What follows belongs to an exercise in optimizing a design on an open flow for small area; a production flow would make more cautious choices. In this exercise RTL edits were held to simulation tests only and were not proved equivalent to the original. The series may have gaps, and a smaller design here may also do less where the tests do not look. In runs 5 to 12 the design's own scripts or RTL, not TritonCTS, make the clock network. No driver is modelled on the clock port, so clock power and skew are understated where the tree is cut down; a real chip needs a root buffer or a tree.

$ cat flow/config.mk
export PLATFORM = sky130hd
export DESIGN_NAME = TopLevelModule
export DESIGN_NICKNAME = TopLevelModule
export VERILOG_FILES = /design/flow/design.v
export SDC_FILE = /design/flow/constraint.sdc
export NUM_CORES = 4
export LEC_CHECK = 0
export CAP_MARGIN = 20
export CORE_MARGIN = 2
export CORE_UTILIZATION = 40
export PLACE_DENSITY = 0.6
export SLEW_MARGIN = 20
$ cat flow/constraint.sdc
create_clock -name core_clock -period 10.0 [get_ports {clk}]
set_input_delay 2.0000 -clock core_clock [delete_from_list [all_inputs] [get_ports {clk}]]
set_output_delay 2.0000 -clock core_clock [all_outputs]
set_load 0.01 [all_outputs]
$ cat flow/design.v
`timescale 1ns / 1ps
module sevensegdecoder(Seg,HexVal);
	output 	[0:6] Seg;
	input 	[3:0] HexVal;
	reg 	[0:6] Seg;
	always @(HexVal)
	begin
		case(HexVal)  
			4'h0: Seg = 7'b000_0001;
			4'h1: Seg = 7'b100_1111; 
			4'h2: Seg = 7'b001_0010; 
			4'h3: Seg = 7'b000_0110; 
			4'h4: Seg = 7'b100_1100; 
			4'h5: Seg = 7'b010_0100; 
			4'h6: Seg = 7'b010_0000; 
			4'h7: Seg = 7'b000_1111; 
			4'h8: Seg = 7'b000_0000;
			4'h9: Seg = 7'b000_0100;
			default: Seg = 7'b000_0000;  
		endcase
	end
endmodule
`timescale 1ns / 1ps
module CounterModule(min,sec_msd,sec_lsd,tenable,clk,rst,tick,clr,enable,dswitch);
	output [3:0] min,sec_msd,sec_lsd,tenable;
	input  clk,rst,tick,clr,enable,dswitch;
	wire  dswitch_en,bk_en,mdswitch_en,mbk_en,min_dswitch_en,minbken,lsd_en,msd_en,min_en;
	count_to9 tenth(tenable,clk,rst,tick,clr,enable,dswitch,dswitch_en,bk_en);  
	count_to9 lsdig_second(sec_lsd,clk,rst,tick,clr,lsd_en,dswitch,mdswitch_en,mbk_en);  
	count_to5 msdig_second(sec_msd,clk,rst,tick,clr,msd_en,dswitch,min_dswitch_en,minbken);  
	count_to9 minute(min,clk,rst,tick,clr,min_en,dswitch, , );  
	assign lsd_en = (clr && enable) || dswitch_en || bk_en;
	assign msd_en = (clr && enable) || mdswitch_en || mbk_en;
	assign min_en = (clr && enable) || min_dswitch_en || minbken;
endmodule
module count_to9(count,clk,rst,tick,clr,enable,dswitch,dswitch_en,bk_en);
	output reg [3:0] count;
	output       dswitch_en, bk_en;
	input        clk, rst, tick, clr, enable, dswitch;
	reg    [3:0] count_n;
	always @(posedge clk)
	begin
		if(rst)
			count <= 0;
		else if(tick)
		begin
			if(enable)
				count <= count_n;
			else
				count <= count;
			if(clr)
				count <= 0;
		end
	end
	always @(count or dswitch)
	begin
		if(dswitch)
			count_n=(count==9) ? 0 : count+4'b0001;
		else
			count_n=(count==0) ? 9 : count-4'b0001;
	end
	assign dswitch_en = (count==9) && dswitch && enable;
	assign bk_en = (count==0) && !dswitch && enable;
endmodule
module count_to5(count,clk,rst,tick,clr,enable,dswitch,dswitch_en,bk_en);
	output reg [3:0] count;
	output       dswitch_en, bk_en;
	input        clk, rst, tick, clr, enable, dswitch;
	reg    [3:0] count_n;
	always @(posedge clk)
	begin
		if(rst)
			count <= 0;
		else if(tick)
		begin
			if(enable)
				count <= count_n;
			else
				count <= count;
			if(clr)
				count <= 0;
		end
	end
	always @(count or dswitch)
	begin
		if(dswitch)
			count_n=(count==5) ? 0 : count+4'b0001;
		else
			count_n=(count==0) ? 5 : count-4'b0001;
	end
	assign dswitch_en = (count==5) && dswitch && enable;
	assign bk_en = (count==0) && !dswitch && enable;
endmodule
`timescale 1ns / 1ps
module fourdigitdriver(A, B, C, D, clk, rst, dots, seg, an, dp, flashing);
    input clk, rst;
    input [3:0] A, B, C, D;  
    input [0:3] dots;  
    input flashing;
    output reg [3:0] an;
    output [0:6] seg;
    output reg dp;  
    reg [5:0] refreshCount;
    reg [11:0] flashingCount;
    reg [1:0] switch;
    reg [3:0] Hex;
    reg flashState;
    sevensegdecoder  u1(.Seg(seg[0:6]), .HexVal(Hex));
    always @(posedge clk)
    begin
        if(rst)
        begin
            refreshCount = 0;
            flashingCount = 1;
            switch = 0;
            Hex = 0;
            an = 4'b1111;
            dp = 1;
            flashState = 0;
        end
        else
        begin
        if(flashingCount == 0)  
            flashState = !flashState;
        if(refreshCount == 0)  
           begin
           case(switch)  
                2'b00:
                begin
                    Hex = A;  
                    an = 4'b0111;  
                    if(!dots[0]) dp = 1;  
                    else dp = 0;
                end
                2'b01:
                begin
                    Hex = B;  
                    an = 4'b1011;  
                    if(!dots[1]) dp = 1;  
                    else dp = 0;
                end
                2'b10:
                begin
                    Hex = C;  
                    an = 4'b1101;  
                    if(!dots[2]) dp = 1;  
                    else dp = 0;
                end
                2'b11:
                begin
                    Hex = D;  
                    an = 4'b1110;  
                    if(!dots[3]) dp = 1;  
                    else dp = 0;
                end
            endcase
            switch = switch + 1'b1;  
        end
        if(flashState == 1 && flashing == 1)
            an = 4'b1111;  
        refreshCount = refreshCount + 1'b1;
        flashingCount = flashingCount + 1'b1;
        end
    end
endmodule
`timescale 1ns / 1ps
module TopLevelModule(seg, an, clk, rst, dp, start, stop, dswitch, reset, lap, TimeSet);
    output [0:6] seg;
    output [3:0] an;
    output [0:0] dp;
    input clk, rst, start, stop, dswitch, reset, lap, TimeSet;
    localparam integer TICK_LIMIT = 500;
    wire [0:3] dots = 4'b1010;
    reg tick;
    reg running;
    reg flashing;
    reg started;
    reg countDirection;
    reg resetState;
    reg lapState;
    reg setState;
    reg [3:0] lapA;
    reg [3:0] lapB;
    reg [3:0] lapC;
    reg [3:0] lapD;
    integer count;
    reg n_tick;
    reg n_running;
    reg n_flashing;
    reg n_started;
    reg n_countDirection;
    reg n_resetState;
    reg n_lapState;
    reg n_setState;
    reg [3:0] n_lapA;
    reg [3:0] n_lapB;
    reg [3:0] n_lapC;
    reg [3:0] n_lapD;
    integer n_count;
    reg tick_en;  
    wire [3:0] A;
    wire [3:0] B;
    wire [3:0] C;
    wire [3:0] D;
    always @*
    begin
        n_tick = tick;
        n_running = running;
        n_flashing = flashing;
        n_started = started;
        n_countDirection = countDirection;
        n_resetState = resetState;
        n_lapState = lapState;
        n_setState = setState;
        n_lapA = lapA;
        n_lapB = lapB;
        n_lapC = lapC;
        n_lapD = lapD;
        n_count = count;
        tick_en = 1'b0;
        if(start)
        begin
            n_running = 1'b1;
            n_flashing = 1'b0;
            n_lapState = 1'b0;
        end
        if(stop)
        begin
            n_running = 1'b0;
            n_flashing = 1'b0;
        end
        if(!n_running)  
            n_countDirection = dswitch;  
        if(!n_running)  
            n_resetState = reset;  
        if(reset)
            n_started = 0;
        if(n_resetState)
            n_lapState = 0;
        if(A == 0 && B == 0 && C == 0 && D == 0 && n_started && n_setState == 0)
        begin
            n_running = 0;
            n_flashing = 1;
            n_started = 0;
        end
        if(A != 0 || B != 0 || C != 0 || D != 0)
        begin
            n_started = 1;
            n_flashing = 0;
        end
        if(lap && (n_countDirection == 1'b1))  
            n_lapState = 1'b1;  
        if(!n_lapState)
        begin
            n_lapA = A;
            n_lapB = B;
            n_lapC = C;
            n_lapD = D;
        end
        if(!n_running)
            n_setState = TimeSet;
        if(!n_setState)
            n_count = n_count + 1;  
        else
            n_count = n_count + 5;  
        if(n_count >= TICK_LIMIT)  
        begin
            n_tick = n_tick + 1'b1;
            n_count = 0;
            tick_en = n_tick;  
        end
    end
    always @(posedge clk)
    begin
        if(rst)
        begin
            tick <= 1'b0;
            running <= 1'b0;
            flashing <= 1'b0;
            started <= 1'b0;
            countDirection <= 1'b1;
            resetState <= 1'b0;
            lapState <= 1'b0;
            setState <= 1'b0;
            lapA <= 4'd0;
            lapB <= 4'd0;
            lapC <= 4'd0;
            lapD <= 4'd0;
            count <= 0;
        end
        else
        begin
            tick <= n_tick;
            running <= n_running;
            flashing <= n_flashing;
            started <= n_started;
            countDirection <= n_countDirection;
            resetState <= n_resetState;
            lapState <= n_lapState;
            setState <= n_setState;
            lapA <= n_lapA;
            lapB <= n_lapB;
            lapC <= n_lapC;
            lapD <= n_lapD;
            count <= n_count;
        end
    end
    CounterModule counter(A, B, C, D, clk, rst, tick_en, n_resetState, n_running, n_countDirection);
    fourdigitdriver driver(lapA, lapB, lapC, lapD, clk, rst, dots, seg, an, dp, flashing);
endmodule
$ cat flow/run.sh
#!/bin/bash
# synth_recipe.tcl (not shown) runs the flow's synth.tcl, then flattens the netlist and writes it again
# the make line also repeats each setting of config.mk as NAME=value (left out here)
make -C /OpenROAD-flow-scripts/flow DESIGN_CONFIG=/design/flow/config.mk WORK_HOME=/design/flow/orfs CLKGATE_MAP_FILE= SYNTH_SCRIPT=/design/flow/synth_recipe.tcl finish
Run 1, nets reached from selected ports:
Scale bar: 20 um.
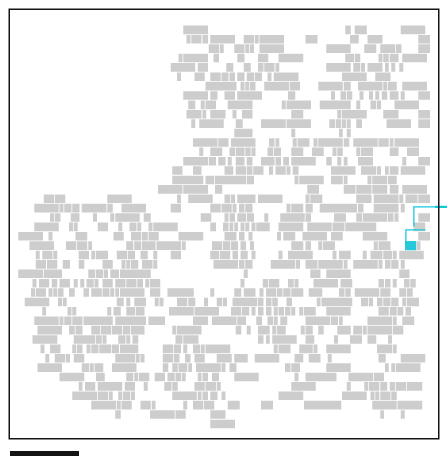
- cyan: lap (bits 1; direction input; edge east; end cells 1; buffers 1; wire 22.2 um)

Run 1, met2 routing:
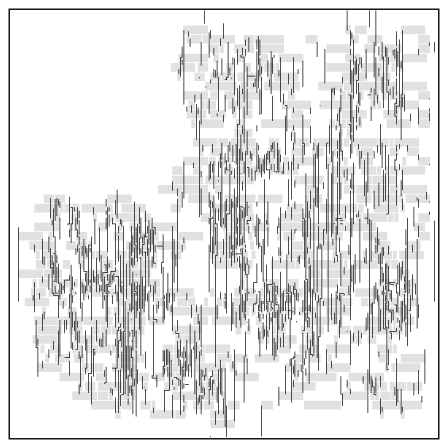
- main direction: vertical
- wire length on this layer: 5500 um
- share of all routed wire: 45%

==> run_results.csv, run 1 <==
group,metric,value,unit
status,run_status,"complete, no violations",
floorplan,io_pins,20,
synth,synth_fp_nets,717,
critical_path,cpMaxStageDelayCell,"nand2_1",
synth,syn_area,0.005767,mm2
critical_path,max_stage_delay,640,ps
finish,nets,706,
grt,grt_pass1_vias,4329,
floorplan,core_area,0.01399,mm2
critical_path,reg2reg_slack,4680,ps
place,dpl_cell_area,0.006008,mm2
finish,final_common_cell,"nor2_1",
cts,postCtsHoldBufs,0,
detailed_routing,wire_per_inst,14.07,um
finish,layout.cells.non_filler,865,
synth,yosysTopAreaCell,"dfxtp_1",
sta,grt_setup_unrepaired,"false",
finish,final_cell_area,0.006337,mm2
sta,period_share,0.6756,
grt,antenna_found_initial,0,
finish,layout.nonclk_buf_frac,0.03277,
hold_path,hold_end,"driver.flashingCount[0]",
hold_path,holdCritStartpoint,"driver.flashingCount[0]",
finish,inverters,22,
hold_path,hold_path_depth,1,
finish,fillerInstances,1367,
sta,report.final.slew_viol_count,0,
critical_path,setup.worst_path.end,"count[3]",
finish,clock_area_frac,0.05193,
critical_path,critPathKind,"in2reg",
place,place_inst,849,
sta,tightest_slew,1042,ps
detailed_routing,drtIter0Drc,249,
critical_path,required,10280,ps
synth,synth_seq_cells,109,
sta,finClkSkew,8.825,ps
synth,synth_top_area_frac,0.3784,
synth,avgSynthCellArea,8.346,um2
floorplan,tap_cells,180,
finish,area_delta_synth_final,9.894,%
floorplan,die_y,124.1,um
floorplan,die-area,0.01539,mm2
place,hpwlAfterDp,8.642,mm
synth,synthFlopType,"dfxtp_1",
detailed_routing,vias,4719,
finish,multi_input_area_share,0.5224,
detailed_routing,drc,0,
cts,clk_pin_slew,70,ps
synth,ys_async_sr_fraction,0,
sta,finalSetupViolCount,0,
detailed_routing,m1WireLength,5.885,mm
finish,seq_cell_count,109,
cts,htree_levels,3,
cts,cts_buffers,9,
Run 1, cell area per tile:
12 x 12 tiles, from dark purple (low) to yellow (high), 0 to 100% covered.
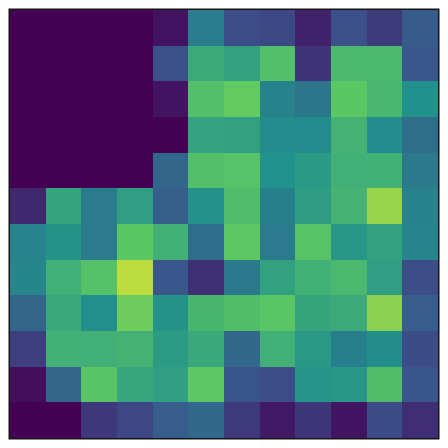
- nearly empty tiles: 16%
- densest ninth of the die: east
- tiles over 75% full: 3.5%

## run 1: routing by layer
metal,GRT usage,vias to the layer above
met2,0.2705,81
li1,-,2385
met3,0.03068,20
met5,0,-
met4,0.06952,0
met1,0.2157,2233
## run 1: critical path, delay by kind of cell
family / cells / cell delay [ps]
AO/OA/AOI/OAI: 4 / 1090
XOR/XNOR: 1 / 190
adder cells (fa/ha/maj): 1 / 440
buffers and inverters: 1 / 470
multiplexers: 1 / 360
AND/OR/NAND/NOR: 6 / 2460
## run 1: logic make-up after synthesis
logic type,Yosys count,synth area share
and+or+nand+nor,293,0.2547
AOI/OAI and AO/OA,114,0.1302
DFF,109,0.3784
buffers and inverters,66,0.04752
xor gates and xnor gates,55,0.08353
muxes,36,0.06661
adders and majority gates,18,0.03905
## run 1: stage by stage
stage | utilization | hold slack, ps | setup WS (ps)
final | 0.4530 | 421.0 | 3244
after global routing | 0.4530 | 453.1 | 2824
after CTS | 0.4530 | 425.4 | 3249
after detailed placement | 0.4295 | 406.8 | 2894
after global placement | 0.4295 | 394.1 | 3021
after floorplan | - | 383.9 | 4232
Run 1, congestion heat map:
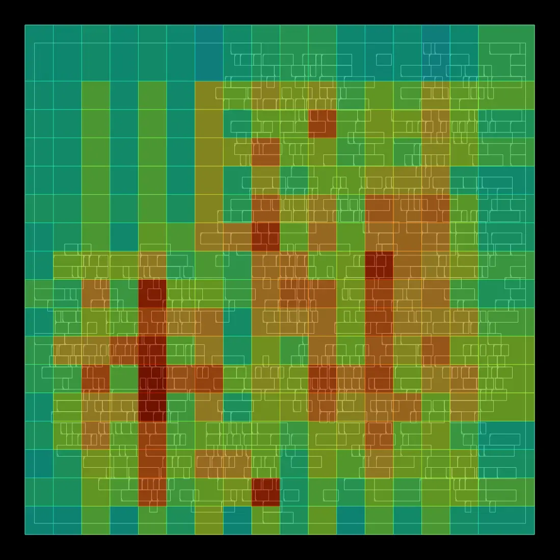

--- run 2 (diff from run 1) ---
==> flow/design.v (replaced) <==
`timescale 1ns / 1ps
module sevensegdecoder(Seg,HexVal);
	output 	[0:6] Seg;
	input 	[3:0] HexVal;
	wire h3 = HexVal[3], h2 = HexVal[2], h1 = HexVal[1], h0 = HexVal[0];
	wire one  = ~h3 & ~h2 & ~h1 & h0;
	wire four = h2 & ~h1 & ~h0;
	wire svn  = h2 & h1 & h0;
	assign Seg[0] = one | four;                     
	assign Seg[1] = h2 & (h1 ^ h0);                 
	assign Seg[2] = ~h2 & h1 & ~h0;                 
	assign Seg[3] = one | four | svn;               
	assign Seg[4] = h0 | (h2 & ~h1);                
	assign Seg[5] = (~h2 & h1) | (h1 & h0) | (~h3 & ~h2 & h0);  
	assign Seg[6] = (~h3 & ~h2 & ~h1) | svn;        
endmodule
`timescale 1ns / 1ps
module TopLevelModule(seg, an, clk, rst, dp, start, stop, dswitch, reset, lap, TimeSet);
    output [0:6] seg;
    output [3:0] an;
    output [0:0] dp;
    input clk, rst, start, stop, dswitch, reset, lap, TimeSet;
    reg       tick, running, flashing, started, countDirection, resetState, lapState, setState;
    reg [8:0] count;                  
    reg [3:0] A, C, D;
    reg [2:0] B;
    reg [3:0] lapA, lapC, lapD;
    reg [2:0] lapB;
    reg [12:0] ph;
    reg        blank;
    reg [3:0]  Hex;
    wire zero = (A == 0) && (B == 0) && (C == 0) && (D == 0);
    wire r1   = stop ? 1'b0 : (start ? 1'b1 : running);
    wire n_countDirection = r1 ? countDirection : dswitch;
    wire n_resetState     = r1 ? resetState : reset;
    wire st1  = reset ? 1'b0 : started;
    wire zstop = zero && st1 && !setState;
    wire n_running  = r1 && !zstop;
    wire n_flashing = zero && (zstop || (!(start || stop) && flashing));
    wire n_started  = !zero || (st1 && !zstop);
    wire n_lapState = (lap && n_countDirection) || (!n_resetState && !start && lapState);
    wire n_setState = n_running ? setState : TimeSet;
    wire [8:0] sum = count + (n_setState ? 9'd5 : 9'd1);
    wire wrap = (sum >= 9'd500);
    wire tick_en = wrap && !tick;
    reg [3:0] nA, nC, nD;
    reg [2:0] nB;
    always @* begin
        nA = A; nB = B; nC = C; nD = D;
        if (n_resetState) begin
            nA = 0; nB = 0; nC = 0; nD = 0;
        end else if (n_running) begin
            if (n_countDirection) begin
                nD = (D == 9) ? 4'd0 : D + 4'd1;
                if (D == 9) begin
                    nC = (C == 9) ? 4'd0 : C + 4'd1;
                    if (C == 9) begin
                        nB = (B == 5) ? 3'd0 : B + 3'd1;
                        if (B == 5)
                            nA = (A == 9) ? 4'd0 : A + 4'd1;
                    end
                end
            end else begin
                nD = (D == 0) ? 4'd9 : D - 4'd1;
                if (D == 0) begin
                    nC = (C == 0) ? 4'd9 : C - 4'd1;
                    if (C == 0) begin
                        nB = (B == 0) ? 3'd5 : B - 3'd1;
                        if (B == 0)
                            nA = (A == 0) ? 4'd9 : A - 4'd1;
                    end
                end
            end
        end
    end
    wire [12:0] ph_n = ph + 13'd1;
    wire load = (ph[5:0] == 6'd0);
    wire [1:0] sel = ph[7:6];
    wire [1:0] slot = ph[7:6] - {1'b0, load};   
    reg [3:0] digit;
    always @* begin
        case (sel)
            2'd0: digit = lapA;
            2'd1: digit = {1'b0, lapB};
            2'd2: digit = lapC;
            default: digit = lapD;
        endcase
    end
    always @(posedge clk) begin
        if (rst) begin
            tick <= 1'b0;
            running <= 1'b0;
            flashing <= 1'b0;
            started <= 1'b0;
            countDirection <= 1'b1;
            resetState <= 1'b0;
            lapState <= 1'b0;
            setState <= 1'b0;
            count <= 9'd0;
            A <= 0; B <= 0; C <= 0; D <= 0;
            lapA <= 0; lapB <= 0; lapC <= 0; lapD <= 0;
            ph <= 13'd0;
            blank <= 1'b1;
            Hex <= 4'd0;
        end else begin
            running <= n_running;
            flashing <= n_flashing;
            started <= n_started;
            countDirection <= n_countDirection;
            resetState <= n_resetState;
            lapState <= n_lapState;
            setState <= n_setState;
            if (wrap) begin
                count <= 9'd0;
                tick <= !tick;
            end else
                count <= sum;
            if (tick_en) begin
                A <= nA; B <= nB; C <= nC; D <= nD;
            end
            if (!n_lapState) begin
                lapA <= A; lapB <= B; lapC <= C; lapD <= D;
            end
            ph <= ph_n;
            if (load) begin
                Hex <= digit;
                blank <= flashing && ph_n[12];
            end else
                blank <= blank || (flashing && ph_n[12]);
        end
    end
    sevensegdecoder u1(.Seg(seg), .HexVal(Hex));
    assign an = blank ? 4'b1111 : ~(4'b1000 >> slot);
    assign dp = slot[0];
endmodule
Run 2, congestion heat map:
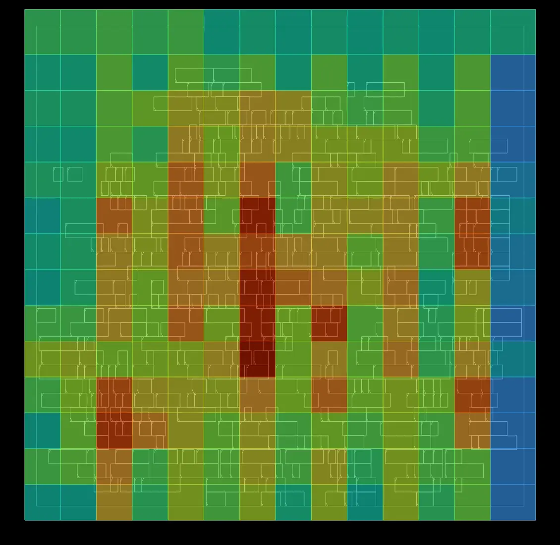
GRT Total Usage: 0.1645
routed length per instance: 13.89 um

Run 2, met2 routing:
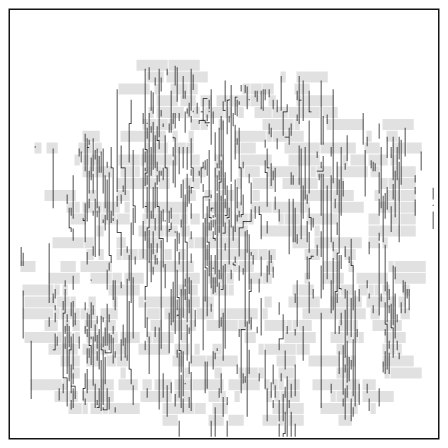
- longest straight run: 31.6 um
- main direction: vertical
- wire length on this layer: 3450 um
- nets with wire on the layer: 350

==> run_results.csv, run 2 <==
group,metric,value,unit
detailed_routing,routed_wirelength,7.531,mm
sta,hold_viol_final,0,
cts,cts_buffers,9,
detailed_routing,vias,2931,
critical_path,max_stage_delay,720,ps
synth,yosysTopAreaCell,"dfxtp_1",
detailed_routing,viasPerCell,5.408,
place,gp_routability_congestion,0.8750,
grt,grt_overflow,0,
finish,layout_common_cells,"nor2_1, dfxtp_1, nand2_1, mux2i_1, a21oi_1",
sta,finalSetupTns,0,ps
finish,largest_register_ffs,13,
finish,final_cell_area,0.003931,mm2
sta,post-route-min-period,5737,ps
finish,nets,446,
status,run_status,"complete, no violations",
synth,synth_top_area_frac,0.3652,
place,place_inst,528,
synth,synthFlopType,"dfxtp_1",
floorplan,die-area,0.009680,mm2
sta,finClkSkew,6.761,ps
synth,ys_seq_area_frac,0.3652,
sta,tightest_slew,909.3,ps
floorplan,initial_core_util,0.4106,
synth,yosys.area_share.simple,0.2360,
cts,postCtsHoldBufs,0,
place,pre_cts_slack,3931,ps
sta,clock.fmax,0.1743,GHz
sta,report.final.slew_viol_count,0,
critical_path,cp_max_fo,11,
finish,fillerInstances,882,
cts,htree_levels,3,
floorplan,die_y,98.39,um
synth,synthTopCellsByArea,"dfxtp_1, mux2i_1, nor2_1",
grt,grt_pass1_vias,2634,
sta,worst_slack,4263,ps
synth,syn_area,0.003563,mm2
detailed_routing,drtIter0Drc,211,
sta,grt_setup_unrepaired,"false",
synth,avgSynthCellArea,8.326,um2
finish,largest_register,"ph",
finish,layout.cells.non_filler,542,
critical_path,start_kind,"input pin",
detailed_routing,drc,0,
place,hpwlAfterDp,5.215,mm
cts,tritoncts,"built",
flow_run,drv_cap,0,
critical_path,cpMostUsedCell,"a21oi_1",
cts,clk_pin_slew,70,ps
synth,yosysMostFrequentCell,"nor2_1",
cts,cts_resized,0,
floorplan,core_area,0.008678,mm2
cts,clock_path_buffers,2,
synth,synth_top_family_by_area,"simple AND/OR/NAND/NOR gates",
cts,root_buffer,"clkbuf_8",
critical_path,cpMaxStageDelayCell,"o21bai_1",
sta,whs,472.6,ps
finish,drive_gt1_frac,0.09217,
floorplan,io_pins,20,
place,port_buffers,19,
critical_path,critPathKind,"in2reg",
synth,synth_fp_nets,443,
grt,antenna_found_initial,0,
synth,synth_seq_cells,65,
synth,ys_types,57,
cts,insertion_delay,350,ps
sta,relSlewSlack,0.3926,
finish,final_common_cell,"nor2_1",
synth,synth-adder-area-share,0.02458,
critical_path,r2r_start,"C[0]",
synth,synth-edff-count,0,
critical_path,crit_chain,"clkdlybuf4s50_1 -> o21bai_1 -> a21oi_1 -> mux2_2 -> ha_1 -> a31oi_1 -> a21oi_1 -> or4_4 -> or2_1 -> or3_4 -> a21oi_2",
finish,area_delta_synth_final,10.32,%
synth,ys_async_sr_fraction,0,
sta,finalSetupViolCount,0,
hold_path,hold_class,"reg2reg",
critical_path,worst-path-buf-inv,1,
hold_path,holdCritStartpoint,"ph[0]",
synth,synth_compound_area_frac,0.1390,
grt,grt_pass1_wl,12.80,mm
synth,synth-xor-area-share,0.06390,
critical_path,required,10280,ps
detailed_routing,drtPass1Iterations,4,
critical_path,critical_path.top_delay_family,"compound AO/OA/AOI/OAI gates",
cts,post-cts-setup-buffers,0,
cts,cts_sinks,65,
synth,yosys-top-cells-count,"nor2_1, dfxtp_1, nand2_1",
sta,period_share,0.5737,
synth,synthMuxAreaShare,0.1204,
detailed_routing,final_antenna_net_count,0,
grt,grt_max_degree,51,
critical_path,endpoint_kind,"register",
finish,utilization,0.4530,
place,dpl_cell_area,0.003774,mm2
Run 2, sequential cells grouped by signal name:
Scale bar: 20 um. Other sequential cells in the stronger gray, the rest of the logic in the fainter gray.
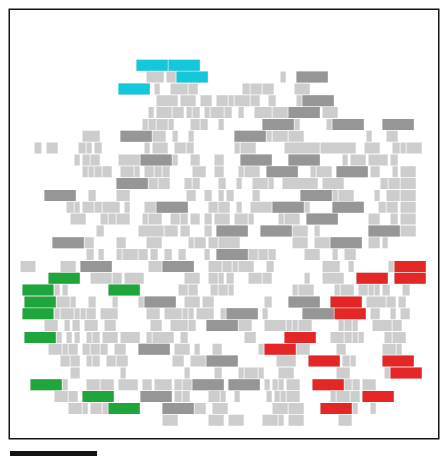
- green: count (placed flops 9)
- red: ph (placed flops 13; where south-east)
- cyan: A (placed flops 4)

[run 2: metal layers]
layer | track usage | wire, um | vias up
li1 | - | - | 1493
met1 | 0.2104 | 3567 | 1367
met2 | 0.2590 | 3450 | 57
met3 | 0.04152 | 333 | 14
met4 | 0.08008 | 179 | 0
met5 | 0 | 0 | -
[run 2: cell type report]
type / count / area [um2] / area share
timing repair buffer: 22 / 207.7 / 0.05283
clock buffer: 9 / 123.9 / 0.03151
inverter: 13 / 48.80 / 0.01241
clock inverter: 5 / 33.78 / 0.008593
multi-input combinational: 320 / 2081 / 0.5293
tap: 108 / 135.1 / 0.03437
sequential: 65 / 1301 / 0.3310
[run 2: path summary, 6_finish.rpt]
| path | end | slack [ps] | cells after the start |
|---|---|---|---|
| max reg2reg | D[1] | 5930 | 12 |
| min reg2reg | ph[0] | 470 | 1 |
| min | ph[0] | 470 | 1 |
| max | D[1] | 4260 | 11 |
Run 2, cell area per tile:
10 x 10 tiles, from dark purple (low) to yellow (high), 0 to 100% covered.
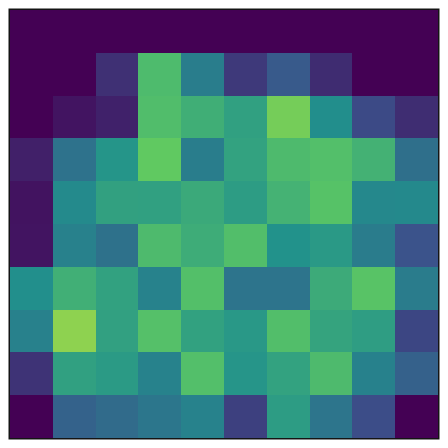

--- run 3 (diff from run 2) ---
--- a/flow/config.mk
+++ b/flow/config.mk
@@ -5,6 +5,7 @@
 export SDC_FILE = /design/flow/constraint.sdc
 export NUM_CORES = 4
 export LEC_CHECK = 0
+export ABC_AREA = 1
 export CAP_MARGIN = 20
 export CORE_MARGIN = 2
 export CORE_UTILIZATION = 40
Run 3, cell area per tile:
10 x 10 tiles, from dark purple (low) to yellow (high), 0 to 100% covered.
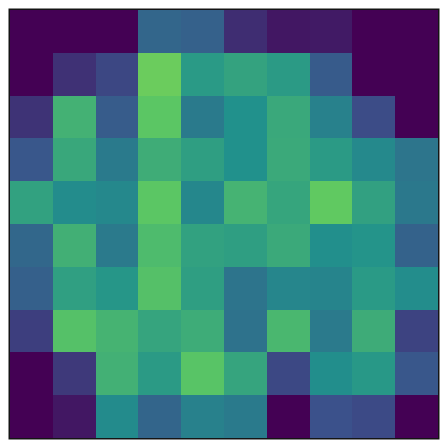
- emptiest ninth of the die: north-east
- mean over tiles: 40%
- nearly empty tiles: 13%
- fullest tile: 77%
- densest ninth of the die: center
- tiles over 75% full: 2.0%

Run 3, sequential cells grouped by signal name:
Scale bar: 20 um. Other sequential cells in the stronger gray, the rest of the logic in the fainter gray.
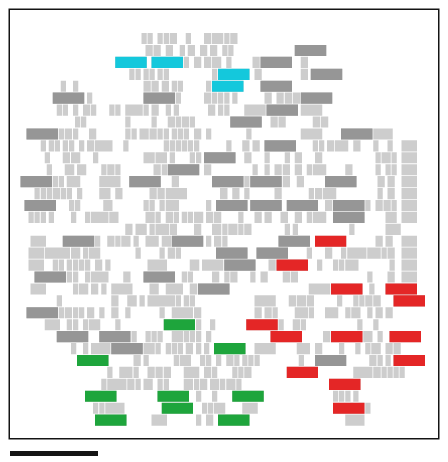
- cyan: A (placed flops 4; where north)
- red: ph (placed flops 13; where south-east)
- green: count (placed flops 9)

Run 3, met2 routing:
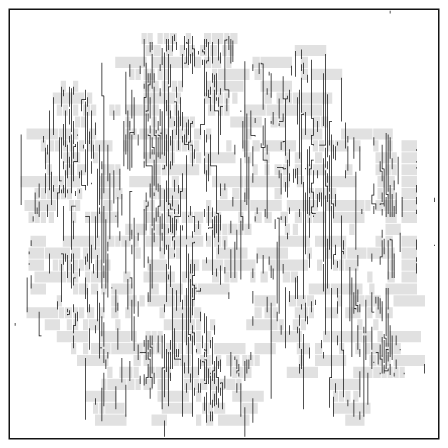
- share of all routed wire: 44%
- nets with wire on the layer: 424
- wire length on this layer: 3450 um

==> run_results.csv, run 3 <==
group,metric,value,unit
status,run_status,"complete, no violations",
cts,postCtsHoldBufs,0,
synth,ys_async_sr_fraction,0,
hold_path,hold_class,"reg2reg",
critical_path,required,10240,ps
grt,antenna_found_initial,0,
synth,synth_top_area_frac,0.3710,
detailed_routing,drtPass1Iterations,4,
sta,report.final.slew_viol_count,0,
synth,ys_types,37,
sta,post-route-min-period,4588,ps
grt,grtUsageMet2,0.2621,
place,gp_routability_congestion,0.8615,
synth,synth-edff-count,0,
detailed_routing,wire_per_inst,11.92,um
synth,synthTopCellsByArea,"dfxtp_1, nand2_1, nor2_1",
finish,seq_cell_count,65,
finish,signal_buffers,20,
finish,drive_gt1_frac,0.08410,
critical_path,critPathKind,"in2reg",
place,port_buffers,19,
detailed_routing,wl_met2,3.454,mm
synth,yosys-top-cells-count,"nand2_1, nor2_1, dfxtp_1",
cts,insertion_delay,340,ps
synth,synth_fp_nets,539,
finish,largest_class,"multi-input gates",
finish,multiInputGateArea,0.001891,mm2
finish,final_cell_area,0.003959,mm2
floorplan,initial_core_util,0.4081,
sta,period_share,0.4588,
floorplan,tap_cells,108,
finish,final_common_cell,"nand2_1",
cts,clk_pin_slew,70,ps
finish,layout.cells.non_filler,655,
cts,tritoncts,"built",
sta,hold_viol_final,0,
finish,layout.nonclk_buf_frac,0.04994,
detailed_routing,drc,0,
synth,yosysMostFrequentCell,"nand2_1",
finish,nClkBuffers,12,
sta,clock.fmax,0.2179,GHz
finish,nets,557,
critical_path,cp_max_fo,11,
finish,largest_register,"ph",
synth,ys_seq_area_frac,0.3710,
detailed_routing,final_antenna_net_count,0,
finish,regArea,0.001301,mm2
floorplan,die_y,97.64,um
detailed_routing,vias,3258,
finish,inverters,67,
detailed_routing,viasPerCell,4.974,
cts,root_buffer,"clkbuf_8",
cts,post-cts-setup-buffers,0,
floorplan,die-area,0.009533,mm2
sta,finClkSkew,3.322,ps
detailed_routing,m1WireLength,3.953,mm
sta,tightest_slew,761.2,ps
-- run 3: final timing paths --
check | start | to | slack, ps | depth (start not counted)
max | start | B[1] | 5410 | 19
min | lapC[0] | lapC[0] | 450 | 2
max reg2reg | A[1] | B[1] | 6910 | 19
min reg2reg | lapC[0] | lapC[0] | 450 | 2
-- run 3: worst max-delay path, stage by stage --
cell,delay (ps)
clkdlybuf4s50_1,520
inv_2,50
nand2_2,110
nand2_4,80
inv_2,70
nand2_2,80
o21a_1,190
ha_1,350
nand3_1,130
nand2_2,130
nand2_1,80
nand2_1,60
nand2_1,70
nor2_1,120
nand3_1,120
nor2_2,380
nand3_1,140
nand2_1,100
nor2_1,40
-- run 3: kinds of logic (layout without fill, tap and decap cells) --
| kind of cell | Yosys count | in the layout | share of synthesized area |
|---|---|---|---|
| fa+ha+maj | 7 | 7 | 0.02497 |
| xor+xnor | 9 | 9 | 0.02248 |
| compound gates | 94 | 94 | 0.1466 |
| flops | 65 | 65 | 0.3710 |
| buf+inv | 80 | 103 | 0.08990 |
| simple gates | 269 | 269 | 0.3450 |
Run 3, nets reached from selected ports:
Scale bar: 20 um.
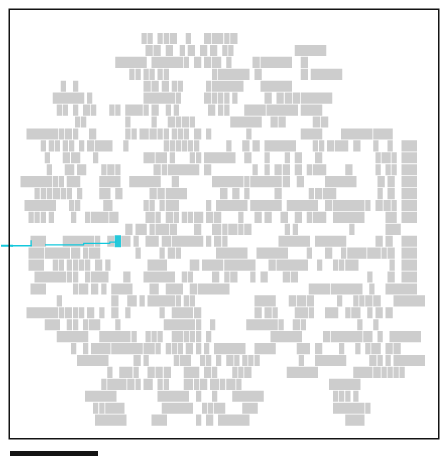

--- run 4 (diff from run 3) ---
==> flow/flow/run.sh (new file) <==
#!/bin/bash
# Own layout flow: the standard ORFS flow, except that
#  - synthesis maps the logic with an area-oriented ABC script (flow/area.abc); every step
#    before ABC is the standard synthesis unchanged, so register names and types are the same;
#  - port buffers are the smallest buffer;
#  - CTS uses fewer, smaller clock buffers and no dummy loads.
# Each tool's output goes to a log file in this folder (and ORFS's own logs under orfs/logs).
set -euo pipefail
W=$(pwd)
ORFS_FLOW=${FLOW_HOME}
ABC_SCRIPT=$W/flow/area.abc

# synthesis script: synth_recipe.tcl with ORFS's synth.tcl patched to use our ABC script
sed "s#log_cmd abc {\*}\$abc_args#log_cmd abc -script $ABC_SCRIPT {*}[lrange \$abc_args 2 end]#" \
  "$ORFS_FLOW/scripts/synth.tcl" > "$W/own_synth.tcl"
grep -q "abc -script $ABC_SCRIPT" "$W/own_synth.tcl"
sed "s#source \$::env(SCRIPTS_DIR)/synth.tcl#source $W/own_synth.tcl#" "$W/synth_recipe.tcl" > "$W/own_synth_recipe.tcl"
grep -q "source $W/own_synth.tcl" "$W/own_synth_recipe.tcl"

RESULTS=$W/orfs/results/$FLOW_PLATFORM/TopLevelModule/base
make -C "$ORFS_FLOW" DESIGN_CONFIG="$W/config.mk" WORK_HOME="$W/orfs" CLKGATE_MAP_FILE= \
  SYNTH_SCRIPT="$W/own_synth_recipe.tcl" \
  BUFFER_PORTS_ARGS="-buffer_cell sky130_fd_sc_hd__buf_1" \
  CTS_ARGS="-sink_clustering_enable -repair_clock_nets -dont_use_dummy_load -buf_list sky130_fd_sc_hd__clkbuf_8 -root_buf sky130_fd_sc_hd__clkbuf_8 -sink_clustering_size 24 -sink_clustering_max_diameter 100" \
  finish > "$W/make_finish.log" 2>&1

: # left out here: write the final layout as DEF
==> flow/flow/area.abc (new file) <==
strash
dc2
dch -f
amap
topo
==> flow/standard.sh (new file) <==
#!/bin/bash
# synth_recipe.tcl (not shown) runs the flow's synth.tcl, then flattens the netlist and writes it again
# the make line also repeats each setting of config.mk as NAME=value (left out here)
make -C /OpenROAD-flow-scripts/flow DESIGN_CONFIG=/design/flow/config.mk WORK_HOME=/design/flow/orfs CLKGATE_MAP_FILE= SYNTH_SCRIPT=/design/flow/synth_recipe.tcl "${@:-finish}"
--- a/flow/config.mk
+++ b/flow/config.mk
@@ -5,7 +5,6 @@
 export SDC_FILE = /design/flow/constraint.sdc
 export NUM_CORES = 4
 export LEC_CHECK = 0
-export ABC_AREA = 1
 export CAP_MARGIN = 20
 export CORE_MARGIN = 2
 export CORE_UTILIZATION = 40
removed: flow/run.sh
Run 4, nets reached from selected ports:
Scale bar: 20 um.
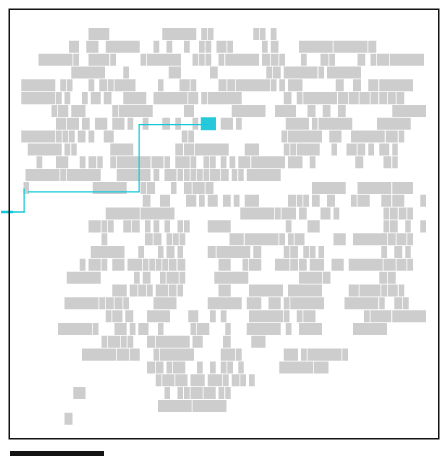
- cyan: lap (bits 1; direction input; edge west; end cells 1; buffers 1; wire 59.5 um)

Run 4, cell area per tile:
9 x 9 tiles, from dark purple (low) to yellow (high), 0 to 100% covered.
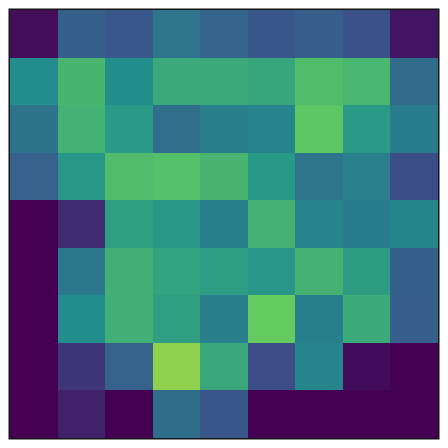
- nearly empty tiles: 14%
- tiles over 75% full: 2.5%
- mean over tiles: 39%
- densest ninth of the die: center

==> run_results.csv, run 4 <==
group,metric,value,unit
detailed_routing,wire_per_inst,12.57,um
grt,antenna_found_initial,0,
cts,post-cts-setup-buffers,0,
synth,ys_seq_area_frac,0.4321,
cts,postCtsHoldBufs,0,
finish,largest_register,"ph",
sta,period_share,0.6637,
synth,synth_top_family_by_area,"compound AO/OA/AOI/OAI gates",
detailed_routing,drc,0,
floorplan,initial_core_util,0.4152,
finish,layout.cells.non_filler,523,
sta,finClkSkew,25.75,ps
floorplan,die_y,90.77,um
critical_path,worst-path-buf-inv,5,
finish,final_common_cell,"nor2_1",
synth,yosys-top-cells-count,"nor2_1, dfxtp_1, clkinv_1",
sta,post-route-min-period,6637,ps
detailed_routing,final_antenna_net_count,0,
cts,tritoncts,"built",
cts,cts_sinks,65,
critical_path,crit_chain,"buf_1 -> nor2_1 -> nor2_1 -> clkinv_1 -> or2_0 -> a22oi_1 -> clkinv_1 -> ha_1 -> a31oi_1 -> nor2_1 -> nand2_1 -> nor3_1 -> xnor2_1 -> or4_1 -> a211oi_1 -> nand2_1 -> a21oi_1 -> clkinv_1 -> nor2b_1 -> o211ai_1 -> nor3_1 -> clkinv_1 -> a22oi_1 -> nor2_1",
place,port_buffers,19,
synth,yosysMostFrequentCell,"nor2_1",
cts,root_buffer,"clkbuf_8",
critical_path,required,10200,ps
sta,clock.fmax,0.1507,GHz
sta,report.final.slew_viol_count,0,
synth,synth_top_area_frac,0.4321,
synth,synth-adder-area-share,0.02908,
detailed_routing,viasPerCell,5.245,
sta,tightest_slew,473.9,ps
cts,clk_pin_slew,60,ps
cts,insertion_delay,350,ps
critical_path,max_stage_delay,410,ps
sta,hold_viol_final,0,
critical_path,critical_path.top_delay_family,"simple AND/OR/NAND/NOR gates",
finish,nets,441,
sta,whs,448.0,ps
floorplan,die-area,0.008239,mm2
synth,synth_compound_area_frac,0.2563,
synth,ys_async_sr_fraction,0,
finish,final_cell_area,0.003347,mm2
critical_path,cp_max_fo,6,
status,run_status,"complete, no violations",
synth,synthMuxAreaShare,0,
synth,synthTopCellsByArea,"dfxtp_1, nor2_1, clkinv_1",
finish,drive_gt1_frac,0.02830,
place,gp_routability_congestion,0.8982,
synth,yosys.area_share.simple,0.2086,
detailed_routing,drtPass1Iterations,4,
synth,synth_fp_nets,409,
synth,synth-edff-count,0,
critical_path,cpMaxStageDelayCell,"nor3_1",
synth,synth-xor-area-share,0.002908,
Run 4, sequential cells grouped by signal name:
Scale bar: 20 um. Other sequential cells in the stronger gray, the rest of the logic in the fainter gray.
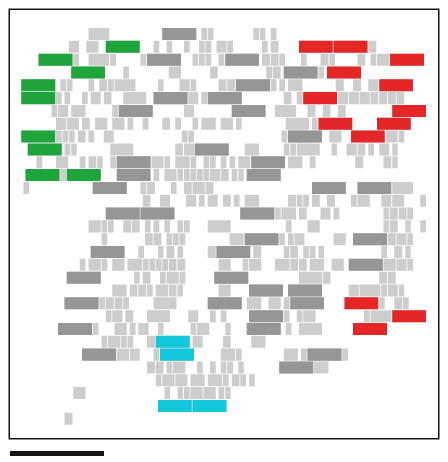
- cyan: A (placed flops 4; where south)
- red: ph (placed flops 13)
- green: count (placed flops 9; where north-west)
- not colored: 39

[run 4: area by class of cell]
type / count / area [um2] / share of cell area
Clock buffer: 9 / 123.9 / 0.03701
Inverter: 57 / 214.0 / 0.06393
Multi-Input combinational cell: 272 / 1496 / 0.4471
Sequential cell: 65 / 1301 / 0.3888
Tap cell: 99 / 123.9 / 0.03701
Timing Repair Buffer: 21 / 87.58 / 0.02617
[run 4: path summary, 6_finish.rpt]
check	end	slack [ps]	from	cells past startpoint
setup / recovery	A[1]	3360	start	24
hold / removal	ph[0]	450	ph[0]	1
hold reg to reg	ph[0]	450	ph[0]	1
setup reg to reg	A[1]	4350	D[1]	27
[run 4: metal layers]
| layer | part of all wire | track usage |
|---|---|---|
| met2 | 0.45 | 0.2687 |
| met5 | 0 | 0 |
| met3 | 0.035 | 0.02755 |
| met1 | 0.50 | 0.2197 |
| met4 | 0.013 | 0.07071 |
[run 4: through the flow]
stage / utilization
after floorplan: -
after global placement: 0.4444
after detailed placement: 0.4444
after CTS: 0.4614
after global routing: 0.4614
final: 0.4614
Run 4, met2 routing:
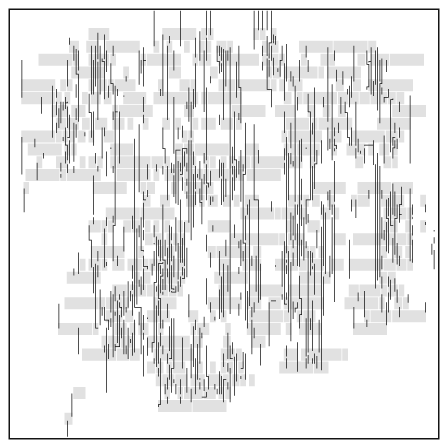

--- run 5 (diff from run 4) ---
==> flow/flow/run.sh (replaced) <==
#!/bin/bash
# Own layout flow: the standard ORFS flow (same make targets, config and SDC), except:
#  - synthesis maps the logic with an area-oriented ABC script (flow/area.abc); every step
#    before ABC is the standard synthesis unchanged, so register names and types are the same;
#  - port buffers are the smallest buffer (buf_1);
#  - the clock tree is one level of clock buffers, one per cluster of flip-flops
#    (flow/clock_buffer.tcl), instead of TritonCTS's
#    H-tree; the rest of the CTS step (placement legalisation, timing repair) is unchanged.
# ORFS's scripts are copied to ./scripts and patched only at those two places.
# Each tool's output goes to a log file in this folder (and ORFS's own logs under orfs/logs).
set -euo pipefail
W=$(pwd)
S=$W/scripts
rm -rf "$S"
cp -r "$FLOW_HOME/scripts" "$S"

# synthesis: ORFS's synth.tcl with our ABC script
sed -i "s#log_cmd abc {\*}\$abc_args#log_cmd abc -script $W/flow/area.abc {*}[lrange \$abc_args 2 end]#" "$S/synth.tcl"
grep -q "abc -script $W/flow/area.abc" "$S/synth.tcl"
# CTS: one clock buffer instead of clock_tree_synthesis
sed -i "s#log_cmd clock_tree_synthesis {\*}\$cts_args#source $W/flow/clock_buffer.tcl#" "$S/cts.tcl"
grep -q "source $W/flow/clock_buffer.tcl" "$S/cts.tcl"

export OWN_CLOCK_BUFFER=${OWN_CLOCK_BUFFER:-sky130_fd_sc_hd__clkbuf_8}
export OWN_CLOCK_CLUSTERS=${OWN_CLOCK_CLUSTERS:-4}
RESULTS=$W/orfs/results/$FLOW_PLATFORM/TopLevelModule/base
make -C "$FLOW_HOME" DESIGN_CONFIG="$W/config.mk" WORK_HOME="$W/orfs" CLKGATE_MAP_FILE= \
  SCRIPTS_DIR="$S" SYNTH_SCRIPT="$W/synth_recipe.tcl" \
  BUFFER_PORTS_ARGS="-buffer_cell sky130_fd_sc_hd__buf_1" \
  finish > "$W/make_finish.log" 2>&1

: # left out here: write the final layout as DEF
==> flow/flow/clock_buffer.tcl (new file) <==
# Replaces TritonCTS's H-tree for this small design: the clock sinks are split into a few
# clusters by location (k-means), and one clock buffer, placed at each cluster's centre, drives
# that cluster. The clock port drives only those buffers.
set block [ord::get_db_block]
set clk_net [$block findNet clk]
set k $::env(OWN_CLOCK_CLUSTERS)
set pins {}
foreach iterm [$clk_net getITerms] {
  set bbox [[$iterm getInst] getBBox]
  lappend pins [list $iterm [expr {([$bbox xMin] + [$bbox xMax]) / 2.0}] \
                            [expr {([$bbox yMin] + [$bbox yMax]) / 2.0}]]
}
set n [llength $pins]
# initial centres: sinks sorted by x+y, spread evenly
set sorted [lsort -real -index 1 $pins]
set centres {}
for {set c 0} {$c < $k} {incr c} {
  set p [lindex $sorted [expr {int(($c + 0.5) * $n / $k)}]]
  lappend centres [list [lindex $p 1] [lindex $p 2]]
}
for {set it 0} {$it < 50} {incr it} {
  set sums {}
  for {set c 0} {$c < $k} {incr c} { lappend sums [list 0.0 0.0 0] }
  set assign {}
  foreach p $pins {
    set best -1; set bd 1e30
    for {set c 0} {$c < $k} {incr c} {
      lassign [lindex $centres $c] cx cy
      set d [expr {abs([lindex $p 1] - $cx) + abs([lindex $p 2] - $cy)}]
      if {$d < $bd} { set bd $d; set best $c }
    }
    lappend assign $best
    lassign [lindex $sums $best] sx sy sn
    lset sums $best [list [expr {$sx + [lindex $p 1]}] [expr {$sy + [lindex $p 2]}] [expr {$sn + 1}]]
  }
  for {set c 0} {$c < $k} {incr c} {
    lassign [lindex $sums $c] sx sy sn
    if {$sn > 0} { lset centres $c [list [expr {$sx / $sn}] [expr {$sy / $sn}]] }
  }
}
for {set c 0} {$c < $k} {incr c} {
  set loads {}
  foreach p $pins a $assign {
    if {$a == $c} {
      set it [lindex $p 0]
      lappend loads [get_pins [[$it getInst] getName]/[[$it getMTerm] getName]]
    }
  }
  if {[llength $loads] == 0} { continue }
  lassign [lindex $centres $c] cx cy
  set cx [ord::dbu_to_microns [expr {int($cx)}]]
  set cy [ord::dbu_to_microns [expr {int($cy)}]]
  set buf [insert_buffer -buffer_cell $::env(OWN_CLOCK_BUFFER) -net clk -load_pins $loads \
    -location [list $cx $cy] -buffer_name clkbuf_leaf_$c -net_name clk_leaf_$c]
  set dbuf [$block findInst [get_full_name $buf]]
  foreach iterm [$dbuf getITerms] {
    if {[$iterm isOutputSignal]} { [$iterm getNet] setSigType CLOCK }
  }
  puts "clock cluster $c: [llength $loads] sinks, buffer [get_full_name $buf] at $cx $cy"
}
Run 5, met2 routing:
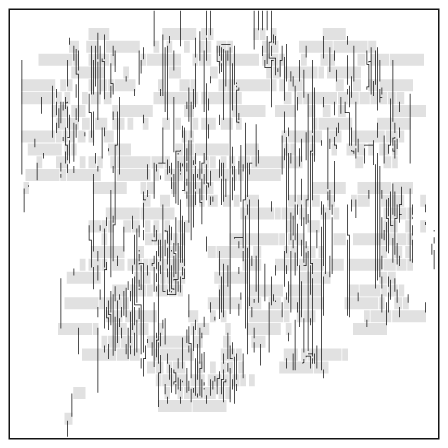
- main direction: vertical
- longest straight run: 56.4 um

Run 5, nets reached from selected ports:
Scale bar: 20 um.
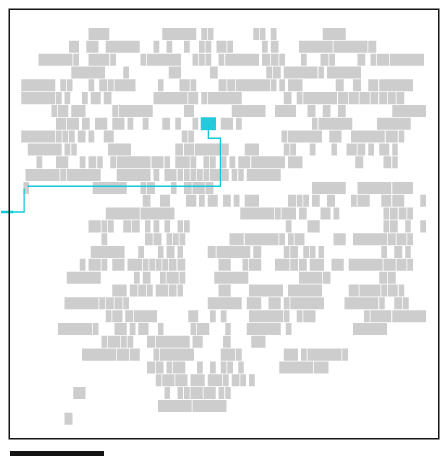
- cyan: lap (bits 1; direction input; edge west; end cells 1; buffers 1; wire 64.4 um)

Run 5, congestion heat map:
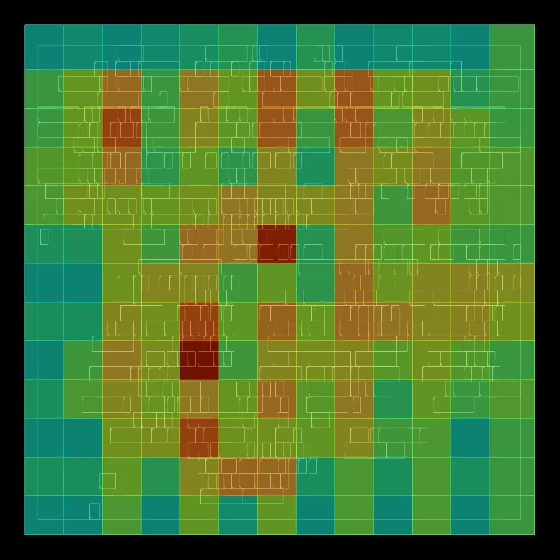
met2 layer usage reported by global route: 0.2662
Layout Utilization: 0.4520
GRT Total Usage: 0.1536
GRT Max-Usage Layer: met2
routed length per instance: 12.58 um

==> run_results.csv, run 5 <==
group,metric,value,unit
critical_path,r2r_start,"D[0]",
cts,insertion_delay,170,ps
critical_path,setup.worst_path.end,"A[1]",
finish,nets,436,
sta,report.final.slew_viol_count,0,
synth,synthFlopType,"dfxtp_1",
critical_path,worst-path-buf-inv,5,
critical_path,cp_max_fo,6,
critical_path,required,10000,ps
synth,yosysMostFrequentCell,"nor2_1",
critical_path,reg2reg_depth,27,
finish,multi_input_area_share,0.4565,
detailed_routing,viasPerCell,5.293,
floorplan,rows,31,
finish,sh_seq_area,0.3969,
detailed_routing,drc,0,
detailed_routing,final_antenna_net_count,0,
sta,period_share,0.6844,
synth,ys_types,33,
sta,whs,458.0,ps
synth,synth_top_area_frac,0.4321,
critical_path,critPathKind,"in2reg",
synth,synth-edff-count,0,
finish,fillerInstances,758,
critical_path,cp_data_arrival_time,6840,ps
floorplan,initial_core_util,0.4152,
critical_path,critical_path.top_delay_family,"simple AND/OR/NAND/NOR gates",
floorplan,io_pins,20,
critical_path,start_kind,"input pin",
finish,drive_gt1_frac,0.01671,
critical_path,crit_chain,"buf_1 -> nor2_1 -> nor2_1 -> clkinv_1 -> or2_0 -> a22oi_1 -> clkinv_1 -> ha_1 -> a31oi_1 -> nor2_1 -> nand2_1 -> nor3_1 -> xnor2_1 -> or4_1 -> a211oi_1 -> nand2_1 -> a21oi_1 -> clkinv_1 -> nor2b_1 -> o211ai_1 -> nor3_1 -> clkinv_1 -> a22oi_1 -> nor2_1",
cts,post-cts-setup-buffers,0,
synth,syn_area,0.003012,mm2
finish,seq_cell_count,65,
floorplan,die_y,90.77,um
synth,yosys-top-cells-count,"nor2_1, dfxtp_1, clkinv_1",
critical_path,max_stage_delay,420,ps
critical_path,crit_cells,24,
sta,finClkSkew,44.23,ps
critical_path,endpoint_kind,"register",
place,gp_routability_congestion,0.8982,
place,hpwlAfterDp,4.808,mm
critical_path,cp-startpoint,"start",
sta,clock.fmax,0.1461,GHz
finish,layout.cells.non_filler,518,
finish,multiInputGateArea,0.001496,mm2
grt,grt_overflow,0,
sta,tightest_slew,476.5,ps
floorplan,core_area,0.007253,mm2
synth,ys_async_sr_fraction,0,
finish,final_common_cell,"nor2_1",
place,port_buffers,19,
synth,yosysTopAreaCell,"dfxtp_1",
synth,synthTopCellsByArea,"dfxtp_1, nor2_1, clkinv_1",
floorplan,die-area,0.008239,mm2
cts,postCtsHoldBufs,0,
status,run_status,"complete, no violations",
synth,synth_fp_nets,409,
hold_path,hold_class,"reg2reg",
finish,area_delta_synth_final,8.849,%
place,place_inst,514,
detailed_routing,drtPass1Iterations,4,
synth,ys_seq_area_frac,0.4321,
finish,layout_common_cells,"nor2_1, dfxtp_1, clkinv_1, nand2_1, o21ai_0",
grt,antenna_found_initial,0,
finish,inverters,57,
finish,largest_register,"ph",
finish,largest_class,"multi-input gates",
sta,post-route-min-period,6844,ps
cts,cts_resized,0,
sta,hold_viol_final,0,
finish,regArea,0.001301,mm2
critical_path,cpMaxStageDelayCell,"nor3_1",
critical_path,reg2reg_slack,4280,ps
cts,clk_pin_slew,100,ps
floorplan,tap_cells,99,
critical_path,reg2reg_to,"A[1]",
finish,multi_input_gates,272,
sta,grt_setup_unrepaired,"false",
-- run 5: metrics by stage --
| step | setup slack [ps] | instance area, um2 |
|---|---|---|
| global route | 2512 | 3278 |
| global placement | 3224 | 3223 |
| CTS | 3002 | 3278 |
| finish | 3156 | 3278 |
| floorplan | 3833 | 3012 |
| detailed placement | 3027 | 3223 |
-- run 5: logic make-up after synthesis --
family | count (synthesis) | share of synthesized area
compound gates | 118 | 0.2563
xor+xnor | 1 | 0.002909
flops | 65 | 0.4321
buf+inv | 57 | 0.07104
simple gates | 146 | 0.2086
fa+ha+maj | 7 | 0.02908
-- run 5: how the worst min path moves through the flow --
stage                        from      end  slack, ps  cells after the start
final                       ph[0]    ph[0]        460                      1
after global routing      lapC[1]  lapC[1]        480                      2
after CTS                   ph[0]    ph[0]        440                      1
after detailed placement    ph[0]    ph[0]        440                      1
after global placement    lapC[1]  lapC[1]        430                      2
after floorplan           lapC[1]  lapC[1]        420                      2
-- run 5: layer usage --
layer  vias to the layer above  wire [um]  track usage
met5                         -          0            0
met4                         0         67      0.01894
met3                         8        248      0.01669
met2                        42       2948       0.2662
met1                      1240       3255       0.2124
li1                       1452          -            -
Run 5, cell area per tile:
9 x 9 tiles, from dark purple (low) to yellow (high), 0 to 100% covered.
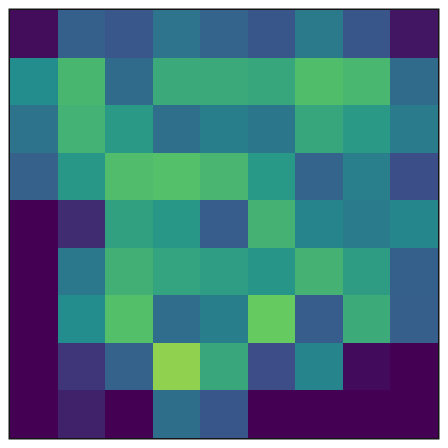

--- run 6 (diff from run 5) ---
--- a/flow/flow/run.sh
+++ b/flow/flow/run.sh
@@ -1,6 +1,7 @@
 #!/bin/bash
 # Own layout flow: the standard ORFS flow (same make targets, config and SDC), except:
-#  - synthesis maps the logic with an area-oriented ABC script (flow/area.abc); every step
+#  - synthesis maps the logic with an area-oriented ABC script (flow/area.abc: a timed
+#    &deepsyn AIG search, then area mapping); every step
 #    before ABC is the standard synthesis unchanged, so register names and types are the same;
 #  - port buffers are the smallest buffer (buf_1);
 #  - the clock tree is one level of clock buffers, one per cluster of flip-flops
==> flow/flow/area.abc (replaced) <==
strash
&get -n
&deepsyn -T 60
&put
dch -f
amap
topo
Run 6, cell area per tile:
9 x 9 tiles, from dark purple (low) to yellow (high), 0 to 100% covered.
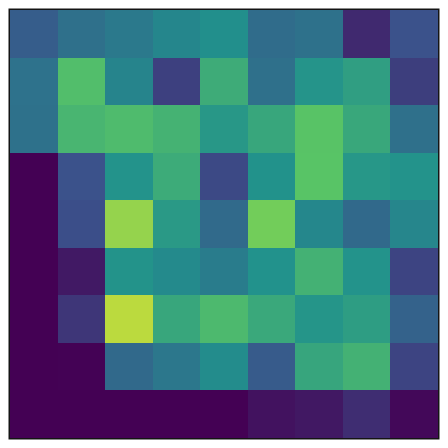
- fullest tile: 90%
- emptiest ninth of the die: south-west
- nearly empty tiles: 14%
- tiles over 75% full: 3.7%

Run 6, congestion heat map:
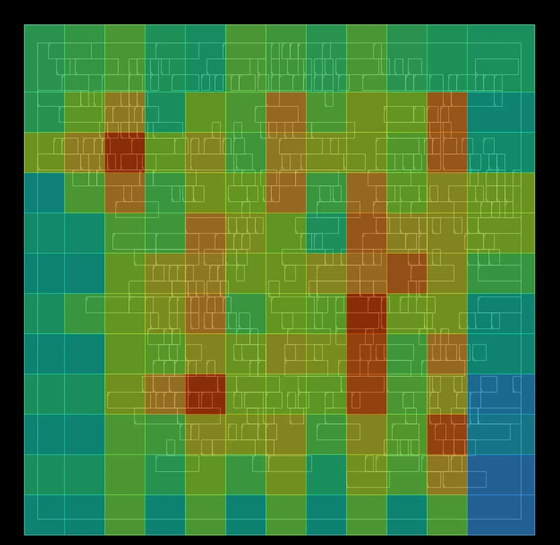
met3 Track Usage GR: 0.01327
Layout Utilization: 0.4480
met2 layer usage reported by global route: 0.2617
GRT Total Usage: 0.1550
routed length per instance: 12.58 um

Run 6, sequential cells grouped by signal name:
Scale bar: 20 um. Other sequential cells in the stronger gray, the rest of the logic in the fainter gray.
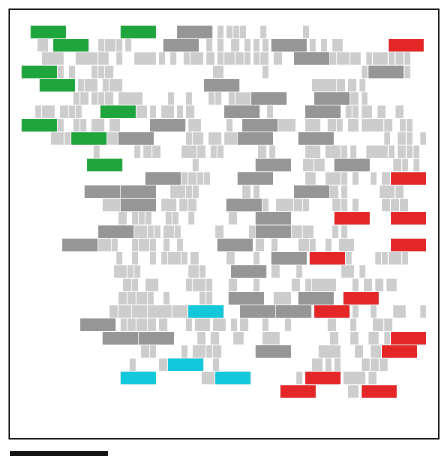
- green: count (placed flops 9; where north-west)
- cyan: A (placed flops 4; where south)
- red: ph (placed flops 13)

==> run_results.csv, run 6 <==
group,metric,value,unit
finish,fillerInstances,690,
place,port_buffers,19,
detailed_routing,viasPerCell,5.268,
place,pre_cts_slack,3292,ps
sta,grt_setup_unrepaired,"false",
critical_path,cp_data_arrival_time,6640,ps
synth,yosys-top-cells-count,"dfxtp_1, nor2_1, clkinv_1",
finish,layout_common_cells,"dfxtp_1, nor2_1, clkinv_1, nand2_1, o21ai_0",
synth,ys_types,31,
critical_path,worst-path-buf-inv,5,
critical_path,endpoint_kind,"register",
sta,worst_slack,3383,ps
floorplan,die_y,87.45,um
critical_path,critPathKind,"in2reg",
finish,drive_gt1_frac,0.01596,
synth,yosysTopAreaCell,"dfxtp_1",
floorplan,io_pins,20,
finish,layout.cells.non_filler,456,
place,hpwlAfterDp,4.412,mm
grt,busiest_layer,"met2",
status,run_status,"complete, no violations",
sta,clock.fmax,0.1511,GHz
floorplan,die-area,0.007647,mm2
floorplan,die_width,87.45,um
cts,cts_resized,0,
finish,nets,393,
place,place_inst,452,
sta,tightest_slew,941.5,ps
synth,synthFlopType,"dfxtp_1",
detailed_routing,drc,0,
grt,grt_overflow,0,
sta,post-route-min-period,6617,ps
synth,ys_seq_area_frac,0.4672,
critical_path,max_stage_delay,570,ps
detailed_routing,drtPass1Iterations,4,
sta,finClkSkew,40.10,ps
synth,synth_fp_nets,366,
finish,final_cell_area,0.003027,mm2
synth,synthTopCellsByArea,"dfxtp_1, nor2_1, clkinv_1",
detailed_routing,final_antenna_net_count,0,
place,dpl_cell_area,0.002972,mm2
synth,yosysMostFrequentCell,"dfxtp_1",
synth,ys_async_sr_fraction,0,
cts,post-cts-setup-buffers,0,
synth,synth_top_area_frac,0.4672,
synth,synth_seq_cells,65,
critical_path,cpMostUsedCell,"nor2_1",
critical_path,cpMaxStageDelayCell,"a211oi_1",
critical_path,cp_max_fo,6,
critical_path,required,10020,ps
synth,syn_area,0.002785,mm2
hold_path,hold_class,"reg2reg",
sta,report.final.slew_viol_count,0,
floorplan,rows,30,
floorplan,core_area,0.006756,mm2
cts,postCtsHoldBufs,0,
cts,insertion_delay,170,ps
grt,antenna_found_initial,0,
cts,clk_pin_slew,110,ps
finish,largest_register,"ph",
sta,whs,469.9,ps
finish,area_delta_synth_final,8.670,%
finish,final_common_cell,"dfxtp_1",
floorplan,initial_core_util,0.4122,
sta,period_share,0.6617,
synth,synth-edff-count,0,
grt,grt_util_met1,0.2207,
place,gp_routability_congestion,0.8131,
critical_path,critical_path.top_delay_family,"compound AO/OA/AOI/OAI gates",
critical_path,crit_chain,"buf_1 -> nor2_1 -> nor2_1 -> o21ai_0 -> a22oi_1 -> clkinv_1 -> ha_1 -> clkinv_1 -> nor2_1 -> o21ai_0 -> nor2_1 -> a21oi_1 -> nand4_1 -> a211oi_1 -> nand2_1 -> nor2_1 -> clkinv_1 -> nor3_1 -> clkinv_1 -> a211oi_1 -> o221ai_1 -> a21oi_1 -> o21a_1 -> nor3_1",
critical_path,start_kind,"input pin",
run 6: layout make-up, clock buffers not listed:
| cell class | instances | area, um2 | share of cell area |
|---|---|---|---|
| Multi-Input combinational cell | 239 | 1308 | 0.4320 |
| Timing Repair Buffer | 21 | 86.33 | 0.02852 |
| Sequential cell | 65 | 1301 | 0.4299 |
| Tap cell | 80 | 100.1 | 0.03307 |
| Inverter | 47 | 176.4 | 0.05829 |
run 6: worst paths after layout:
check	from	end	slack (ps)	cells after the start
setup / recovery	start	A[3]	3380	24
hold / removal	ph[9]	ph[9]	470	2
setup reg to reg	D[0]	A[3]	4380	24
hold reg to reg	ph[9]	ph[9]	470	2
run 6: routing by layer:
layer | up-vias | share of wire
met3 | 9 | 0.028
met2 | 26 | 0.46
met1 | 1070 | 0.50
met5 | - | 0
li1 | 1297 | -
met4 | 0 | 0.015
run 6: logic make-up after synthesis:
family | synth area share
compound gates | 0.2327
fa+ha+maj | 0.03145
buf+inv | 0.06334
flops | 0.4672
simple gates | 0.2053
Run 6, nets reached from selected ports:
Scale bar: 20 um.
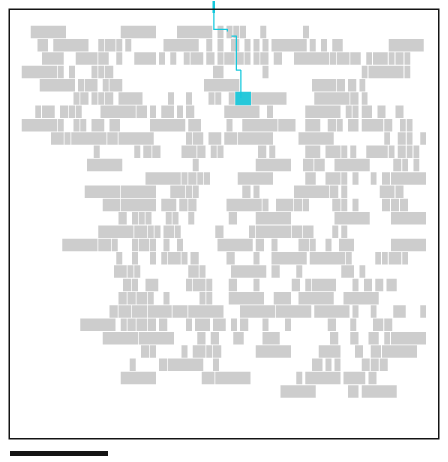

--- run 7 (diff from run 6) ---
==> flow/design.v (replaced) <==
`timescale 1ns / 1ps
module sevensegdecoder(Seg,HexVal);
	output 	[0:6] Seg;
	input 	[3:0] HexVal;
	wire h3 = HexVal[3], h2 = HexVal[2], h1 = HexVal[1], h0 = HexVal[0];
	wire one  = ~h3 & ~h2 & ~h1 & h0;
	wire four = h2 & ~h1 & ~h0;
	wire svn  = h2 & h1 & h0;
	assign Seg[0] = one | four;                     
	assign Seg[1] = h2 & (h1 ^ h0);                 
	assign Seg[2] = ~h2 & h1 & ~h0;                 
	assign Seg[3] = one | four | svn;               
	assign Seg[4] = h0 | (h2 & ~h1);                
	assign Seg[5] = (~h2 & h1) | (h1 & h0) | (~h3 & ~h2 & h0);  
	assign Seg[6] = (~h3 & ~h2 & ~h1) | svn;        
endmodule
`timescale 1ns / 1ps
module TopLevelModule(seg, an, clk, rst, dp, start, stop, dswitch, reset, lap, TimeSet);
    output [0:6] seg;
    output [3:0] an;
    output [0:0] dp;
    input clk, rst, start, stop, dswitch, reset, lap, TimeSet;
    localparam integer TICK_LIMIT = 500;
    reg       tick, running, flashing, started, countDirection, resetState, lapState, setState;
    reg [8:0] count;           
    reg [3:0] A, C, D;
    reg [2:0] B;
    reg [3:0] lapA, lapC, lapD;
    reg [2:0] lapB;
    reg [5:0] lo;
    reg [1:0] slot;
    reg [4:0] fl;
    reg       blank;           
    reg [3:0] Hex;             
    wire zA = ~|A, zB = ~|B, zC = ~|C, zD = ~|D;
    wire zero = zA & zB & zC & zD;
    wire r1   = ~stop & (start | running);            
    wire n_countDirection = r1 ? countDirection : dswitch;
    wire n_resetState     = r1 ? resetState : reset;
    wire st1  = ~reset & started;
    wire zstop = zero & st1 & ~setState;               
    wire n_running  = r1 & ~zstop;
    wire n_flashing = zero & (zstop | (~start & ~stop & flashing));
    wire n_started  = ~zero | (st1 & setState);
    wire n_lapState = (lap & n_countDirection) | (~n_resetState & ~start & lapState);
    wire n_setState = n_running ? setState : TimeSet;
    wire [8:0] sum = count + (n_setState ? 9'd5 : 9'd1);
    wire wrap = (sum >= TICK_LIMIT);
    wire tick_en = wrap & ~tick;                       
    wire up = n_countDirection;
    wire clr = tick_en & n_resetState;
    wire sD = tick_en & n_running;
    wire sC = sD & (up ? (D[3] & D[0]) : zD);
    wire sB = sC & (up ? (C[3] & C[0]) : zC);
    wire sA = sB & (up ? (B[2] & B[0]) : zB);
    function [3:0] tog10;   
        input [3:0] q; input u; input z;
        begin
            tog10[0] = 1'b1;
            tog10[1] = u ? (q[0] & ~q[3]) : (~q[0] & ~z);
            tog10[2] = u ? (q[1] & q[0]) : (~q[0] & ~q[1] & (q[2] | q[3]));
            tog10[3] = u ? ((q[2] & q[1] & q[0]) | (q[3] & q[0])) : (~q[0] & ~q[1] & ~q[2]);
        end
    endfunction
    function [2:0] tog6;    
        input [2:0] q; input u; input z;
        begin
            tog6[0] = 1'b1;
            tog6[1] = u ? (q[0] & ~q[2]) : (~q[0] & ~z);
            tog6[2] = u ? ((q[1] & q[0]) | (q[2] & q[0])) : (~q[0] & ~q[1]);
        end
    endfunction
    wire z5 = ~|lo[4:0];
    wire load = z5 & ~lo[5];                           
    wire last = z5 & lo[5];                            
    wire fb = lo[5] ^ lo[4] ^ z5;
    wire [1:0] slot_n = slot + {1'b0, load};
    wire [4:0] fl_n = fl + {4'd0, last & slot[1] & slot[0]};
    reg [3:0] digit;
    always @* begin
        case (slot_n)
            2'd0: digit = lapA;
            2'd1: digit = {1'b0, lapB};
            2'd2: digit = lapC;
            default: digit = lapD;
        endcase
    end
    wire flash_off = flashing & fl_n[4];
    always @(posedge clk) begin
        if (rst) begin
            tick <= 1'b0;
            running <= 1'b0;
            flashing <= 1'b0;
            started <= 1'b0;
            countDirection <= 1'b1;
            resetState <= 1'b0;
            lapState <= 1'b0;
            setState <= 1'b0;
            count <= 9'd0;
            A <= 0; B <= 0; C <= 0; D <= 0;
            lapA <= 0; lapB <= 0; lapC <= 0; lapD <= 0;
            lo <= 6'd0;
            slot <= 2'd3;
            fl <= 5'd0;
            blank <= 1'b1;
            Hex <= 4'd0;
        end else begin
            running <= n_running;
            flashing <= n_flashing;
            started <= n_started;
            countDirection <= n_countDirection;
            resetState <= n_resetState;
            lapState <= n_lapState;
            setState <= n_setState;
            if (wrap) begin
                count <= 9'd0;
                tick <= ~tick;
            end else
                count <= sum;
            if (clr) begin
                A <= 0; B <= 0; C <= 0; D <= 0;
            end else begin
                A <= A ^ ({4{sA}} & tog10(A, up, zA));
                B <= B ^ ({3{sB}} & tog6(B, up, zB));
                C <= C ^ ({4{sC}} & tog10(C, up, zC));
                D <= D ^ ({4{sD}} & tog10(D, up, zD));
            end
            if (~n_lapState) begin
                lapA <= A; lapB <= B; lapC <= C; lapD <= D;
            end
            lo <= {lo[4:0], fb};
            slot <= slot_n;
            fl <= fl_n;
            if (load) Hex <= digit;
            blank <= flash_off | (blank & ~load);
        end
    end
    sevensegdecoder u1(.Seg(seg), .HexVal(Hex));
    assign an = blank ? 4'b1111 : ~(4'b1000 >> slot);
    assign dp = slot[0];
endmodule
Run 7, nets reached from selected ports:
Scale bar: 20 um.
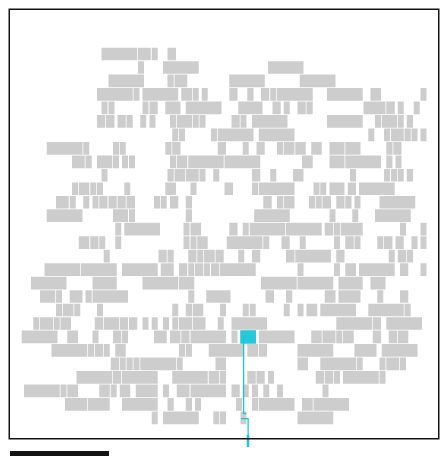
- cyan: lap (bits 1; direction input; edge south; end cells 1; buffers 1; wire 21.5 um)

Run 7, sequential cells grouped by signal name:
Scale bar: 20 um. Other sequential cells in the stronger gray, the rest of the logic in the fainter gray.
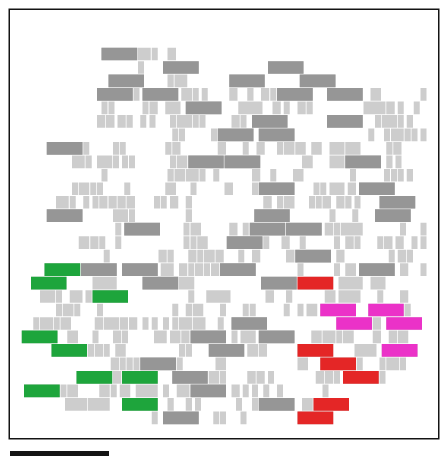
- magenta: fl (placed flops 5; where south-east)
- green: count (placed flops 9; where south-west)
- red: lo (placed flops 6; where south-east)
- not colored: 45

==> run_results.csv, run 7 <==
group,metric,value,unit
grt,grt_overflow,0,
synth,synth_top_area_frac,0.4790,
finish,nets,389,
critical_path,max_stage_delay,410,ps
cts,post-cts-setup-buffers,0,
sta,period_share,0.5928,
sta,whs,430.6,ps
synth,synth_fp_nets,363,
critical_path,reg2reg_to,"A[3]",
finish,utilization,0.4416,
synth,yosys.area_share.simple,0.2395,
hold_path,hold_path_depth,2,
floorplan,die-area,0.007466,mm2
floorplan,core_area,0.006681,mm2
sta,finClkSkew,30.01,ps
critical_path,worst-path-buf-inv,5,
finish,multi_input_area_share,0.4160,
grt,grt_max_degree,22,
cts,postCtsHoldBufs,0,
critical_path,reg2reg_depth,29,
sta,tightest_slew,925.3,ps
floorplan,rows,30,
synth,synth_seq_cells,65,
synth,synth-xor-area-share,0,
finish,largest_class,"sequential cells",
finish,drive_gt1_frac,0.01344,
place,place_inst,448,
detailed_routing,viasPerCell,5.058,
status,run_status,"complete, no violations",
finish,largest_register,"count",
critical_path,start_kind,"input pin",
synth,ys_types,26,
flow_run,drv_cap,0,
floorplan,die_y,86.41,um
synth,syn_area,0.002716,mm2
place,gp_routability_congestion,0.8034,
place,pre_cts_slack,3913,ps
sta,grt_setup_unrepaired,"false",
hold_path,hold_end,"lo[1]",
critical_path,critical_path.top_delay_family,"simple AND/OR/NAND/NOR gates",
finish,final_cell_area,0.002950,mm2
finish,regArea,0.001301,mm2
critical_path,critPathKind,"in2reg",
detailed_routing,drc,0,
detailed_routing,drtPass1Iterations,4,
synth,synthTopCellsByArea,"dfxtp_1, nor2_1, clkinv_1",
synth,ys_async_sr_fraction,0,
cts,insertion_delay,170,ps
hold_path,holdCritStartpoint,"lo[0]",
finish,area_delta_synth_final,8.614,%
floorplan,tap_cells,80,
detailed_routing,routed_wirelength,5.172,mm
detailed_routing,final_antenna_net_count,0,
finish,multi_input_gates,233,
floorplan,initial_core_util,0.4066,
critical_path,endpoint_kind,"register",
synth,synth_compound_area_frac,0.1801,
floorplan,die_width,86.41,um
cts,clk_pin_slew,100,ps
finish,sh_seq_area,0.4411,
synth,synthFlopType,"dfxtp_1",
critical_path,cp_data_arrival_time,5960,ps
sta,post-route-min-period,5928,ps
floorplan,io_pins,20,
finish,inverters,50,
cts,cts_resized,0,
critical_path,required,10040,ps
grt,antenna_found_initial,0,
finish,layout.cells.non_filler,452,
sta,report.final.slew_viol_count,0,
synth,yosys-top-cells-count,"dfxtp_1, nor2_1, clkinv_1",
synth,synth-adder-area-share,0.03224,
place,port_buffers,19,
sta,worst_slack,4072,ps
place,hpwlAfterDp,4.022,mm
hold_path,hold_class,"reg2reg",
place,dpl_cell_area,0.002895,mm2
finish,layout_common_cells,"dfxtp_1, nor2_1, clkinv_1, nand2_1, o21ai_0",
finish,multiInputGateArea,0.001227,mm2
synth,yosysTopAreaCell,"dfxtp_1",
synth,synth_top_family_by_area,"simple AND/OR/NAND/NOR gates",
finish,fillerInstances,701,
synth,synth-edff-count,0,
finish,seq_cell_count,65,
critical_path,cp-startpoint,"start",
Run 7, congestion heat map:
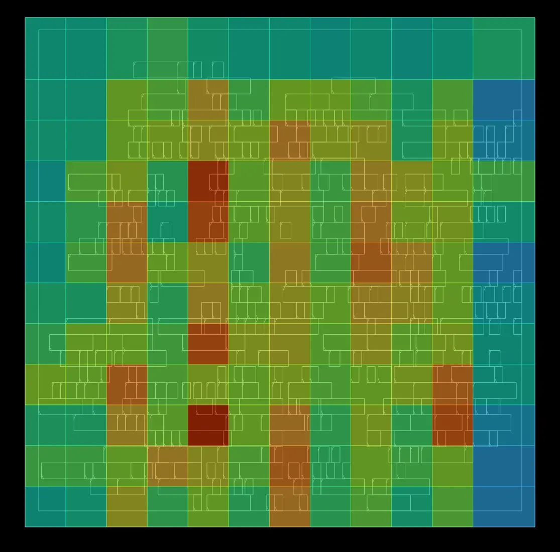
met3 Track Usage GR: 0.01238
met2 layer usage reported by global route: 0.2580
routed length per instance: 11.44 um

## run 7: changes by cell type after synthesis, sizes merged, moves of 3 or more
cell	change
a21oi	-12
a22oi	-4
a32o	-4
and3	-3
clkinv	+3
nand2	+10
nand3	+5
nor2b	+9
o32ai	+3
or2	-4
## run 7: layer usage
| layer | GRT usage | part of all wire |
|---|---|---|
| met2 | 0.2580 | 0.45 |
| met3 | 0.01238 | 0.028 |
| met1 | 0.1975 | 0.51 |
| met5 | 0 | 0 |
| met4 | 0.01563 | 0.013 |
## run 7: logic make-up after synthesis
group,count (synthesis)
AND/OR/NAND/NOR,149
AO/OA/AOI/OAI,77
flip-flops,65
buffers and inverters,50
adder cells (fa/ha/maj),7
## run 7: worst min-delay path, delay by kind of cell (launching register included)
| family | cells | cell delay [ps] |
|---|---|---|
| buf+inv | 1 | 50 |
| simple gates | 1 | 40 |
| flops | 1 | 310 |
Run 7, cell area per tile:
9 x 9 tiles, from dark purple (low) to yellow (high), 0 to 100% covered.
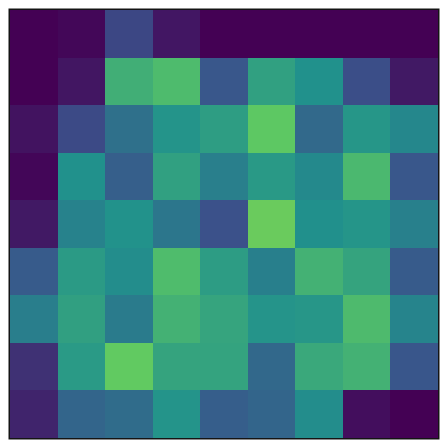

--- run 8 (diff from run 7) ---
--- a/flow/flow/run.sh
+++ b/flow/flow/run.sh
@@ -3,6 +3,7 @@
 #  - synthesis maps the logic with an area-oriented ABC script (flow/area.abc: a timed
 #    &deepsyn AIG search, then area mapping); every step
 #    before ABC is the standard synthesis unchanged, so register names and types are the same;
+#    Adders are left to ABC too (ADDER_MAP_FILE empty: no half/full-adder cells mapped first);
 #  - port buffers are the smallest buffer (buf_1);
 #  - the clock tree is one level of clock buffers, one per cluster of flip-flops
 #    (flow/clock_buffer.tcl), instead of TritonCTS's
@@ -26,7 +27,7 @@
 export OWN_CLOCK_CLUSTERS=${OWN_CLOCK_CLUSTERS:-4}
 RESULTS=$W/orfs/results/$FLOW_PLATFORM/TopLevelModule/base
 make -C "$FLOW_HOME" DESIGN_CONFIG="$W/config.mk" WORK_HOME="$W/orfs" CLKGATE_MAP_FILE= \
-  SCRIPTS_DIR="$S" SYNTH_SCRIPT="$W/synth_recipe.tcl" \
+  SCRIPTS_DIR="$S" SYNTH_SCRIPT="$W/synth_recipe.tcl" ADDER_MAP_FILE= \
   BUFFER_PORTS_ARGS="-buffer_cell sky130_fd_sc_hd__buf_1" \
   finish > "$W/make_finish.log" 2>&1
 
Run 8, cell area per tile:
9 x 9 tiles, from dark purple (low) to yellow (high), 0 to 100% covered.
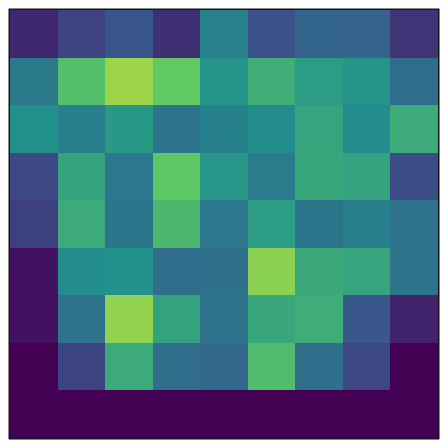
- nearly empty tiles: 14%
- emptiest ninth of the die: south-east
- fullest tile: 85%

Run 8, met2 routing:
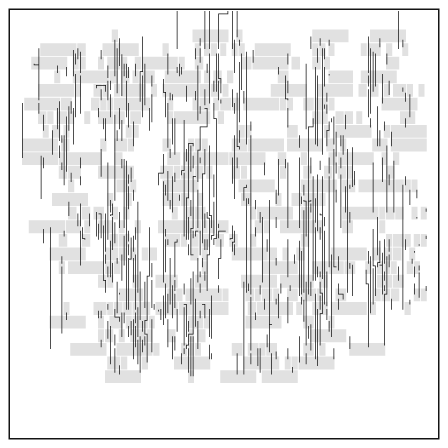
- share of all routed wire: 46%
- longest straight run: 33.4 um
- nets with wire on the layer: 313
- wire length on this layer: 2460 um

Run 8, nets reached from selected ports:
Scale bar: 20 um.
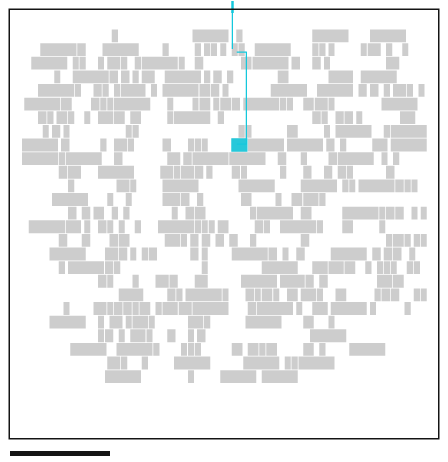
- cyan: lap (bits 1; direction input; edge north; end cells 1; buffers 1; wire 29.5 um)

==> run_results.csv, run 8 <==
group,metric,value,unit
detailed_routing,drc,0,
detailed_routing,wl_met2,2.458,mm
synth,synthTopCellsByArea,"dfxtp_1, clkinv_1, nor2_1",
floorplan,core_area,0.006386,mm2
detailed_routing,viasPerCell,5.192,
synth,yosys-top-cells-count,"dfxtp_1, clkinv_1, nor2_1",
detailed_routing,wire_per_inst,12.05,um
critical_path,critPathKind,"in2reg",
detailed_routing,final_antenna_net_count,0,
cts,insertion_delay,170,ps
floorplan,die_width,85.42,um
finish,layout_common_cells,"dfxtp_1, clkinv_1, nor2_1, nand2_1, o21ai_0",
detailed_routing,wl_met3,157,um
critical_path,cp-startpoint,"start",
critical_path,start_kind,"input pin",
critical_path,reg2reg_depth,26,
floorplan,die_y,85.42,um
finish,nets,375,
synth,synth-edff-count,0,
place,hpwlAfterDp,4.085,mm
synth,synth_fp_nets,348,
critical_path,cp_data_arrival_time,6480,ps
critical_path,critical_path.top_delay_family,"compound AO/OA/AOI/OAI gates",
hold_path,hold_end,"lo[1]",
sta,tightest_slew,820.9,ps
synth,synthFlopType,"dfxtp_1",
status,run_status,"complete, no violations",
finish,drive_gt1_frac,0.01644,
hold_path,hold_path_depth,2,
finish,layout.cells.non_filler,442,
cts,post-cts-setup-buffers,0,
critical_path,reg2reg_to,"C[2]",
sta,period_share,0.6422,
synth,syn_area,0.002651,mm2
sta,report.final.slew_viol_count,0,
place,pre_cts_slack,3424,ps
sta,grt_setup_unrepaired,"false",
place,gp_routability_congestion,0.8113,
detailed_routing,m1WireLength,2.656,mm
hold_path,holdCritStartpoint,"lo[0]",
cts,clk_pin_slew,120,ps
synth,synth_seq_cells,65,
detailed_routing,routed_wirelength,5.325,mm
detailed_routing,drtPass1Iterations,4,
grt,grt_max_degree,21,
cts,cts_resized,0,
critical_path,worst-path-buf-inv,5,
critical_path,required,10060,ps
place,dpl_cell_area,0.002834,mm2
place,place_inst,438,
## run 8: metal layers
layer  global-route usage  up-vias
met3              0.01459        4
met4              0.01299        0
met5                    0        -
li1                     -     1237
met1               0.2113     1032
met2               0.2592       22
## run 8: area by class of cell, clock buffers not listed
class | count | area, um2
well taps | 77 | 96.34
fillers | 659 | 3497
multi-input cells | 218 | 1136
flip-flops and latches | 65 | 1301
repair buffers | 21 | 86.33
inverters | 57 | 214.0
## run 8: logic make-up after synthesis
| kind of cell | after synthesis | synth area share |
|---|---|---|
| xor+xnor | 1 | 0.003304 |
| compound gates | 88 | 0.2119 |
| flops | 65 | 0.4908 |
| simple gates | 129 | 0.2133 |
| buf+inv | 57 | 0.08070 |
## run 8: stage by stage
| step | utilization | hold WS (ps) |
|---|---|---|
| after floorplan | - | 400.4 |
| after global placement | 0.4438 | 415.7 |
| after detailed placement | 0.4438 | 419.3 |
| after CTS | 0.4524 | 422.3 |
| after global routing | 0.4524 | 467.0 |
| final | 0.4524 | 434.8 |
Run 8, congestion heat map:
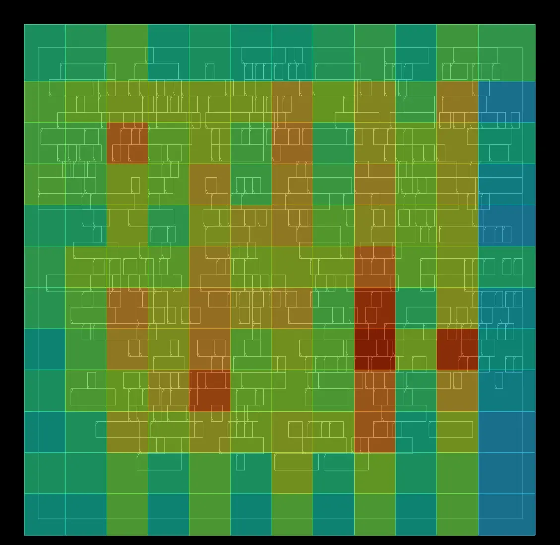

--- run 9 (diff from run 8) ---
--- a/flow/flow/run.sh
+++ b/flow/flow/run.sh
@@ -1,7 +1,7 @@
 #!/bin/bash
 # Own layout flow: the standard ORFS flow (same make targets, config and SDC), except:
-#  - synthesis maps the logic with an area-oriented ABC script (flow/area.abc: a timed
-#    &deepsyn AIG search, then area mapping); every step
+#  - synthesis maps the logic with an area-oriented ABC script (flow/area.abc: three timed
+#    &deepsyn AIG searches in a row, then area mapping); every step
 #    before ABC is the standard synthesis unchanged, so register names and types are the same;
 #    Adders are left to ABC too (ADDER_MAP_FILE empty: no half/full-adder cells mapped first);
 #  - port buffers are the smallest buffer (buf_1);
==> flow/flow/area.abc (replaced) <==
strash
&get -n
&deepsyn -T 20 -S 1
&deepsyn -T 20 -S 2
&deepsyn -T 20 -S 3
&put
dch -f
amap
topo
Run 9, congestion heat map:
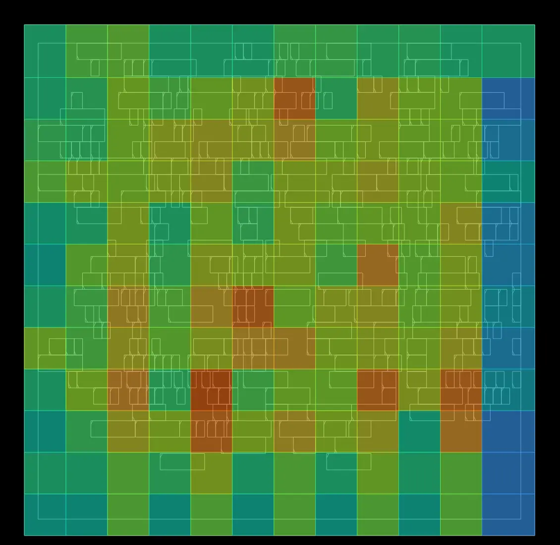
GRT Total Usage: 0.1404
met2 layer usage reported by global route: 0.2398
routed length per instance: 11.93 um
met3 Track Usage GR: 0.01278
met1 GRT Util: 0.2026

Run 9, nets reached from selected ports:
Scale bar: 20 um.
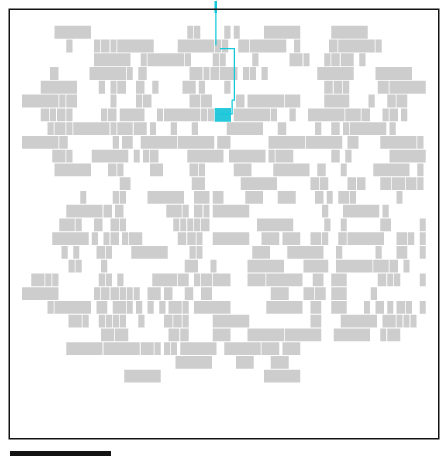
- cyan: lap (bits 1; direction input; edge north; end cells 1; buffers 1; wire 25.2 um)

==> run_results.csv, run 9 <==
group,metric,value,unit
status,run_status,"complete, no violations",
critical_path,max_stage_delay,510,ps
critical_path,cp_data_arrival_time,6730,ps
synth,yosys-top-cells-count,"dfxtp_1, nor2_1, clkinv_1",
synth,synth_seq_cells,65,
critical_path,r2r_start,"C[2]",
synth,syn_area,0.002602,mm2
critical_path,critPathKind,"in2reg",
place,gp_routability_congestion,0.7608,
finish,utilization,0.4511,
finish,inverters,38,
finish,seq_cell_count,65,
synth,synth_top_family_by_area,"compound AO/OA/AOI/OAI gates",
grt,grt_pass1_wl,8.825,mm
sta,finalSetupViolCount,0,
finish,multiInputGateArea,0.001159,mm2
sta,report.final.slew_viol_count,0,
sta,whs,427.9,ps
finish,multi_input_area_share,0.4069,
synth,yosys.area_share.simple,0.2120,
critical_path,required,10040,ps
sta,finClkSkew,30.21,ps
grt,grt_overflow,0,
floorplan,core_area,0.006314,mm2
place,hpwlAfterDp,3.732,mm
place,dpl_cell_area,0.002793,mm2
finish,nets,351,
critical_path,start_kind,"input pin",
floorplan,die_width,84.66,um
synth,synthTopCellsByArea,"dfxtp_1, nor2_1, a32o_1",
floorplan,die-area,0.007167,mm2
detailed_routing,drtIter0Drc,94,
critical_path,critical_path.top_delay_family,"simple AND/OR/NAND/NOR gates",
detailed_routing,viasPerCell,5.318,
finish,multi_input_gates,212,
finish,layout_common_cells,"dfxtp_1, nor2_1, clkinv_1, nand2_1, o21ai_0",
synth,synth_compound_area_frac,0.2298,
hold_path,holdCritStartpoint,"lo[0]",
floorplan,initial_core_util,0.4122,
synth,synthMuxAreaShare,0,
floorplan,die_y,84.66,um
critical_path,reg2reg_to,"A[2]",
finish,largest_class,"sequential cells",
synth,synth-xor-area-share,0.003365,
synth,synth-adder-area-share,0,
synth,postSynthCellCount,315,
synth,synth_fp_nets,323,
cts,cts_resized,0,
floorplan,rows,29,
critical_path,worst-path-buf-inv,3,
sta,grt_setup_unrepaired,"false",
detailed_routing,drtPass1Iterations,4,
critical_path,cpMaxStageDelayCell,"a2111oi_0",
finish,fillerInstances,634,
hold_path,hold_end,"lo[1]",
sta,period_share,0.6685,
cts,clk_pin_slew,100,ps
synth,ys.warnings.count,1,
synth,ys_types,31,
synth,yosysMostFrequentCell,"dfxtp_1",
sta,tightest_slew,961.0,ps
grt,antenna_found_initial,0,
synth,avgSynthCellArea,8.262,um2
synth,ys_seq_area_frac,0.5000,
detailed_routing,drc,0,
sta,worst_slack,3315,ps
cts,insertion_delay,160,ps
finish,drive_gt1_frac,0.02053,
grt,grt_max_degree,22,
critical_path,cpMostUsedCell,"nor2_1",
place,place_inst,414,
detailed_routing,vias,2223,
synth,yosysTopAreaCell,"dfxtp_1",
hold_path,hold_path_depth,2,
finish,final_common_cell,"dfxtp_1",
critical_path,cp_max_fo,5,
finish,regArea,0.001301,mm2
synth,synthFlopType,"dfxtp_1",
finish,largest_register,"count",
critical_path,reg2reg_depth,33,
critical_path,reg2reg_slack,4210,ps
cts,post-cts-setup-buffers,0,
detailed_routing,final_antenna_net_count,0,
place,pre_cts_slack,3109,ps
synth,synth-edff-count,0,
detailed_routing,routed_wirelength,4.985,mm
grt,grt_pass1_vias,1996,
sta,finalSetupTns,0,ps
synth,ys_async_sr_fraction,0,
finish,sh_seq_area,0.4569,
finish,largest_register_ffs,9,
finish,layout.cells.non_filler,418,
floorplan,tap_cells,77,
Run 9, cell area per tile:
8 x 8 tiles, from dark purple (low) to yellow (high), 0 to 100% covered.
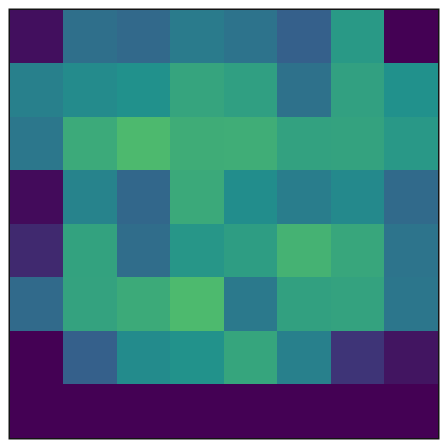
- mean over tiles: 38%
- nearly empty tiles: 16%
- fullest tile: 68%

run 9: cells by family (layout without fill, tap and decap cells):
| logic type | count (synthesis) | count (layout) |
|---|---|---|
| AND/OR/NAND/NOR | 127 | 127 |
| AO/OA/AOI/OAI | 84 | 84 |
| flip-flops | 65 | 65 |
| buffers and inverters | 38 | 64 |
| XOR/XNOR | 1 | 1 |
run 9: worst max path at each step:
stage                     start  endpoint  slack, ps  depth (start not counted)
final                     start      A[2]       3320                         29
after detailed placement  start      A[2]       3110                         29
after floorplan           start      A[1]       3920                         28
after CTS                 start      A[2]       3110                         29
after global placement    start      A[1]       3370                         29
after global routing      start      A[2]       2350                         29
run 9: routing by layer:
layer | global-route usage | up-vias | routed length [um]
met5 | 0 | - | 0
met4 | 0.01010 | 0 | 44
met3 | 0.01278 | 4 | 176
met2 | 0.2398 | 31 | 2220
met1 | 0.2026 | 1012 | 2543
li1 | - | 1176 | -
Run 9, met2 routing:
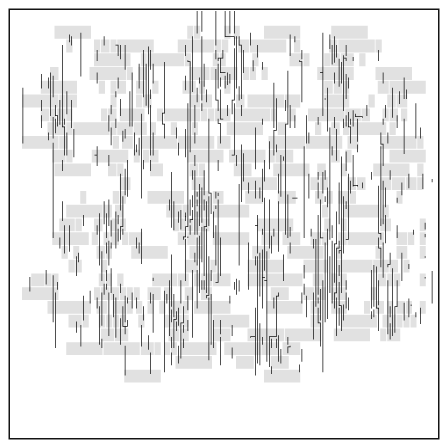

--- run 10 (diff from run 9) ---
--- a/flow/config.mk
+++ b/flow/config.mk
@@ -5,8 +5,9 @@
 export SDC_FILE = /design/flow/constraint.sdc
 export NUM_CORES = 4
 export LEC_CHECK = 0
-export CAP_MARGIN = 20
+export CAP_MARGIN = 0
 export CORE_MARGIN = 2
 export CORE_UTILIZATION = 40
+export GPL_TIMING_DRIVEN = 0
 export PLACE_DENSITY = 0.6
-export SLEW_MARGIN = 20
+export SLEW_MARGIN = 0
Run 10, met2 routing:
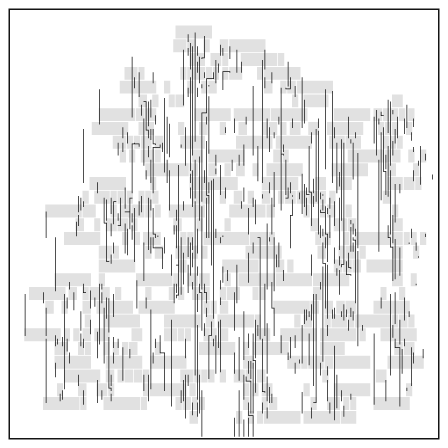
- main direction: vertical
- share of all routed wire: 46%
- wire length on this layer: 2270 um

Run 10, cell area per tile:
8 x 8 tiles, from dark purple (low) to yellow (high), 0 to 100% covered.
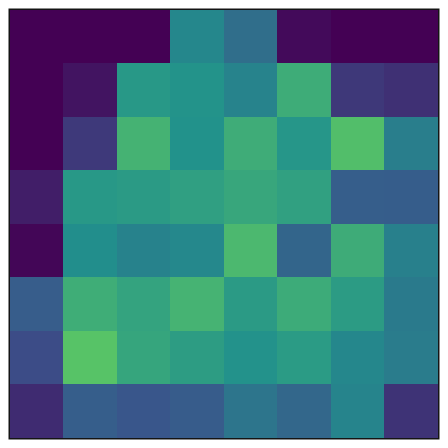
- nearly empty tiles: 13%
- densest ninth of the die: center
- mean over tiles: 38%

Run 10, sequential cells grouped by signal name:
Scale bar: 20 um. Other sequential cells in the stronger gray, the rest of the logic in the fainter gray.
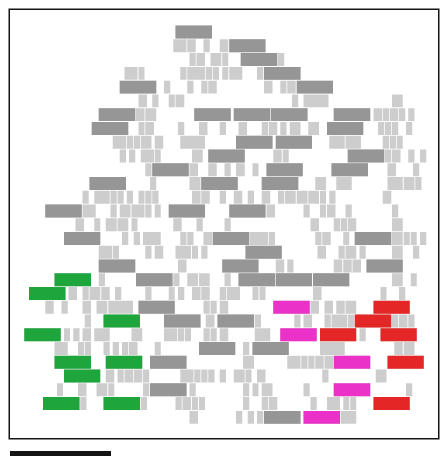
- magenta: fl (placed flops 5; where south-east)
- green: count (placed flops 9; where south-west)
- red: lo (placed flops 6; where south-east)
- not colored: 45

==> run_results.csv, run 10 <==
group,metric,value,unit
status,run_status,"complete, no violations",
synth,yosysMostFrequentCell,"dfxtp_1",
floorplan,io_pins,20,
synth,synth-edff-count,0,
critical_path,cpMostUsedCell,"nand2_1",
floorplan,core_area,0.006314,mm2
finish,final_common_cell,"dfxtp_1",
synth,synthFlopType,"dfxtp_1",
critical_path,max_stage_delay,610,ps
synth,syn_area,0.002599,mm2
critical_path,cp_max_fo,4,
synth,synth_seq_cells,65,
detailed_routing,final_antenna_net_count,0,
finish,layout_common_cells,"dfxtp_1, nor2_1, clkinv_1, nand2_1, o21ai_0",
floorplan,die_y,84.61,um
synth,yosysTopAreaCell,"dfxtp_1",
cts,cts_resized,0,
detailed_routing,drc,0,
finish,layout.cells.non_filler,435,
cts,postCtsHoldBufs,0,
hold_path,holdCritStartpoint,"lo[1]",
synth,ys_async_sr_fraction,0,
sta,worst_slack,3494,ps
detailed_routing,routed_wirelength,4.978,mm
synth,yosys-top-cells-count,"dfxtp_1, nor2_1, clkinv_1",
finish,largest_register,"count",
finish,largest_register_ffs,9,
grt,grt_overflow,0,
synth,synth_fp_nets,342,
critical_path,r2r_start,"C[0]",
detailed_routing,drtPass1Iterations,4,
floorplan,rows,29,
synth,avgSynthCellArea,7.781,um2
detailed_routing,viasPerCell,5.099,
grt,grt_max_degree,23,
floorplan,initial_core_util,0.4116,
critical_path,critPathKind,"in2reg",
detailed_routing,drtIter0Drc,82,
place,hpwlAfterDp,3.816,mm
grt,grt_usage,0.1389,
critical_path,start_kind,"input pin",
finish,nets,368,
critical_path,cpMaxStageDelayCell,"a2111oi_0",
critical_path,cp-startpoint,"start",
sta,clock.fmax,0.1537,GHz
detailed_routing,vias,2218,
sta,tightest_slew,922.3,ps
critical_path,worst-path-buf-inv,4,
grt,grt_pass1_vias,2036,
place,dpl_cell_area,0.002774,mm2
floorplan,die_width,84.61,um
sta,report.final.slew_viol_count,0,
sta,period_share,0.6506,
cts,post-cts-setup-buffers,0,
synth,postSynthCellCount,334,
synth,ys.warnings.count,1,
critical_path,critical_path.top_delay_family,"simple AND/OR/NAND/NOR gates",
grt,antenna_found_initial,0,
finish,utilization,0.4481,
critical_path,cp_data_arrival_time,6580,ps
cts,clk_pin_slew,120,ps
sta,whs,425.4,ps
synth,synth_top_area_frac,0.5007,
place,gp_routability_congestion,0.8066,
sta,finalSetupViolCount,0,
sta,grt_setup_unrepaired,"false",
sta,finClkSkew,34.66,ps
sta,finalSetupTns,0,ps
synth,ys_seq_area_frac,0.5007,
place,pre_cts_slack,3350,ps
floorplan,die-area,0.007158,mm2
synth,synthTopCellsByArea,"dfxtp_1, nor2_1, clkinv_1",
finish,drive_gt1_frac,0.01397,
grt,grt_pass1_wl,8.700,mm
detailed_routing,wire_per_inst,11.44,um
finish,area_delta_synth_final,8.859,%
synth,ys_types,30,
finish,fillerInstances,699,
place,place_inst,431,
cts,insertion_delay,170,ps
critical_path,required,10070,ps
-- run 10: cell count changes in the layout (fill, tap and decap cells not counted), sizes merged, moves of 3 or more --
cell	before	now
clkinv	38	45
o21ai	20	31
o21a	6	2
a32o	15	1
nand2	23	39
a31oi	2	5
nor2	62	56
nor3	17	21
-- run 10: routing by layer --
metal,part of all wire,global-route usage
met1,0.50,0.1907
met2,0.46,0.2462
met3,0.031,0.007866
met4,0.011,0.02165
met5,0,0
-- run 10: cell type report, clock buffers not listed --
| type | count | area, um2 | area share |
|---|---|---|---|
| Inverter | 45 | 168.9 | 0.05971 |
| Timing Repair Buffer | 20 | 78.83 | 0.02786 |
| Tap cell | 77 | 96.34 | 0.03406 |
| Multi-Input combinational cell | 224 | 1129 | 0.3989 |
| Sequential cell | 65 | 1301 | 0.4600 |
-- run 10: kinds of logic after synthesis --
family	count (synthesis)	synth area share
buffers and inverters	45	0.06500
XOR/XNOR	1	0.003371
AO/OA/AOI/OAI	79	0.1892
AND/OR/NAND/NOR	144	0.2417
flip-flops	65	0.5007
-- run 10: final timing paths --
kind	slack [ps]	end	cells past startpoint
max	3490	A[3]	26
max reg2reg	4410	A[3]	26
min	430	lo[2]	2
min reg2reg	430	lo[2]	2
Run 10, congestion heat map:
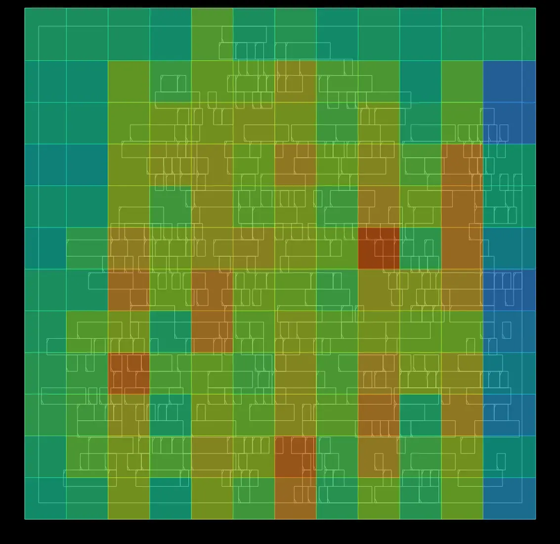

--- run 11 (diff from run 10) ---
--- a/flow/flow/clock_buffer.tcl
+++ b/flow/flow/clock_buffer.tcl
@@ -1,5 +1,5 @@
 # Replaces TritonCTS's H-tree for this small design: the clock sinks are split into a few
-# clusters by location (k-means), and one clock buffer, placed at each cluster's centre, drives
+# clusters by location (k-means with a cap on the cluster size), and one clock buffer, placed at each cluster's centre, drives
 # that cluster. The clock port drives only those buffers.
 set block [ord::get_db_block]
 set clk_net [$block findNet clk]
@@ -18,20 +18,31 @@
   set p [lindex $sorted [expr {int(($c + 0.5) * $n / $k)}]]
   lappend centres [list [lindex $p 1] [lindex $p 2]]
 }
-for {set it 0} {$it < 50} {incr it} {
+# balanced k-means: each cluster takes at most cap sinks, nearest pairs first
+set cap [expr {($n + $k - 1) / $k + 1}]
+for {set it 0} {$it < 30} {incr it} {
+  set pairs {}
+  set i 0
+  foreach p $pins {
+    for {set c 0} {$c < $k} {incr c} {
+      lassign [lindex $centres $c] cx cy
+      lappend pairs [list [expr {abs([lindex $p 1] - $cx) + abs([lindex $p 2] - $cy)}] $i $c]
+    }
+    incr i
+  }
+  set assign [lrepeat $n -1]
+  set count [lrepeat $k 0]
+  foreach pr [lsort -real -index 0 $pairs] {
+    lassign $pr d i c
+    if {[lindex $assign $i] >= 0 || [lindex $count $c] >= $cap} { continue }
+    lset assign $i $c
+    lset count $c [expr {[lindex $count $c] + 1}]
+  }
   set sums {}
   for {set c 0} {$c < $k} {incr c} { lappend sums [list 0.0 0.0 0] }
-  set assign {}
-  foreach p $pins {
-    set best -1; set bd 1e30
-    for {set c 0} {$c < $k} {incr c} {
-      lassign [lindex $centres $c] cx cy
-      set d [expr {abs([lindex $p 1] - $cx) + abs([lindex $p 2] - $cy)}]
-      if {$d < $bd} { set bd $d; set best $c }
-    }
-    lappend assign $best
-    lassign [lindex $sums $best] sx sy sn
-    lset sums $best [list [expr {$sx + [lindex $p 1]}] [expr {$sy + [lindex $p 2]}] [expr {$sn + 1}]]
+  foreach p $pins a $assign {
+    lassign [lindex $sums $a] sx sy sn
+    lset sums $a [list [expr {$sx + [lindex $p 1]}] [expr {$sy + [lindex $p 2]}] [expr {$sn + 1}]]
   }
   for {set c 0} {$c < $k} {incr c} {
     lassign [lindex $sums $c] sx sy sn
Run 11, congestion heat map:
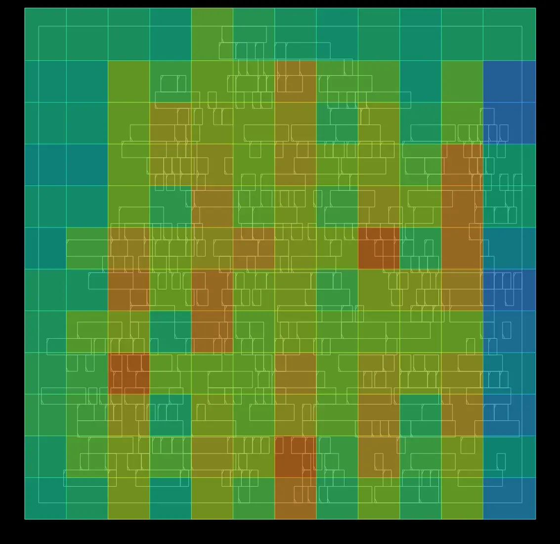
met2 layer usage reported by global route: 0.2470
met3 Track Usage GR: 0.01377
met1 GRT Util: 0.1926
Layout Utilization: 0.4481

Run 11, nets reached from selected ports:
Scale bar: 20 um.
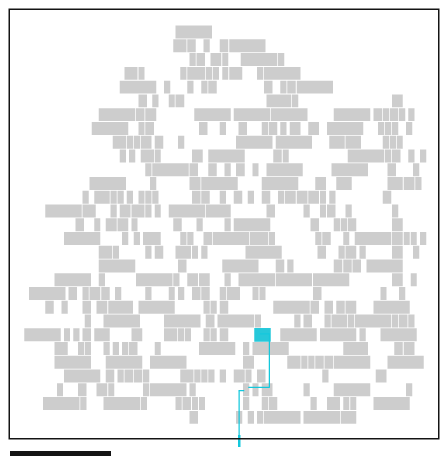
- cyan: lap (bits 1; direction input; edge south; end cells 1; buffers 1; wire 26.4 um)

Run 11, cell area per tile:
8 x 8 tiles, from dark purple (low) to yellow (high), 0 to 100% covered.
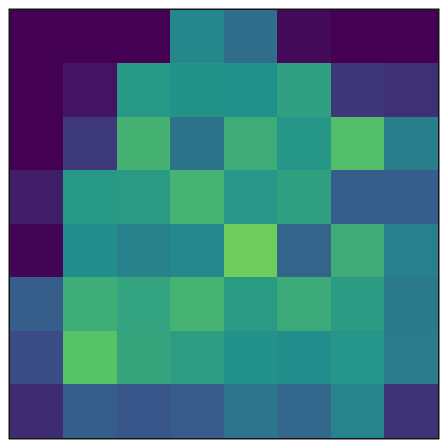
- fullest tile: 77%
- densest ninth of the die: center
- emptiest ninth of the die: north-west
- nearly empty tiles: 13%
- mean over tiles: 38%

==> run_results.csv, run 11 <==
group,metric,value,unit
cts,postCtsHoldBufs,0,
critical_path,reg2reg_depth,26,
synth,synthTopCellsByArea,"dfxtp_1, nor2_1, clkinv_1",
synth,yosys-top-cells-count,"dfxtp_1, nor2_1, clkinv_1",
detailed_routing,wire_per_inst,11.50,um
cts,post-cts-setup-buffers,0,
synth,synth-edff-count,0,
critical_path,reg2reg_slack,4460,ps
floorplan,rows,29,
detailed_routing,viasPerCell,5.106,
sta,finClkSkew,19.46,ps
synth,synthFlopType,"dfxtp_1",
floorplan,io_pins,20,
synth,synth_seq_cells,65,
synth,ys_seq_area_frac,0.5007,
floorplan,die_width,84.61,um
critical_path,max_stage_delay,580,ps
hold_path,hold_path_depth,2,
grt,grt_pass1_wl,8.756,mm
grt,grt_max_degree,21,
synth,synth_fp_nets,342,
detailed_routing,routed_wirelength,5.004,mm
cts,clk_pin_slew,100,ps
sta,finalSetupTns,0,ps
finish,fillerInstances,697,
synth,yosysMostFrequentCell,"dfxtp_1",
critical_path,setup.worst_path.end,"A[3]",
critical_path,critical_path.top_delay_family,"simple AND/OR/NAND/NOR gates",
synth,syn_area,0.002599,mm2
finish,area_delta_synth_final,8.859,%
critical_path,crit_cells,26,
critical_path,worst-path-buf-inv,4,
detailed_routing,drtIter0Drc,54,
critical_path,required,10090,ps
floorplan,die-area,0.007158,mm2
grt,grt_overflow,0,
cts,cts_resized,0,
sta,clock.fmax,0.1552,GHz
sta,period_share,0.6445,
grt,grt_pass1_vias,2035,
grt,grt_usage,0.1404,
synth,ys_types,30,
detailed_routing,drc,0,
place,hpwlAfterDp,3.816,mm
synth,avgSynthCellArea,7.781,um2
grt,antenna_found_initial,0,
finish,layout.cells.non_filler,435,
status,run_status,"complete, no violations",
critical_path,critPathKind,"in2reg",
detailed_routing,final_antenna_net_count,0,
finish,drive_gt1_frac,0.01397,
cts,insertion_delay,160,ps
finish,final_common_cell,"dfxtp_1",
sta,report.final.slew_viol_count,0,
finish,largest_register_ffs,9,
sta,whs,422.4,ps
synth,ys_async_sr_fraction,0,
place,pre_cts_slack,3350,ps
detailed_routing,vias,2221,
finish,regArea,0.001301,mm2
critical_path,cp-startpoint,"start",
critical_path,cpMaxStageDelayCell,"a2111oi_0",
synth,postSynthCellCount,334,
detailed_routing,drtPass1Iterations,4,
critical_path,r2r_start,"C[0]",
finish,layout_common_cells,"dfxtp_1, nor2_1, clkinv_1, nand2_1, o21ai_0",
==> run 11: worst min path at each step <==
stage	start	to	slack, ps
after floorplan	lo[1]	lo[2]	400
after global placement	lo[0]	lo[1]	410
after detailed placement	lo[1]	lo[2]	410
after CTS	lo[1]	lo[2]	410
after global routing	lo[1]	lo[2]	440
final	lo[1]	lo[2]	420
==> run 11: cell type report, clock buffers not listed <==
| type | count | share of cell area |
|---|---|---|
| well taps | 77 | 0.03406 |
| multi-input cells | 224 | 0.3989 |
| inverters | 45 | 0.05971 |
| repair buffers | 20 | 0.02786 |
| flip-flops and latches | 65 | 0.4600 |
==> run 11: logic make-up (layout without fill, tap and decap cells) <==
group                  count (synthesis)  after routing  synth area share
AND/OR/NAND/NOR                      144            144            0.2417
AO/OA/AOI/OAI                         79             79            0.1892
flip-flops                            65             65            0.5007
buffers and inverters                 45             69           0.06500
XOR/XNOR                               1              1          0.003371
==> run 11: metal layers <==
metal / vias up / wire [um] / global-route usage
met5: - / 0 / 0
li1: 1191 / - / -
met2: 28 / 2265 / 0.2470
met4: 0 / 65 / 0.01732
met1: 997 / 2499 / 0.1926
met3: 5 / 173 / 0.01377
Run 11, sequential cells grouped by signal name:
Scale bar: 20 um. Other sequential cells in the stronger gray, the rest of the logic in the fainter gray.
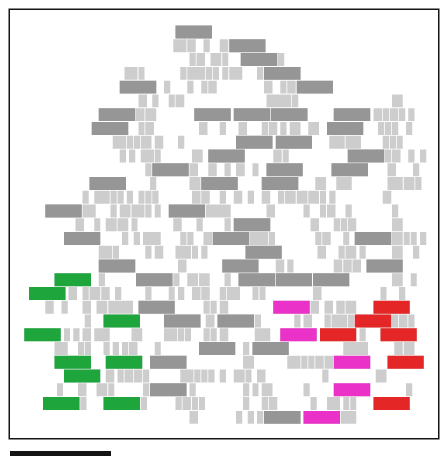

--- run 12 (diff from run 11) ---
--- a/flow/flow/run.sh
+++ b/flow/flow/run.sh
@@ -23,8 +23,8 @@
 sed -i "s#log_cmd clock_tree_synthesis {\*}\$cts_args#source $W/flow/clock_buffer.tcl#" "$S/cts.tcl"
 grep -q "source $W/flow/clock_buffer.tcl" "$S/cts.tcl"
 
-export OWN_CLOCK_BUFFER=${OWN_CLOCK_BUFFER:-sky130_fd_sc_hd__clkbuf_8}
-export OWN_CLOCK_CLUSTERS=${OWN_CLOCK_CLUSTERS:-4}
+export OWN_CLOCK_BUFFER=${OWN_CLOCK_BUFFER:-sky130_fd_sc_hd__clkbuf_16}
+export OWN_CLOCK_CLUSTERS=${OWN_CLOCK_CLUSTERS:-2}
 RESULTS=$W/orfs/results/$FLOW_PLATFORM/TopLevelModule/base
 make -C "$FLOW_HOME" DESIGN_CONFIG="$W/config.mk" WORK_HOME="$W/orfs" CLKGATE_MAP_FILE= \
   SCRIPTS_DIR="$S" SYNTH_SCRIPT="$W/synth_recipe.tcl" ADDER_MAP_FILE= \
Run 12, sequential cells grouped by signal name:
Scale bar: 20 um. Other sequential cells in the stronger gray, the rest of the logic in the fainter gray.
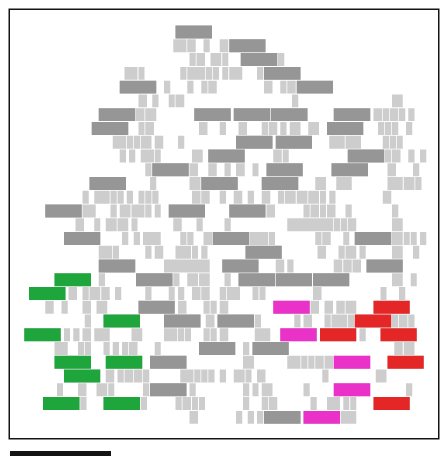
- green: count (placed flops 9; where south-west)
- red: lo (placed flops 6; where south-east)
- magenta: fl (placed flops 5; where south-east)

Run 12, met2 routing:
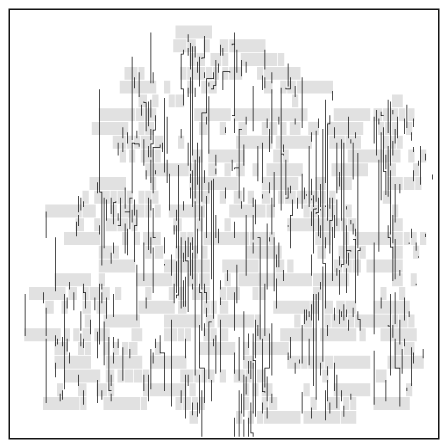
- share of all routed wire: 46%
- main direction: vertical
- nets with wire on the layer: 298
- wire length on this layer: 2290 um
- longest straight run: 34.3 um

Run 12, congestion heat map:
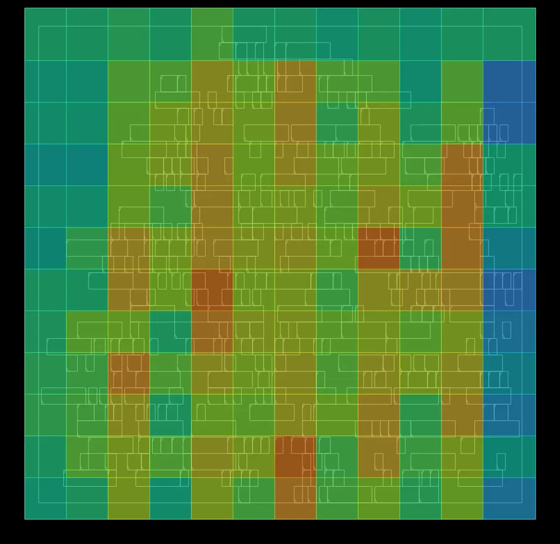
routed length per instance: 11.62 um
met3 Track Usage GR: 0.006883
met1 GRT Util: 0.1956
GRT Total Usage: 0.1412
met2 layer usage reported by global route: 0.2548

==> run_results.csv, run 12 <==
group,metric,value,unit
status,run_status,"complete, no violations",
critical_path,crit_cells,26,
critical_path,required,10110,ps
sta,finClkSkew,8.485,ps
synth,synthFlopType,"dfxtp_1",
critical_path,critical_path.top_delay_family,"simple AND/OR/NAND/NOR gates",
cts,post-cts-setup-buffers,0,
grt,grt_pass1_wl,8.832,mm
hold_path,hold_path_depth,2,
synth,syn_area,0.002599,mm2
synth,ys_async_sr_fraction,0,
detailed_routing,final_antenna_net_count,0,
critical_path,worst-path-buf-inv,4,
grt,grt_pass1_vias,2049,
cts,clk_pin_slew,120,ps
critical_path,critPathKind,"in2reg",
critical_path,cp-startpoint,"start",
critical_path,setup.worst_path.end,"A[3]",
detailed_routing,m1WireLength,2.568,mm
synth,ys_seq_area_frac,0.5007,
sta,report.final.slew_viol_count,0,
critical_path,reg2reg_slack,4440,ps
detailed_routing,top_layer_used,"met4",
synth,postSynthCellCount,334,
hold_path,holdCritStartpoint,"lo[1]",
sta,finalSetupTns,0,ps
finish,largest_register_ffs,9,
synth,synth-edff-count,0,
synth,synth_seq_cells,65,
synth,avgSynthCellArea,7.781,um2
critical_path,reg2reg_depth,26,
finish,layout_common_cells,"dfxtp_1, nor2_1, clkinv_1, nand2_1, o21ai_0",
detailed_routing,wl_met2,2.292,mm
finish,layout.cells.non_filler,433,
sta,whs,424.9,ps
critical_path,r2r_start,"C[0]",
place,place_inst,431,
finish,drive_gt1_frac,0.008427,
synth,ys_types,30,
finish,final_common_cell,"dfxtp_1",
cts,cts_resized,0,
detailed_routing,routed_wirelength,5.033,mm
detailed_routing,wl_met3,129,um
critical_path,max_stage_delay,580,ps
floorplan,io_pins,20,
synth,yosysMostFrequentCell,"dfxtp_1",
grt,antenna_found_initial,0,
detailed_routing,drtPass1Iterations,4,
detailed_routing,drtIter0Drc,90,
cts,postCtsHoldBufs,0,
sta,period_share,0.6459,
critical_path,cpMaxStageDelayCell,"a2111oi_0",
detailed_routing,vias,2195,
-- run 12: cell counts after synthesis --
Identical to the previous run, type by type.
-- run 12: through the flow --
stage | area (um2) | utilization | worst slack, ps
CTS | 2824 | 0.4473 | 3337
floorplan | 2599 | - | 4142
detailed placement | 2774 | 0.4394 | 3350
global placement | 2766 | 0.4382 | 3344
global route | 2824 | 0.4473 | 2688
finish | 2824 | 0.4473 | 3541
-- run 12: cells by family (layout without fill, tap and decap cells) --
group                  count (synthesis)  count (layout)  synth area share
AO/OA/AOI/OAI                         79              79            0.1892
AND/OR/NAND/NOR                      144             144            0.2417
buffers and inverters                 45              67           0.06500
XOR/XNOR                               1               1          0.003371
flip-flops                            65              65            0.5007
-- run 12: final cells by class, clock buffers not listed --
type	count	area (um2)
fill	696	3490
sequential	65	1301
multi-input combinational	224	1129
inverter	45	168.9
tap	77	96.34
timing repair buffer	20	78.83

==> layout pictures side by side <==
Sequential cells grouped by signal name.
Scale bar: 20 um. Other sequential cells in the stronger gray, the rest of the logic in the fainter gray.
(a)
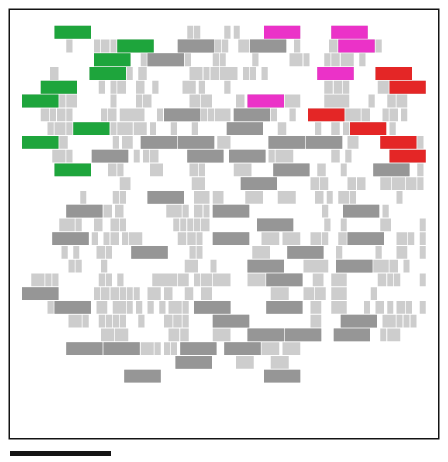
(b)
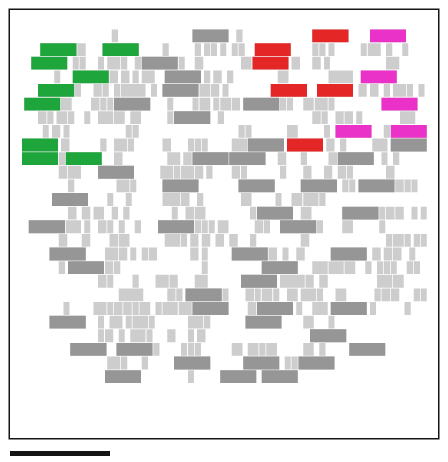
(c)
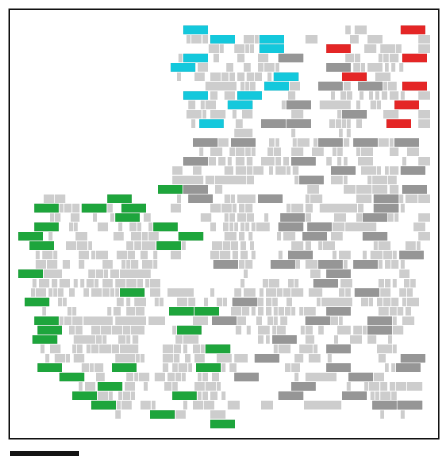
(d)
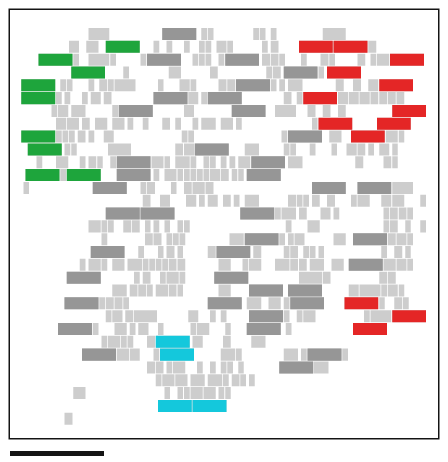
Run 8 is (b).
Run 9 is (a).
Run 5 is (d).
Run 1 is (c).
The one with the largest die is (c).
The one with the most sequential cells is (c).

## what the ideal ports hide
The flow's constraints put no driver on any port. The routed layouts listed below were extracted and timed again, unchanged, in two steps. Step 1 sets driving cells, clkbuf_16 on the clock port and buf_2 on the other inputs (assumed; they add their load-dependent delay and slew). Step 2 also shifts input and output timing later by t, the mid clock arrival at the registers, as if the neighbouring blocks saw the same clock. Three values: no drivers, after step 1, after step 2; two values: the first two.
| run | t, ns | setup WS [ns] | worst setup path at the end | clock arrival spread, ns | worst slew at a driven data input, ns |
|---|---|---|---|---|---|
| run 1 | 0.389 | 3.244 / 3.258 / 2.870 | input to register | 0.009 / 0.009 | 0.05 |
| run 2 | 0.377 | 4.263 / 4.275 / 3.898 | input to register | 0.007 / 0.007 | 0.03 |
| run 3 | 0.371 | 5.412 / 5.420 / 5.049 | input to register | 0.003 / 0.003 | 0.03 |
| run 4 | 0.364 | 3.363 / 3.372 / 3.008 | input to register | 0.026 / 0.026 | 0.03 |
| run 5 | 0.212 | 3.156 / 3.198 / 2.986 | input to register | 0.046 / 0.045 | 0.03 |
| run 6 | 0.209 | 3.383 / 3.418 / 3.209 | input to register | 0.041 / 0.041 | 0.03 |
| run 7 | 0.208 | 4.072 / 4.104 / 3.896 | input to register | 0.030 / 0.030 | 0.03 |
| run 8 | 0.211 | 3.578 / 3.615 / 3.405 | input to register | 0.037 / 0.037 | 0.03 |
| run 9 | 0.207 | 3.315 / 3.350 / 3.143 | input to register | 0.030 / 0.030 | 0.03 |
| run 10 | 0.218 | 3.494 / 3.538 / 3.319 | input to register | 0.035 / 0.035 | 0.03 |
| run 11 | 0.211 | 3.555 / 3.597 / 3.386 | input to register | 0.020 / 0.020 | 0.03 |
| run 12 | 0.224 | 3.541 / 3.571 / 3.348 | input to register | 0.009 / 0.009 | 0.03 |
After both steps every run listed still meets setup and hold. The setup slack of run 1, which loses most, moves by +0.014 ns with the drivers and by -0.374 ns with both steps.
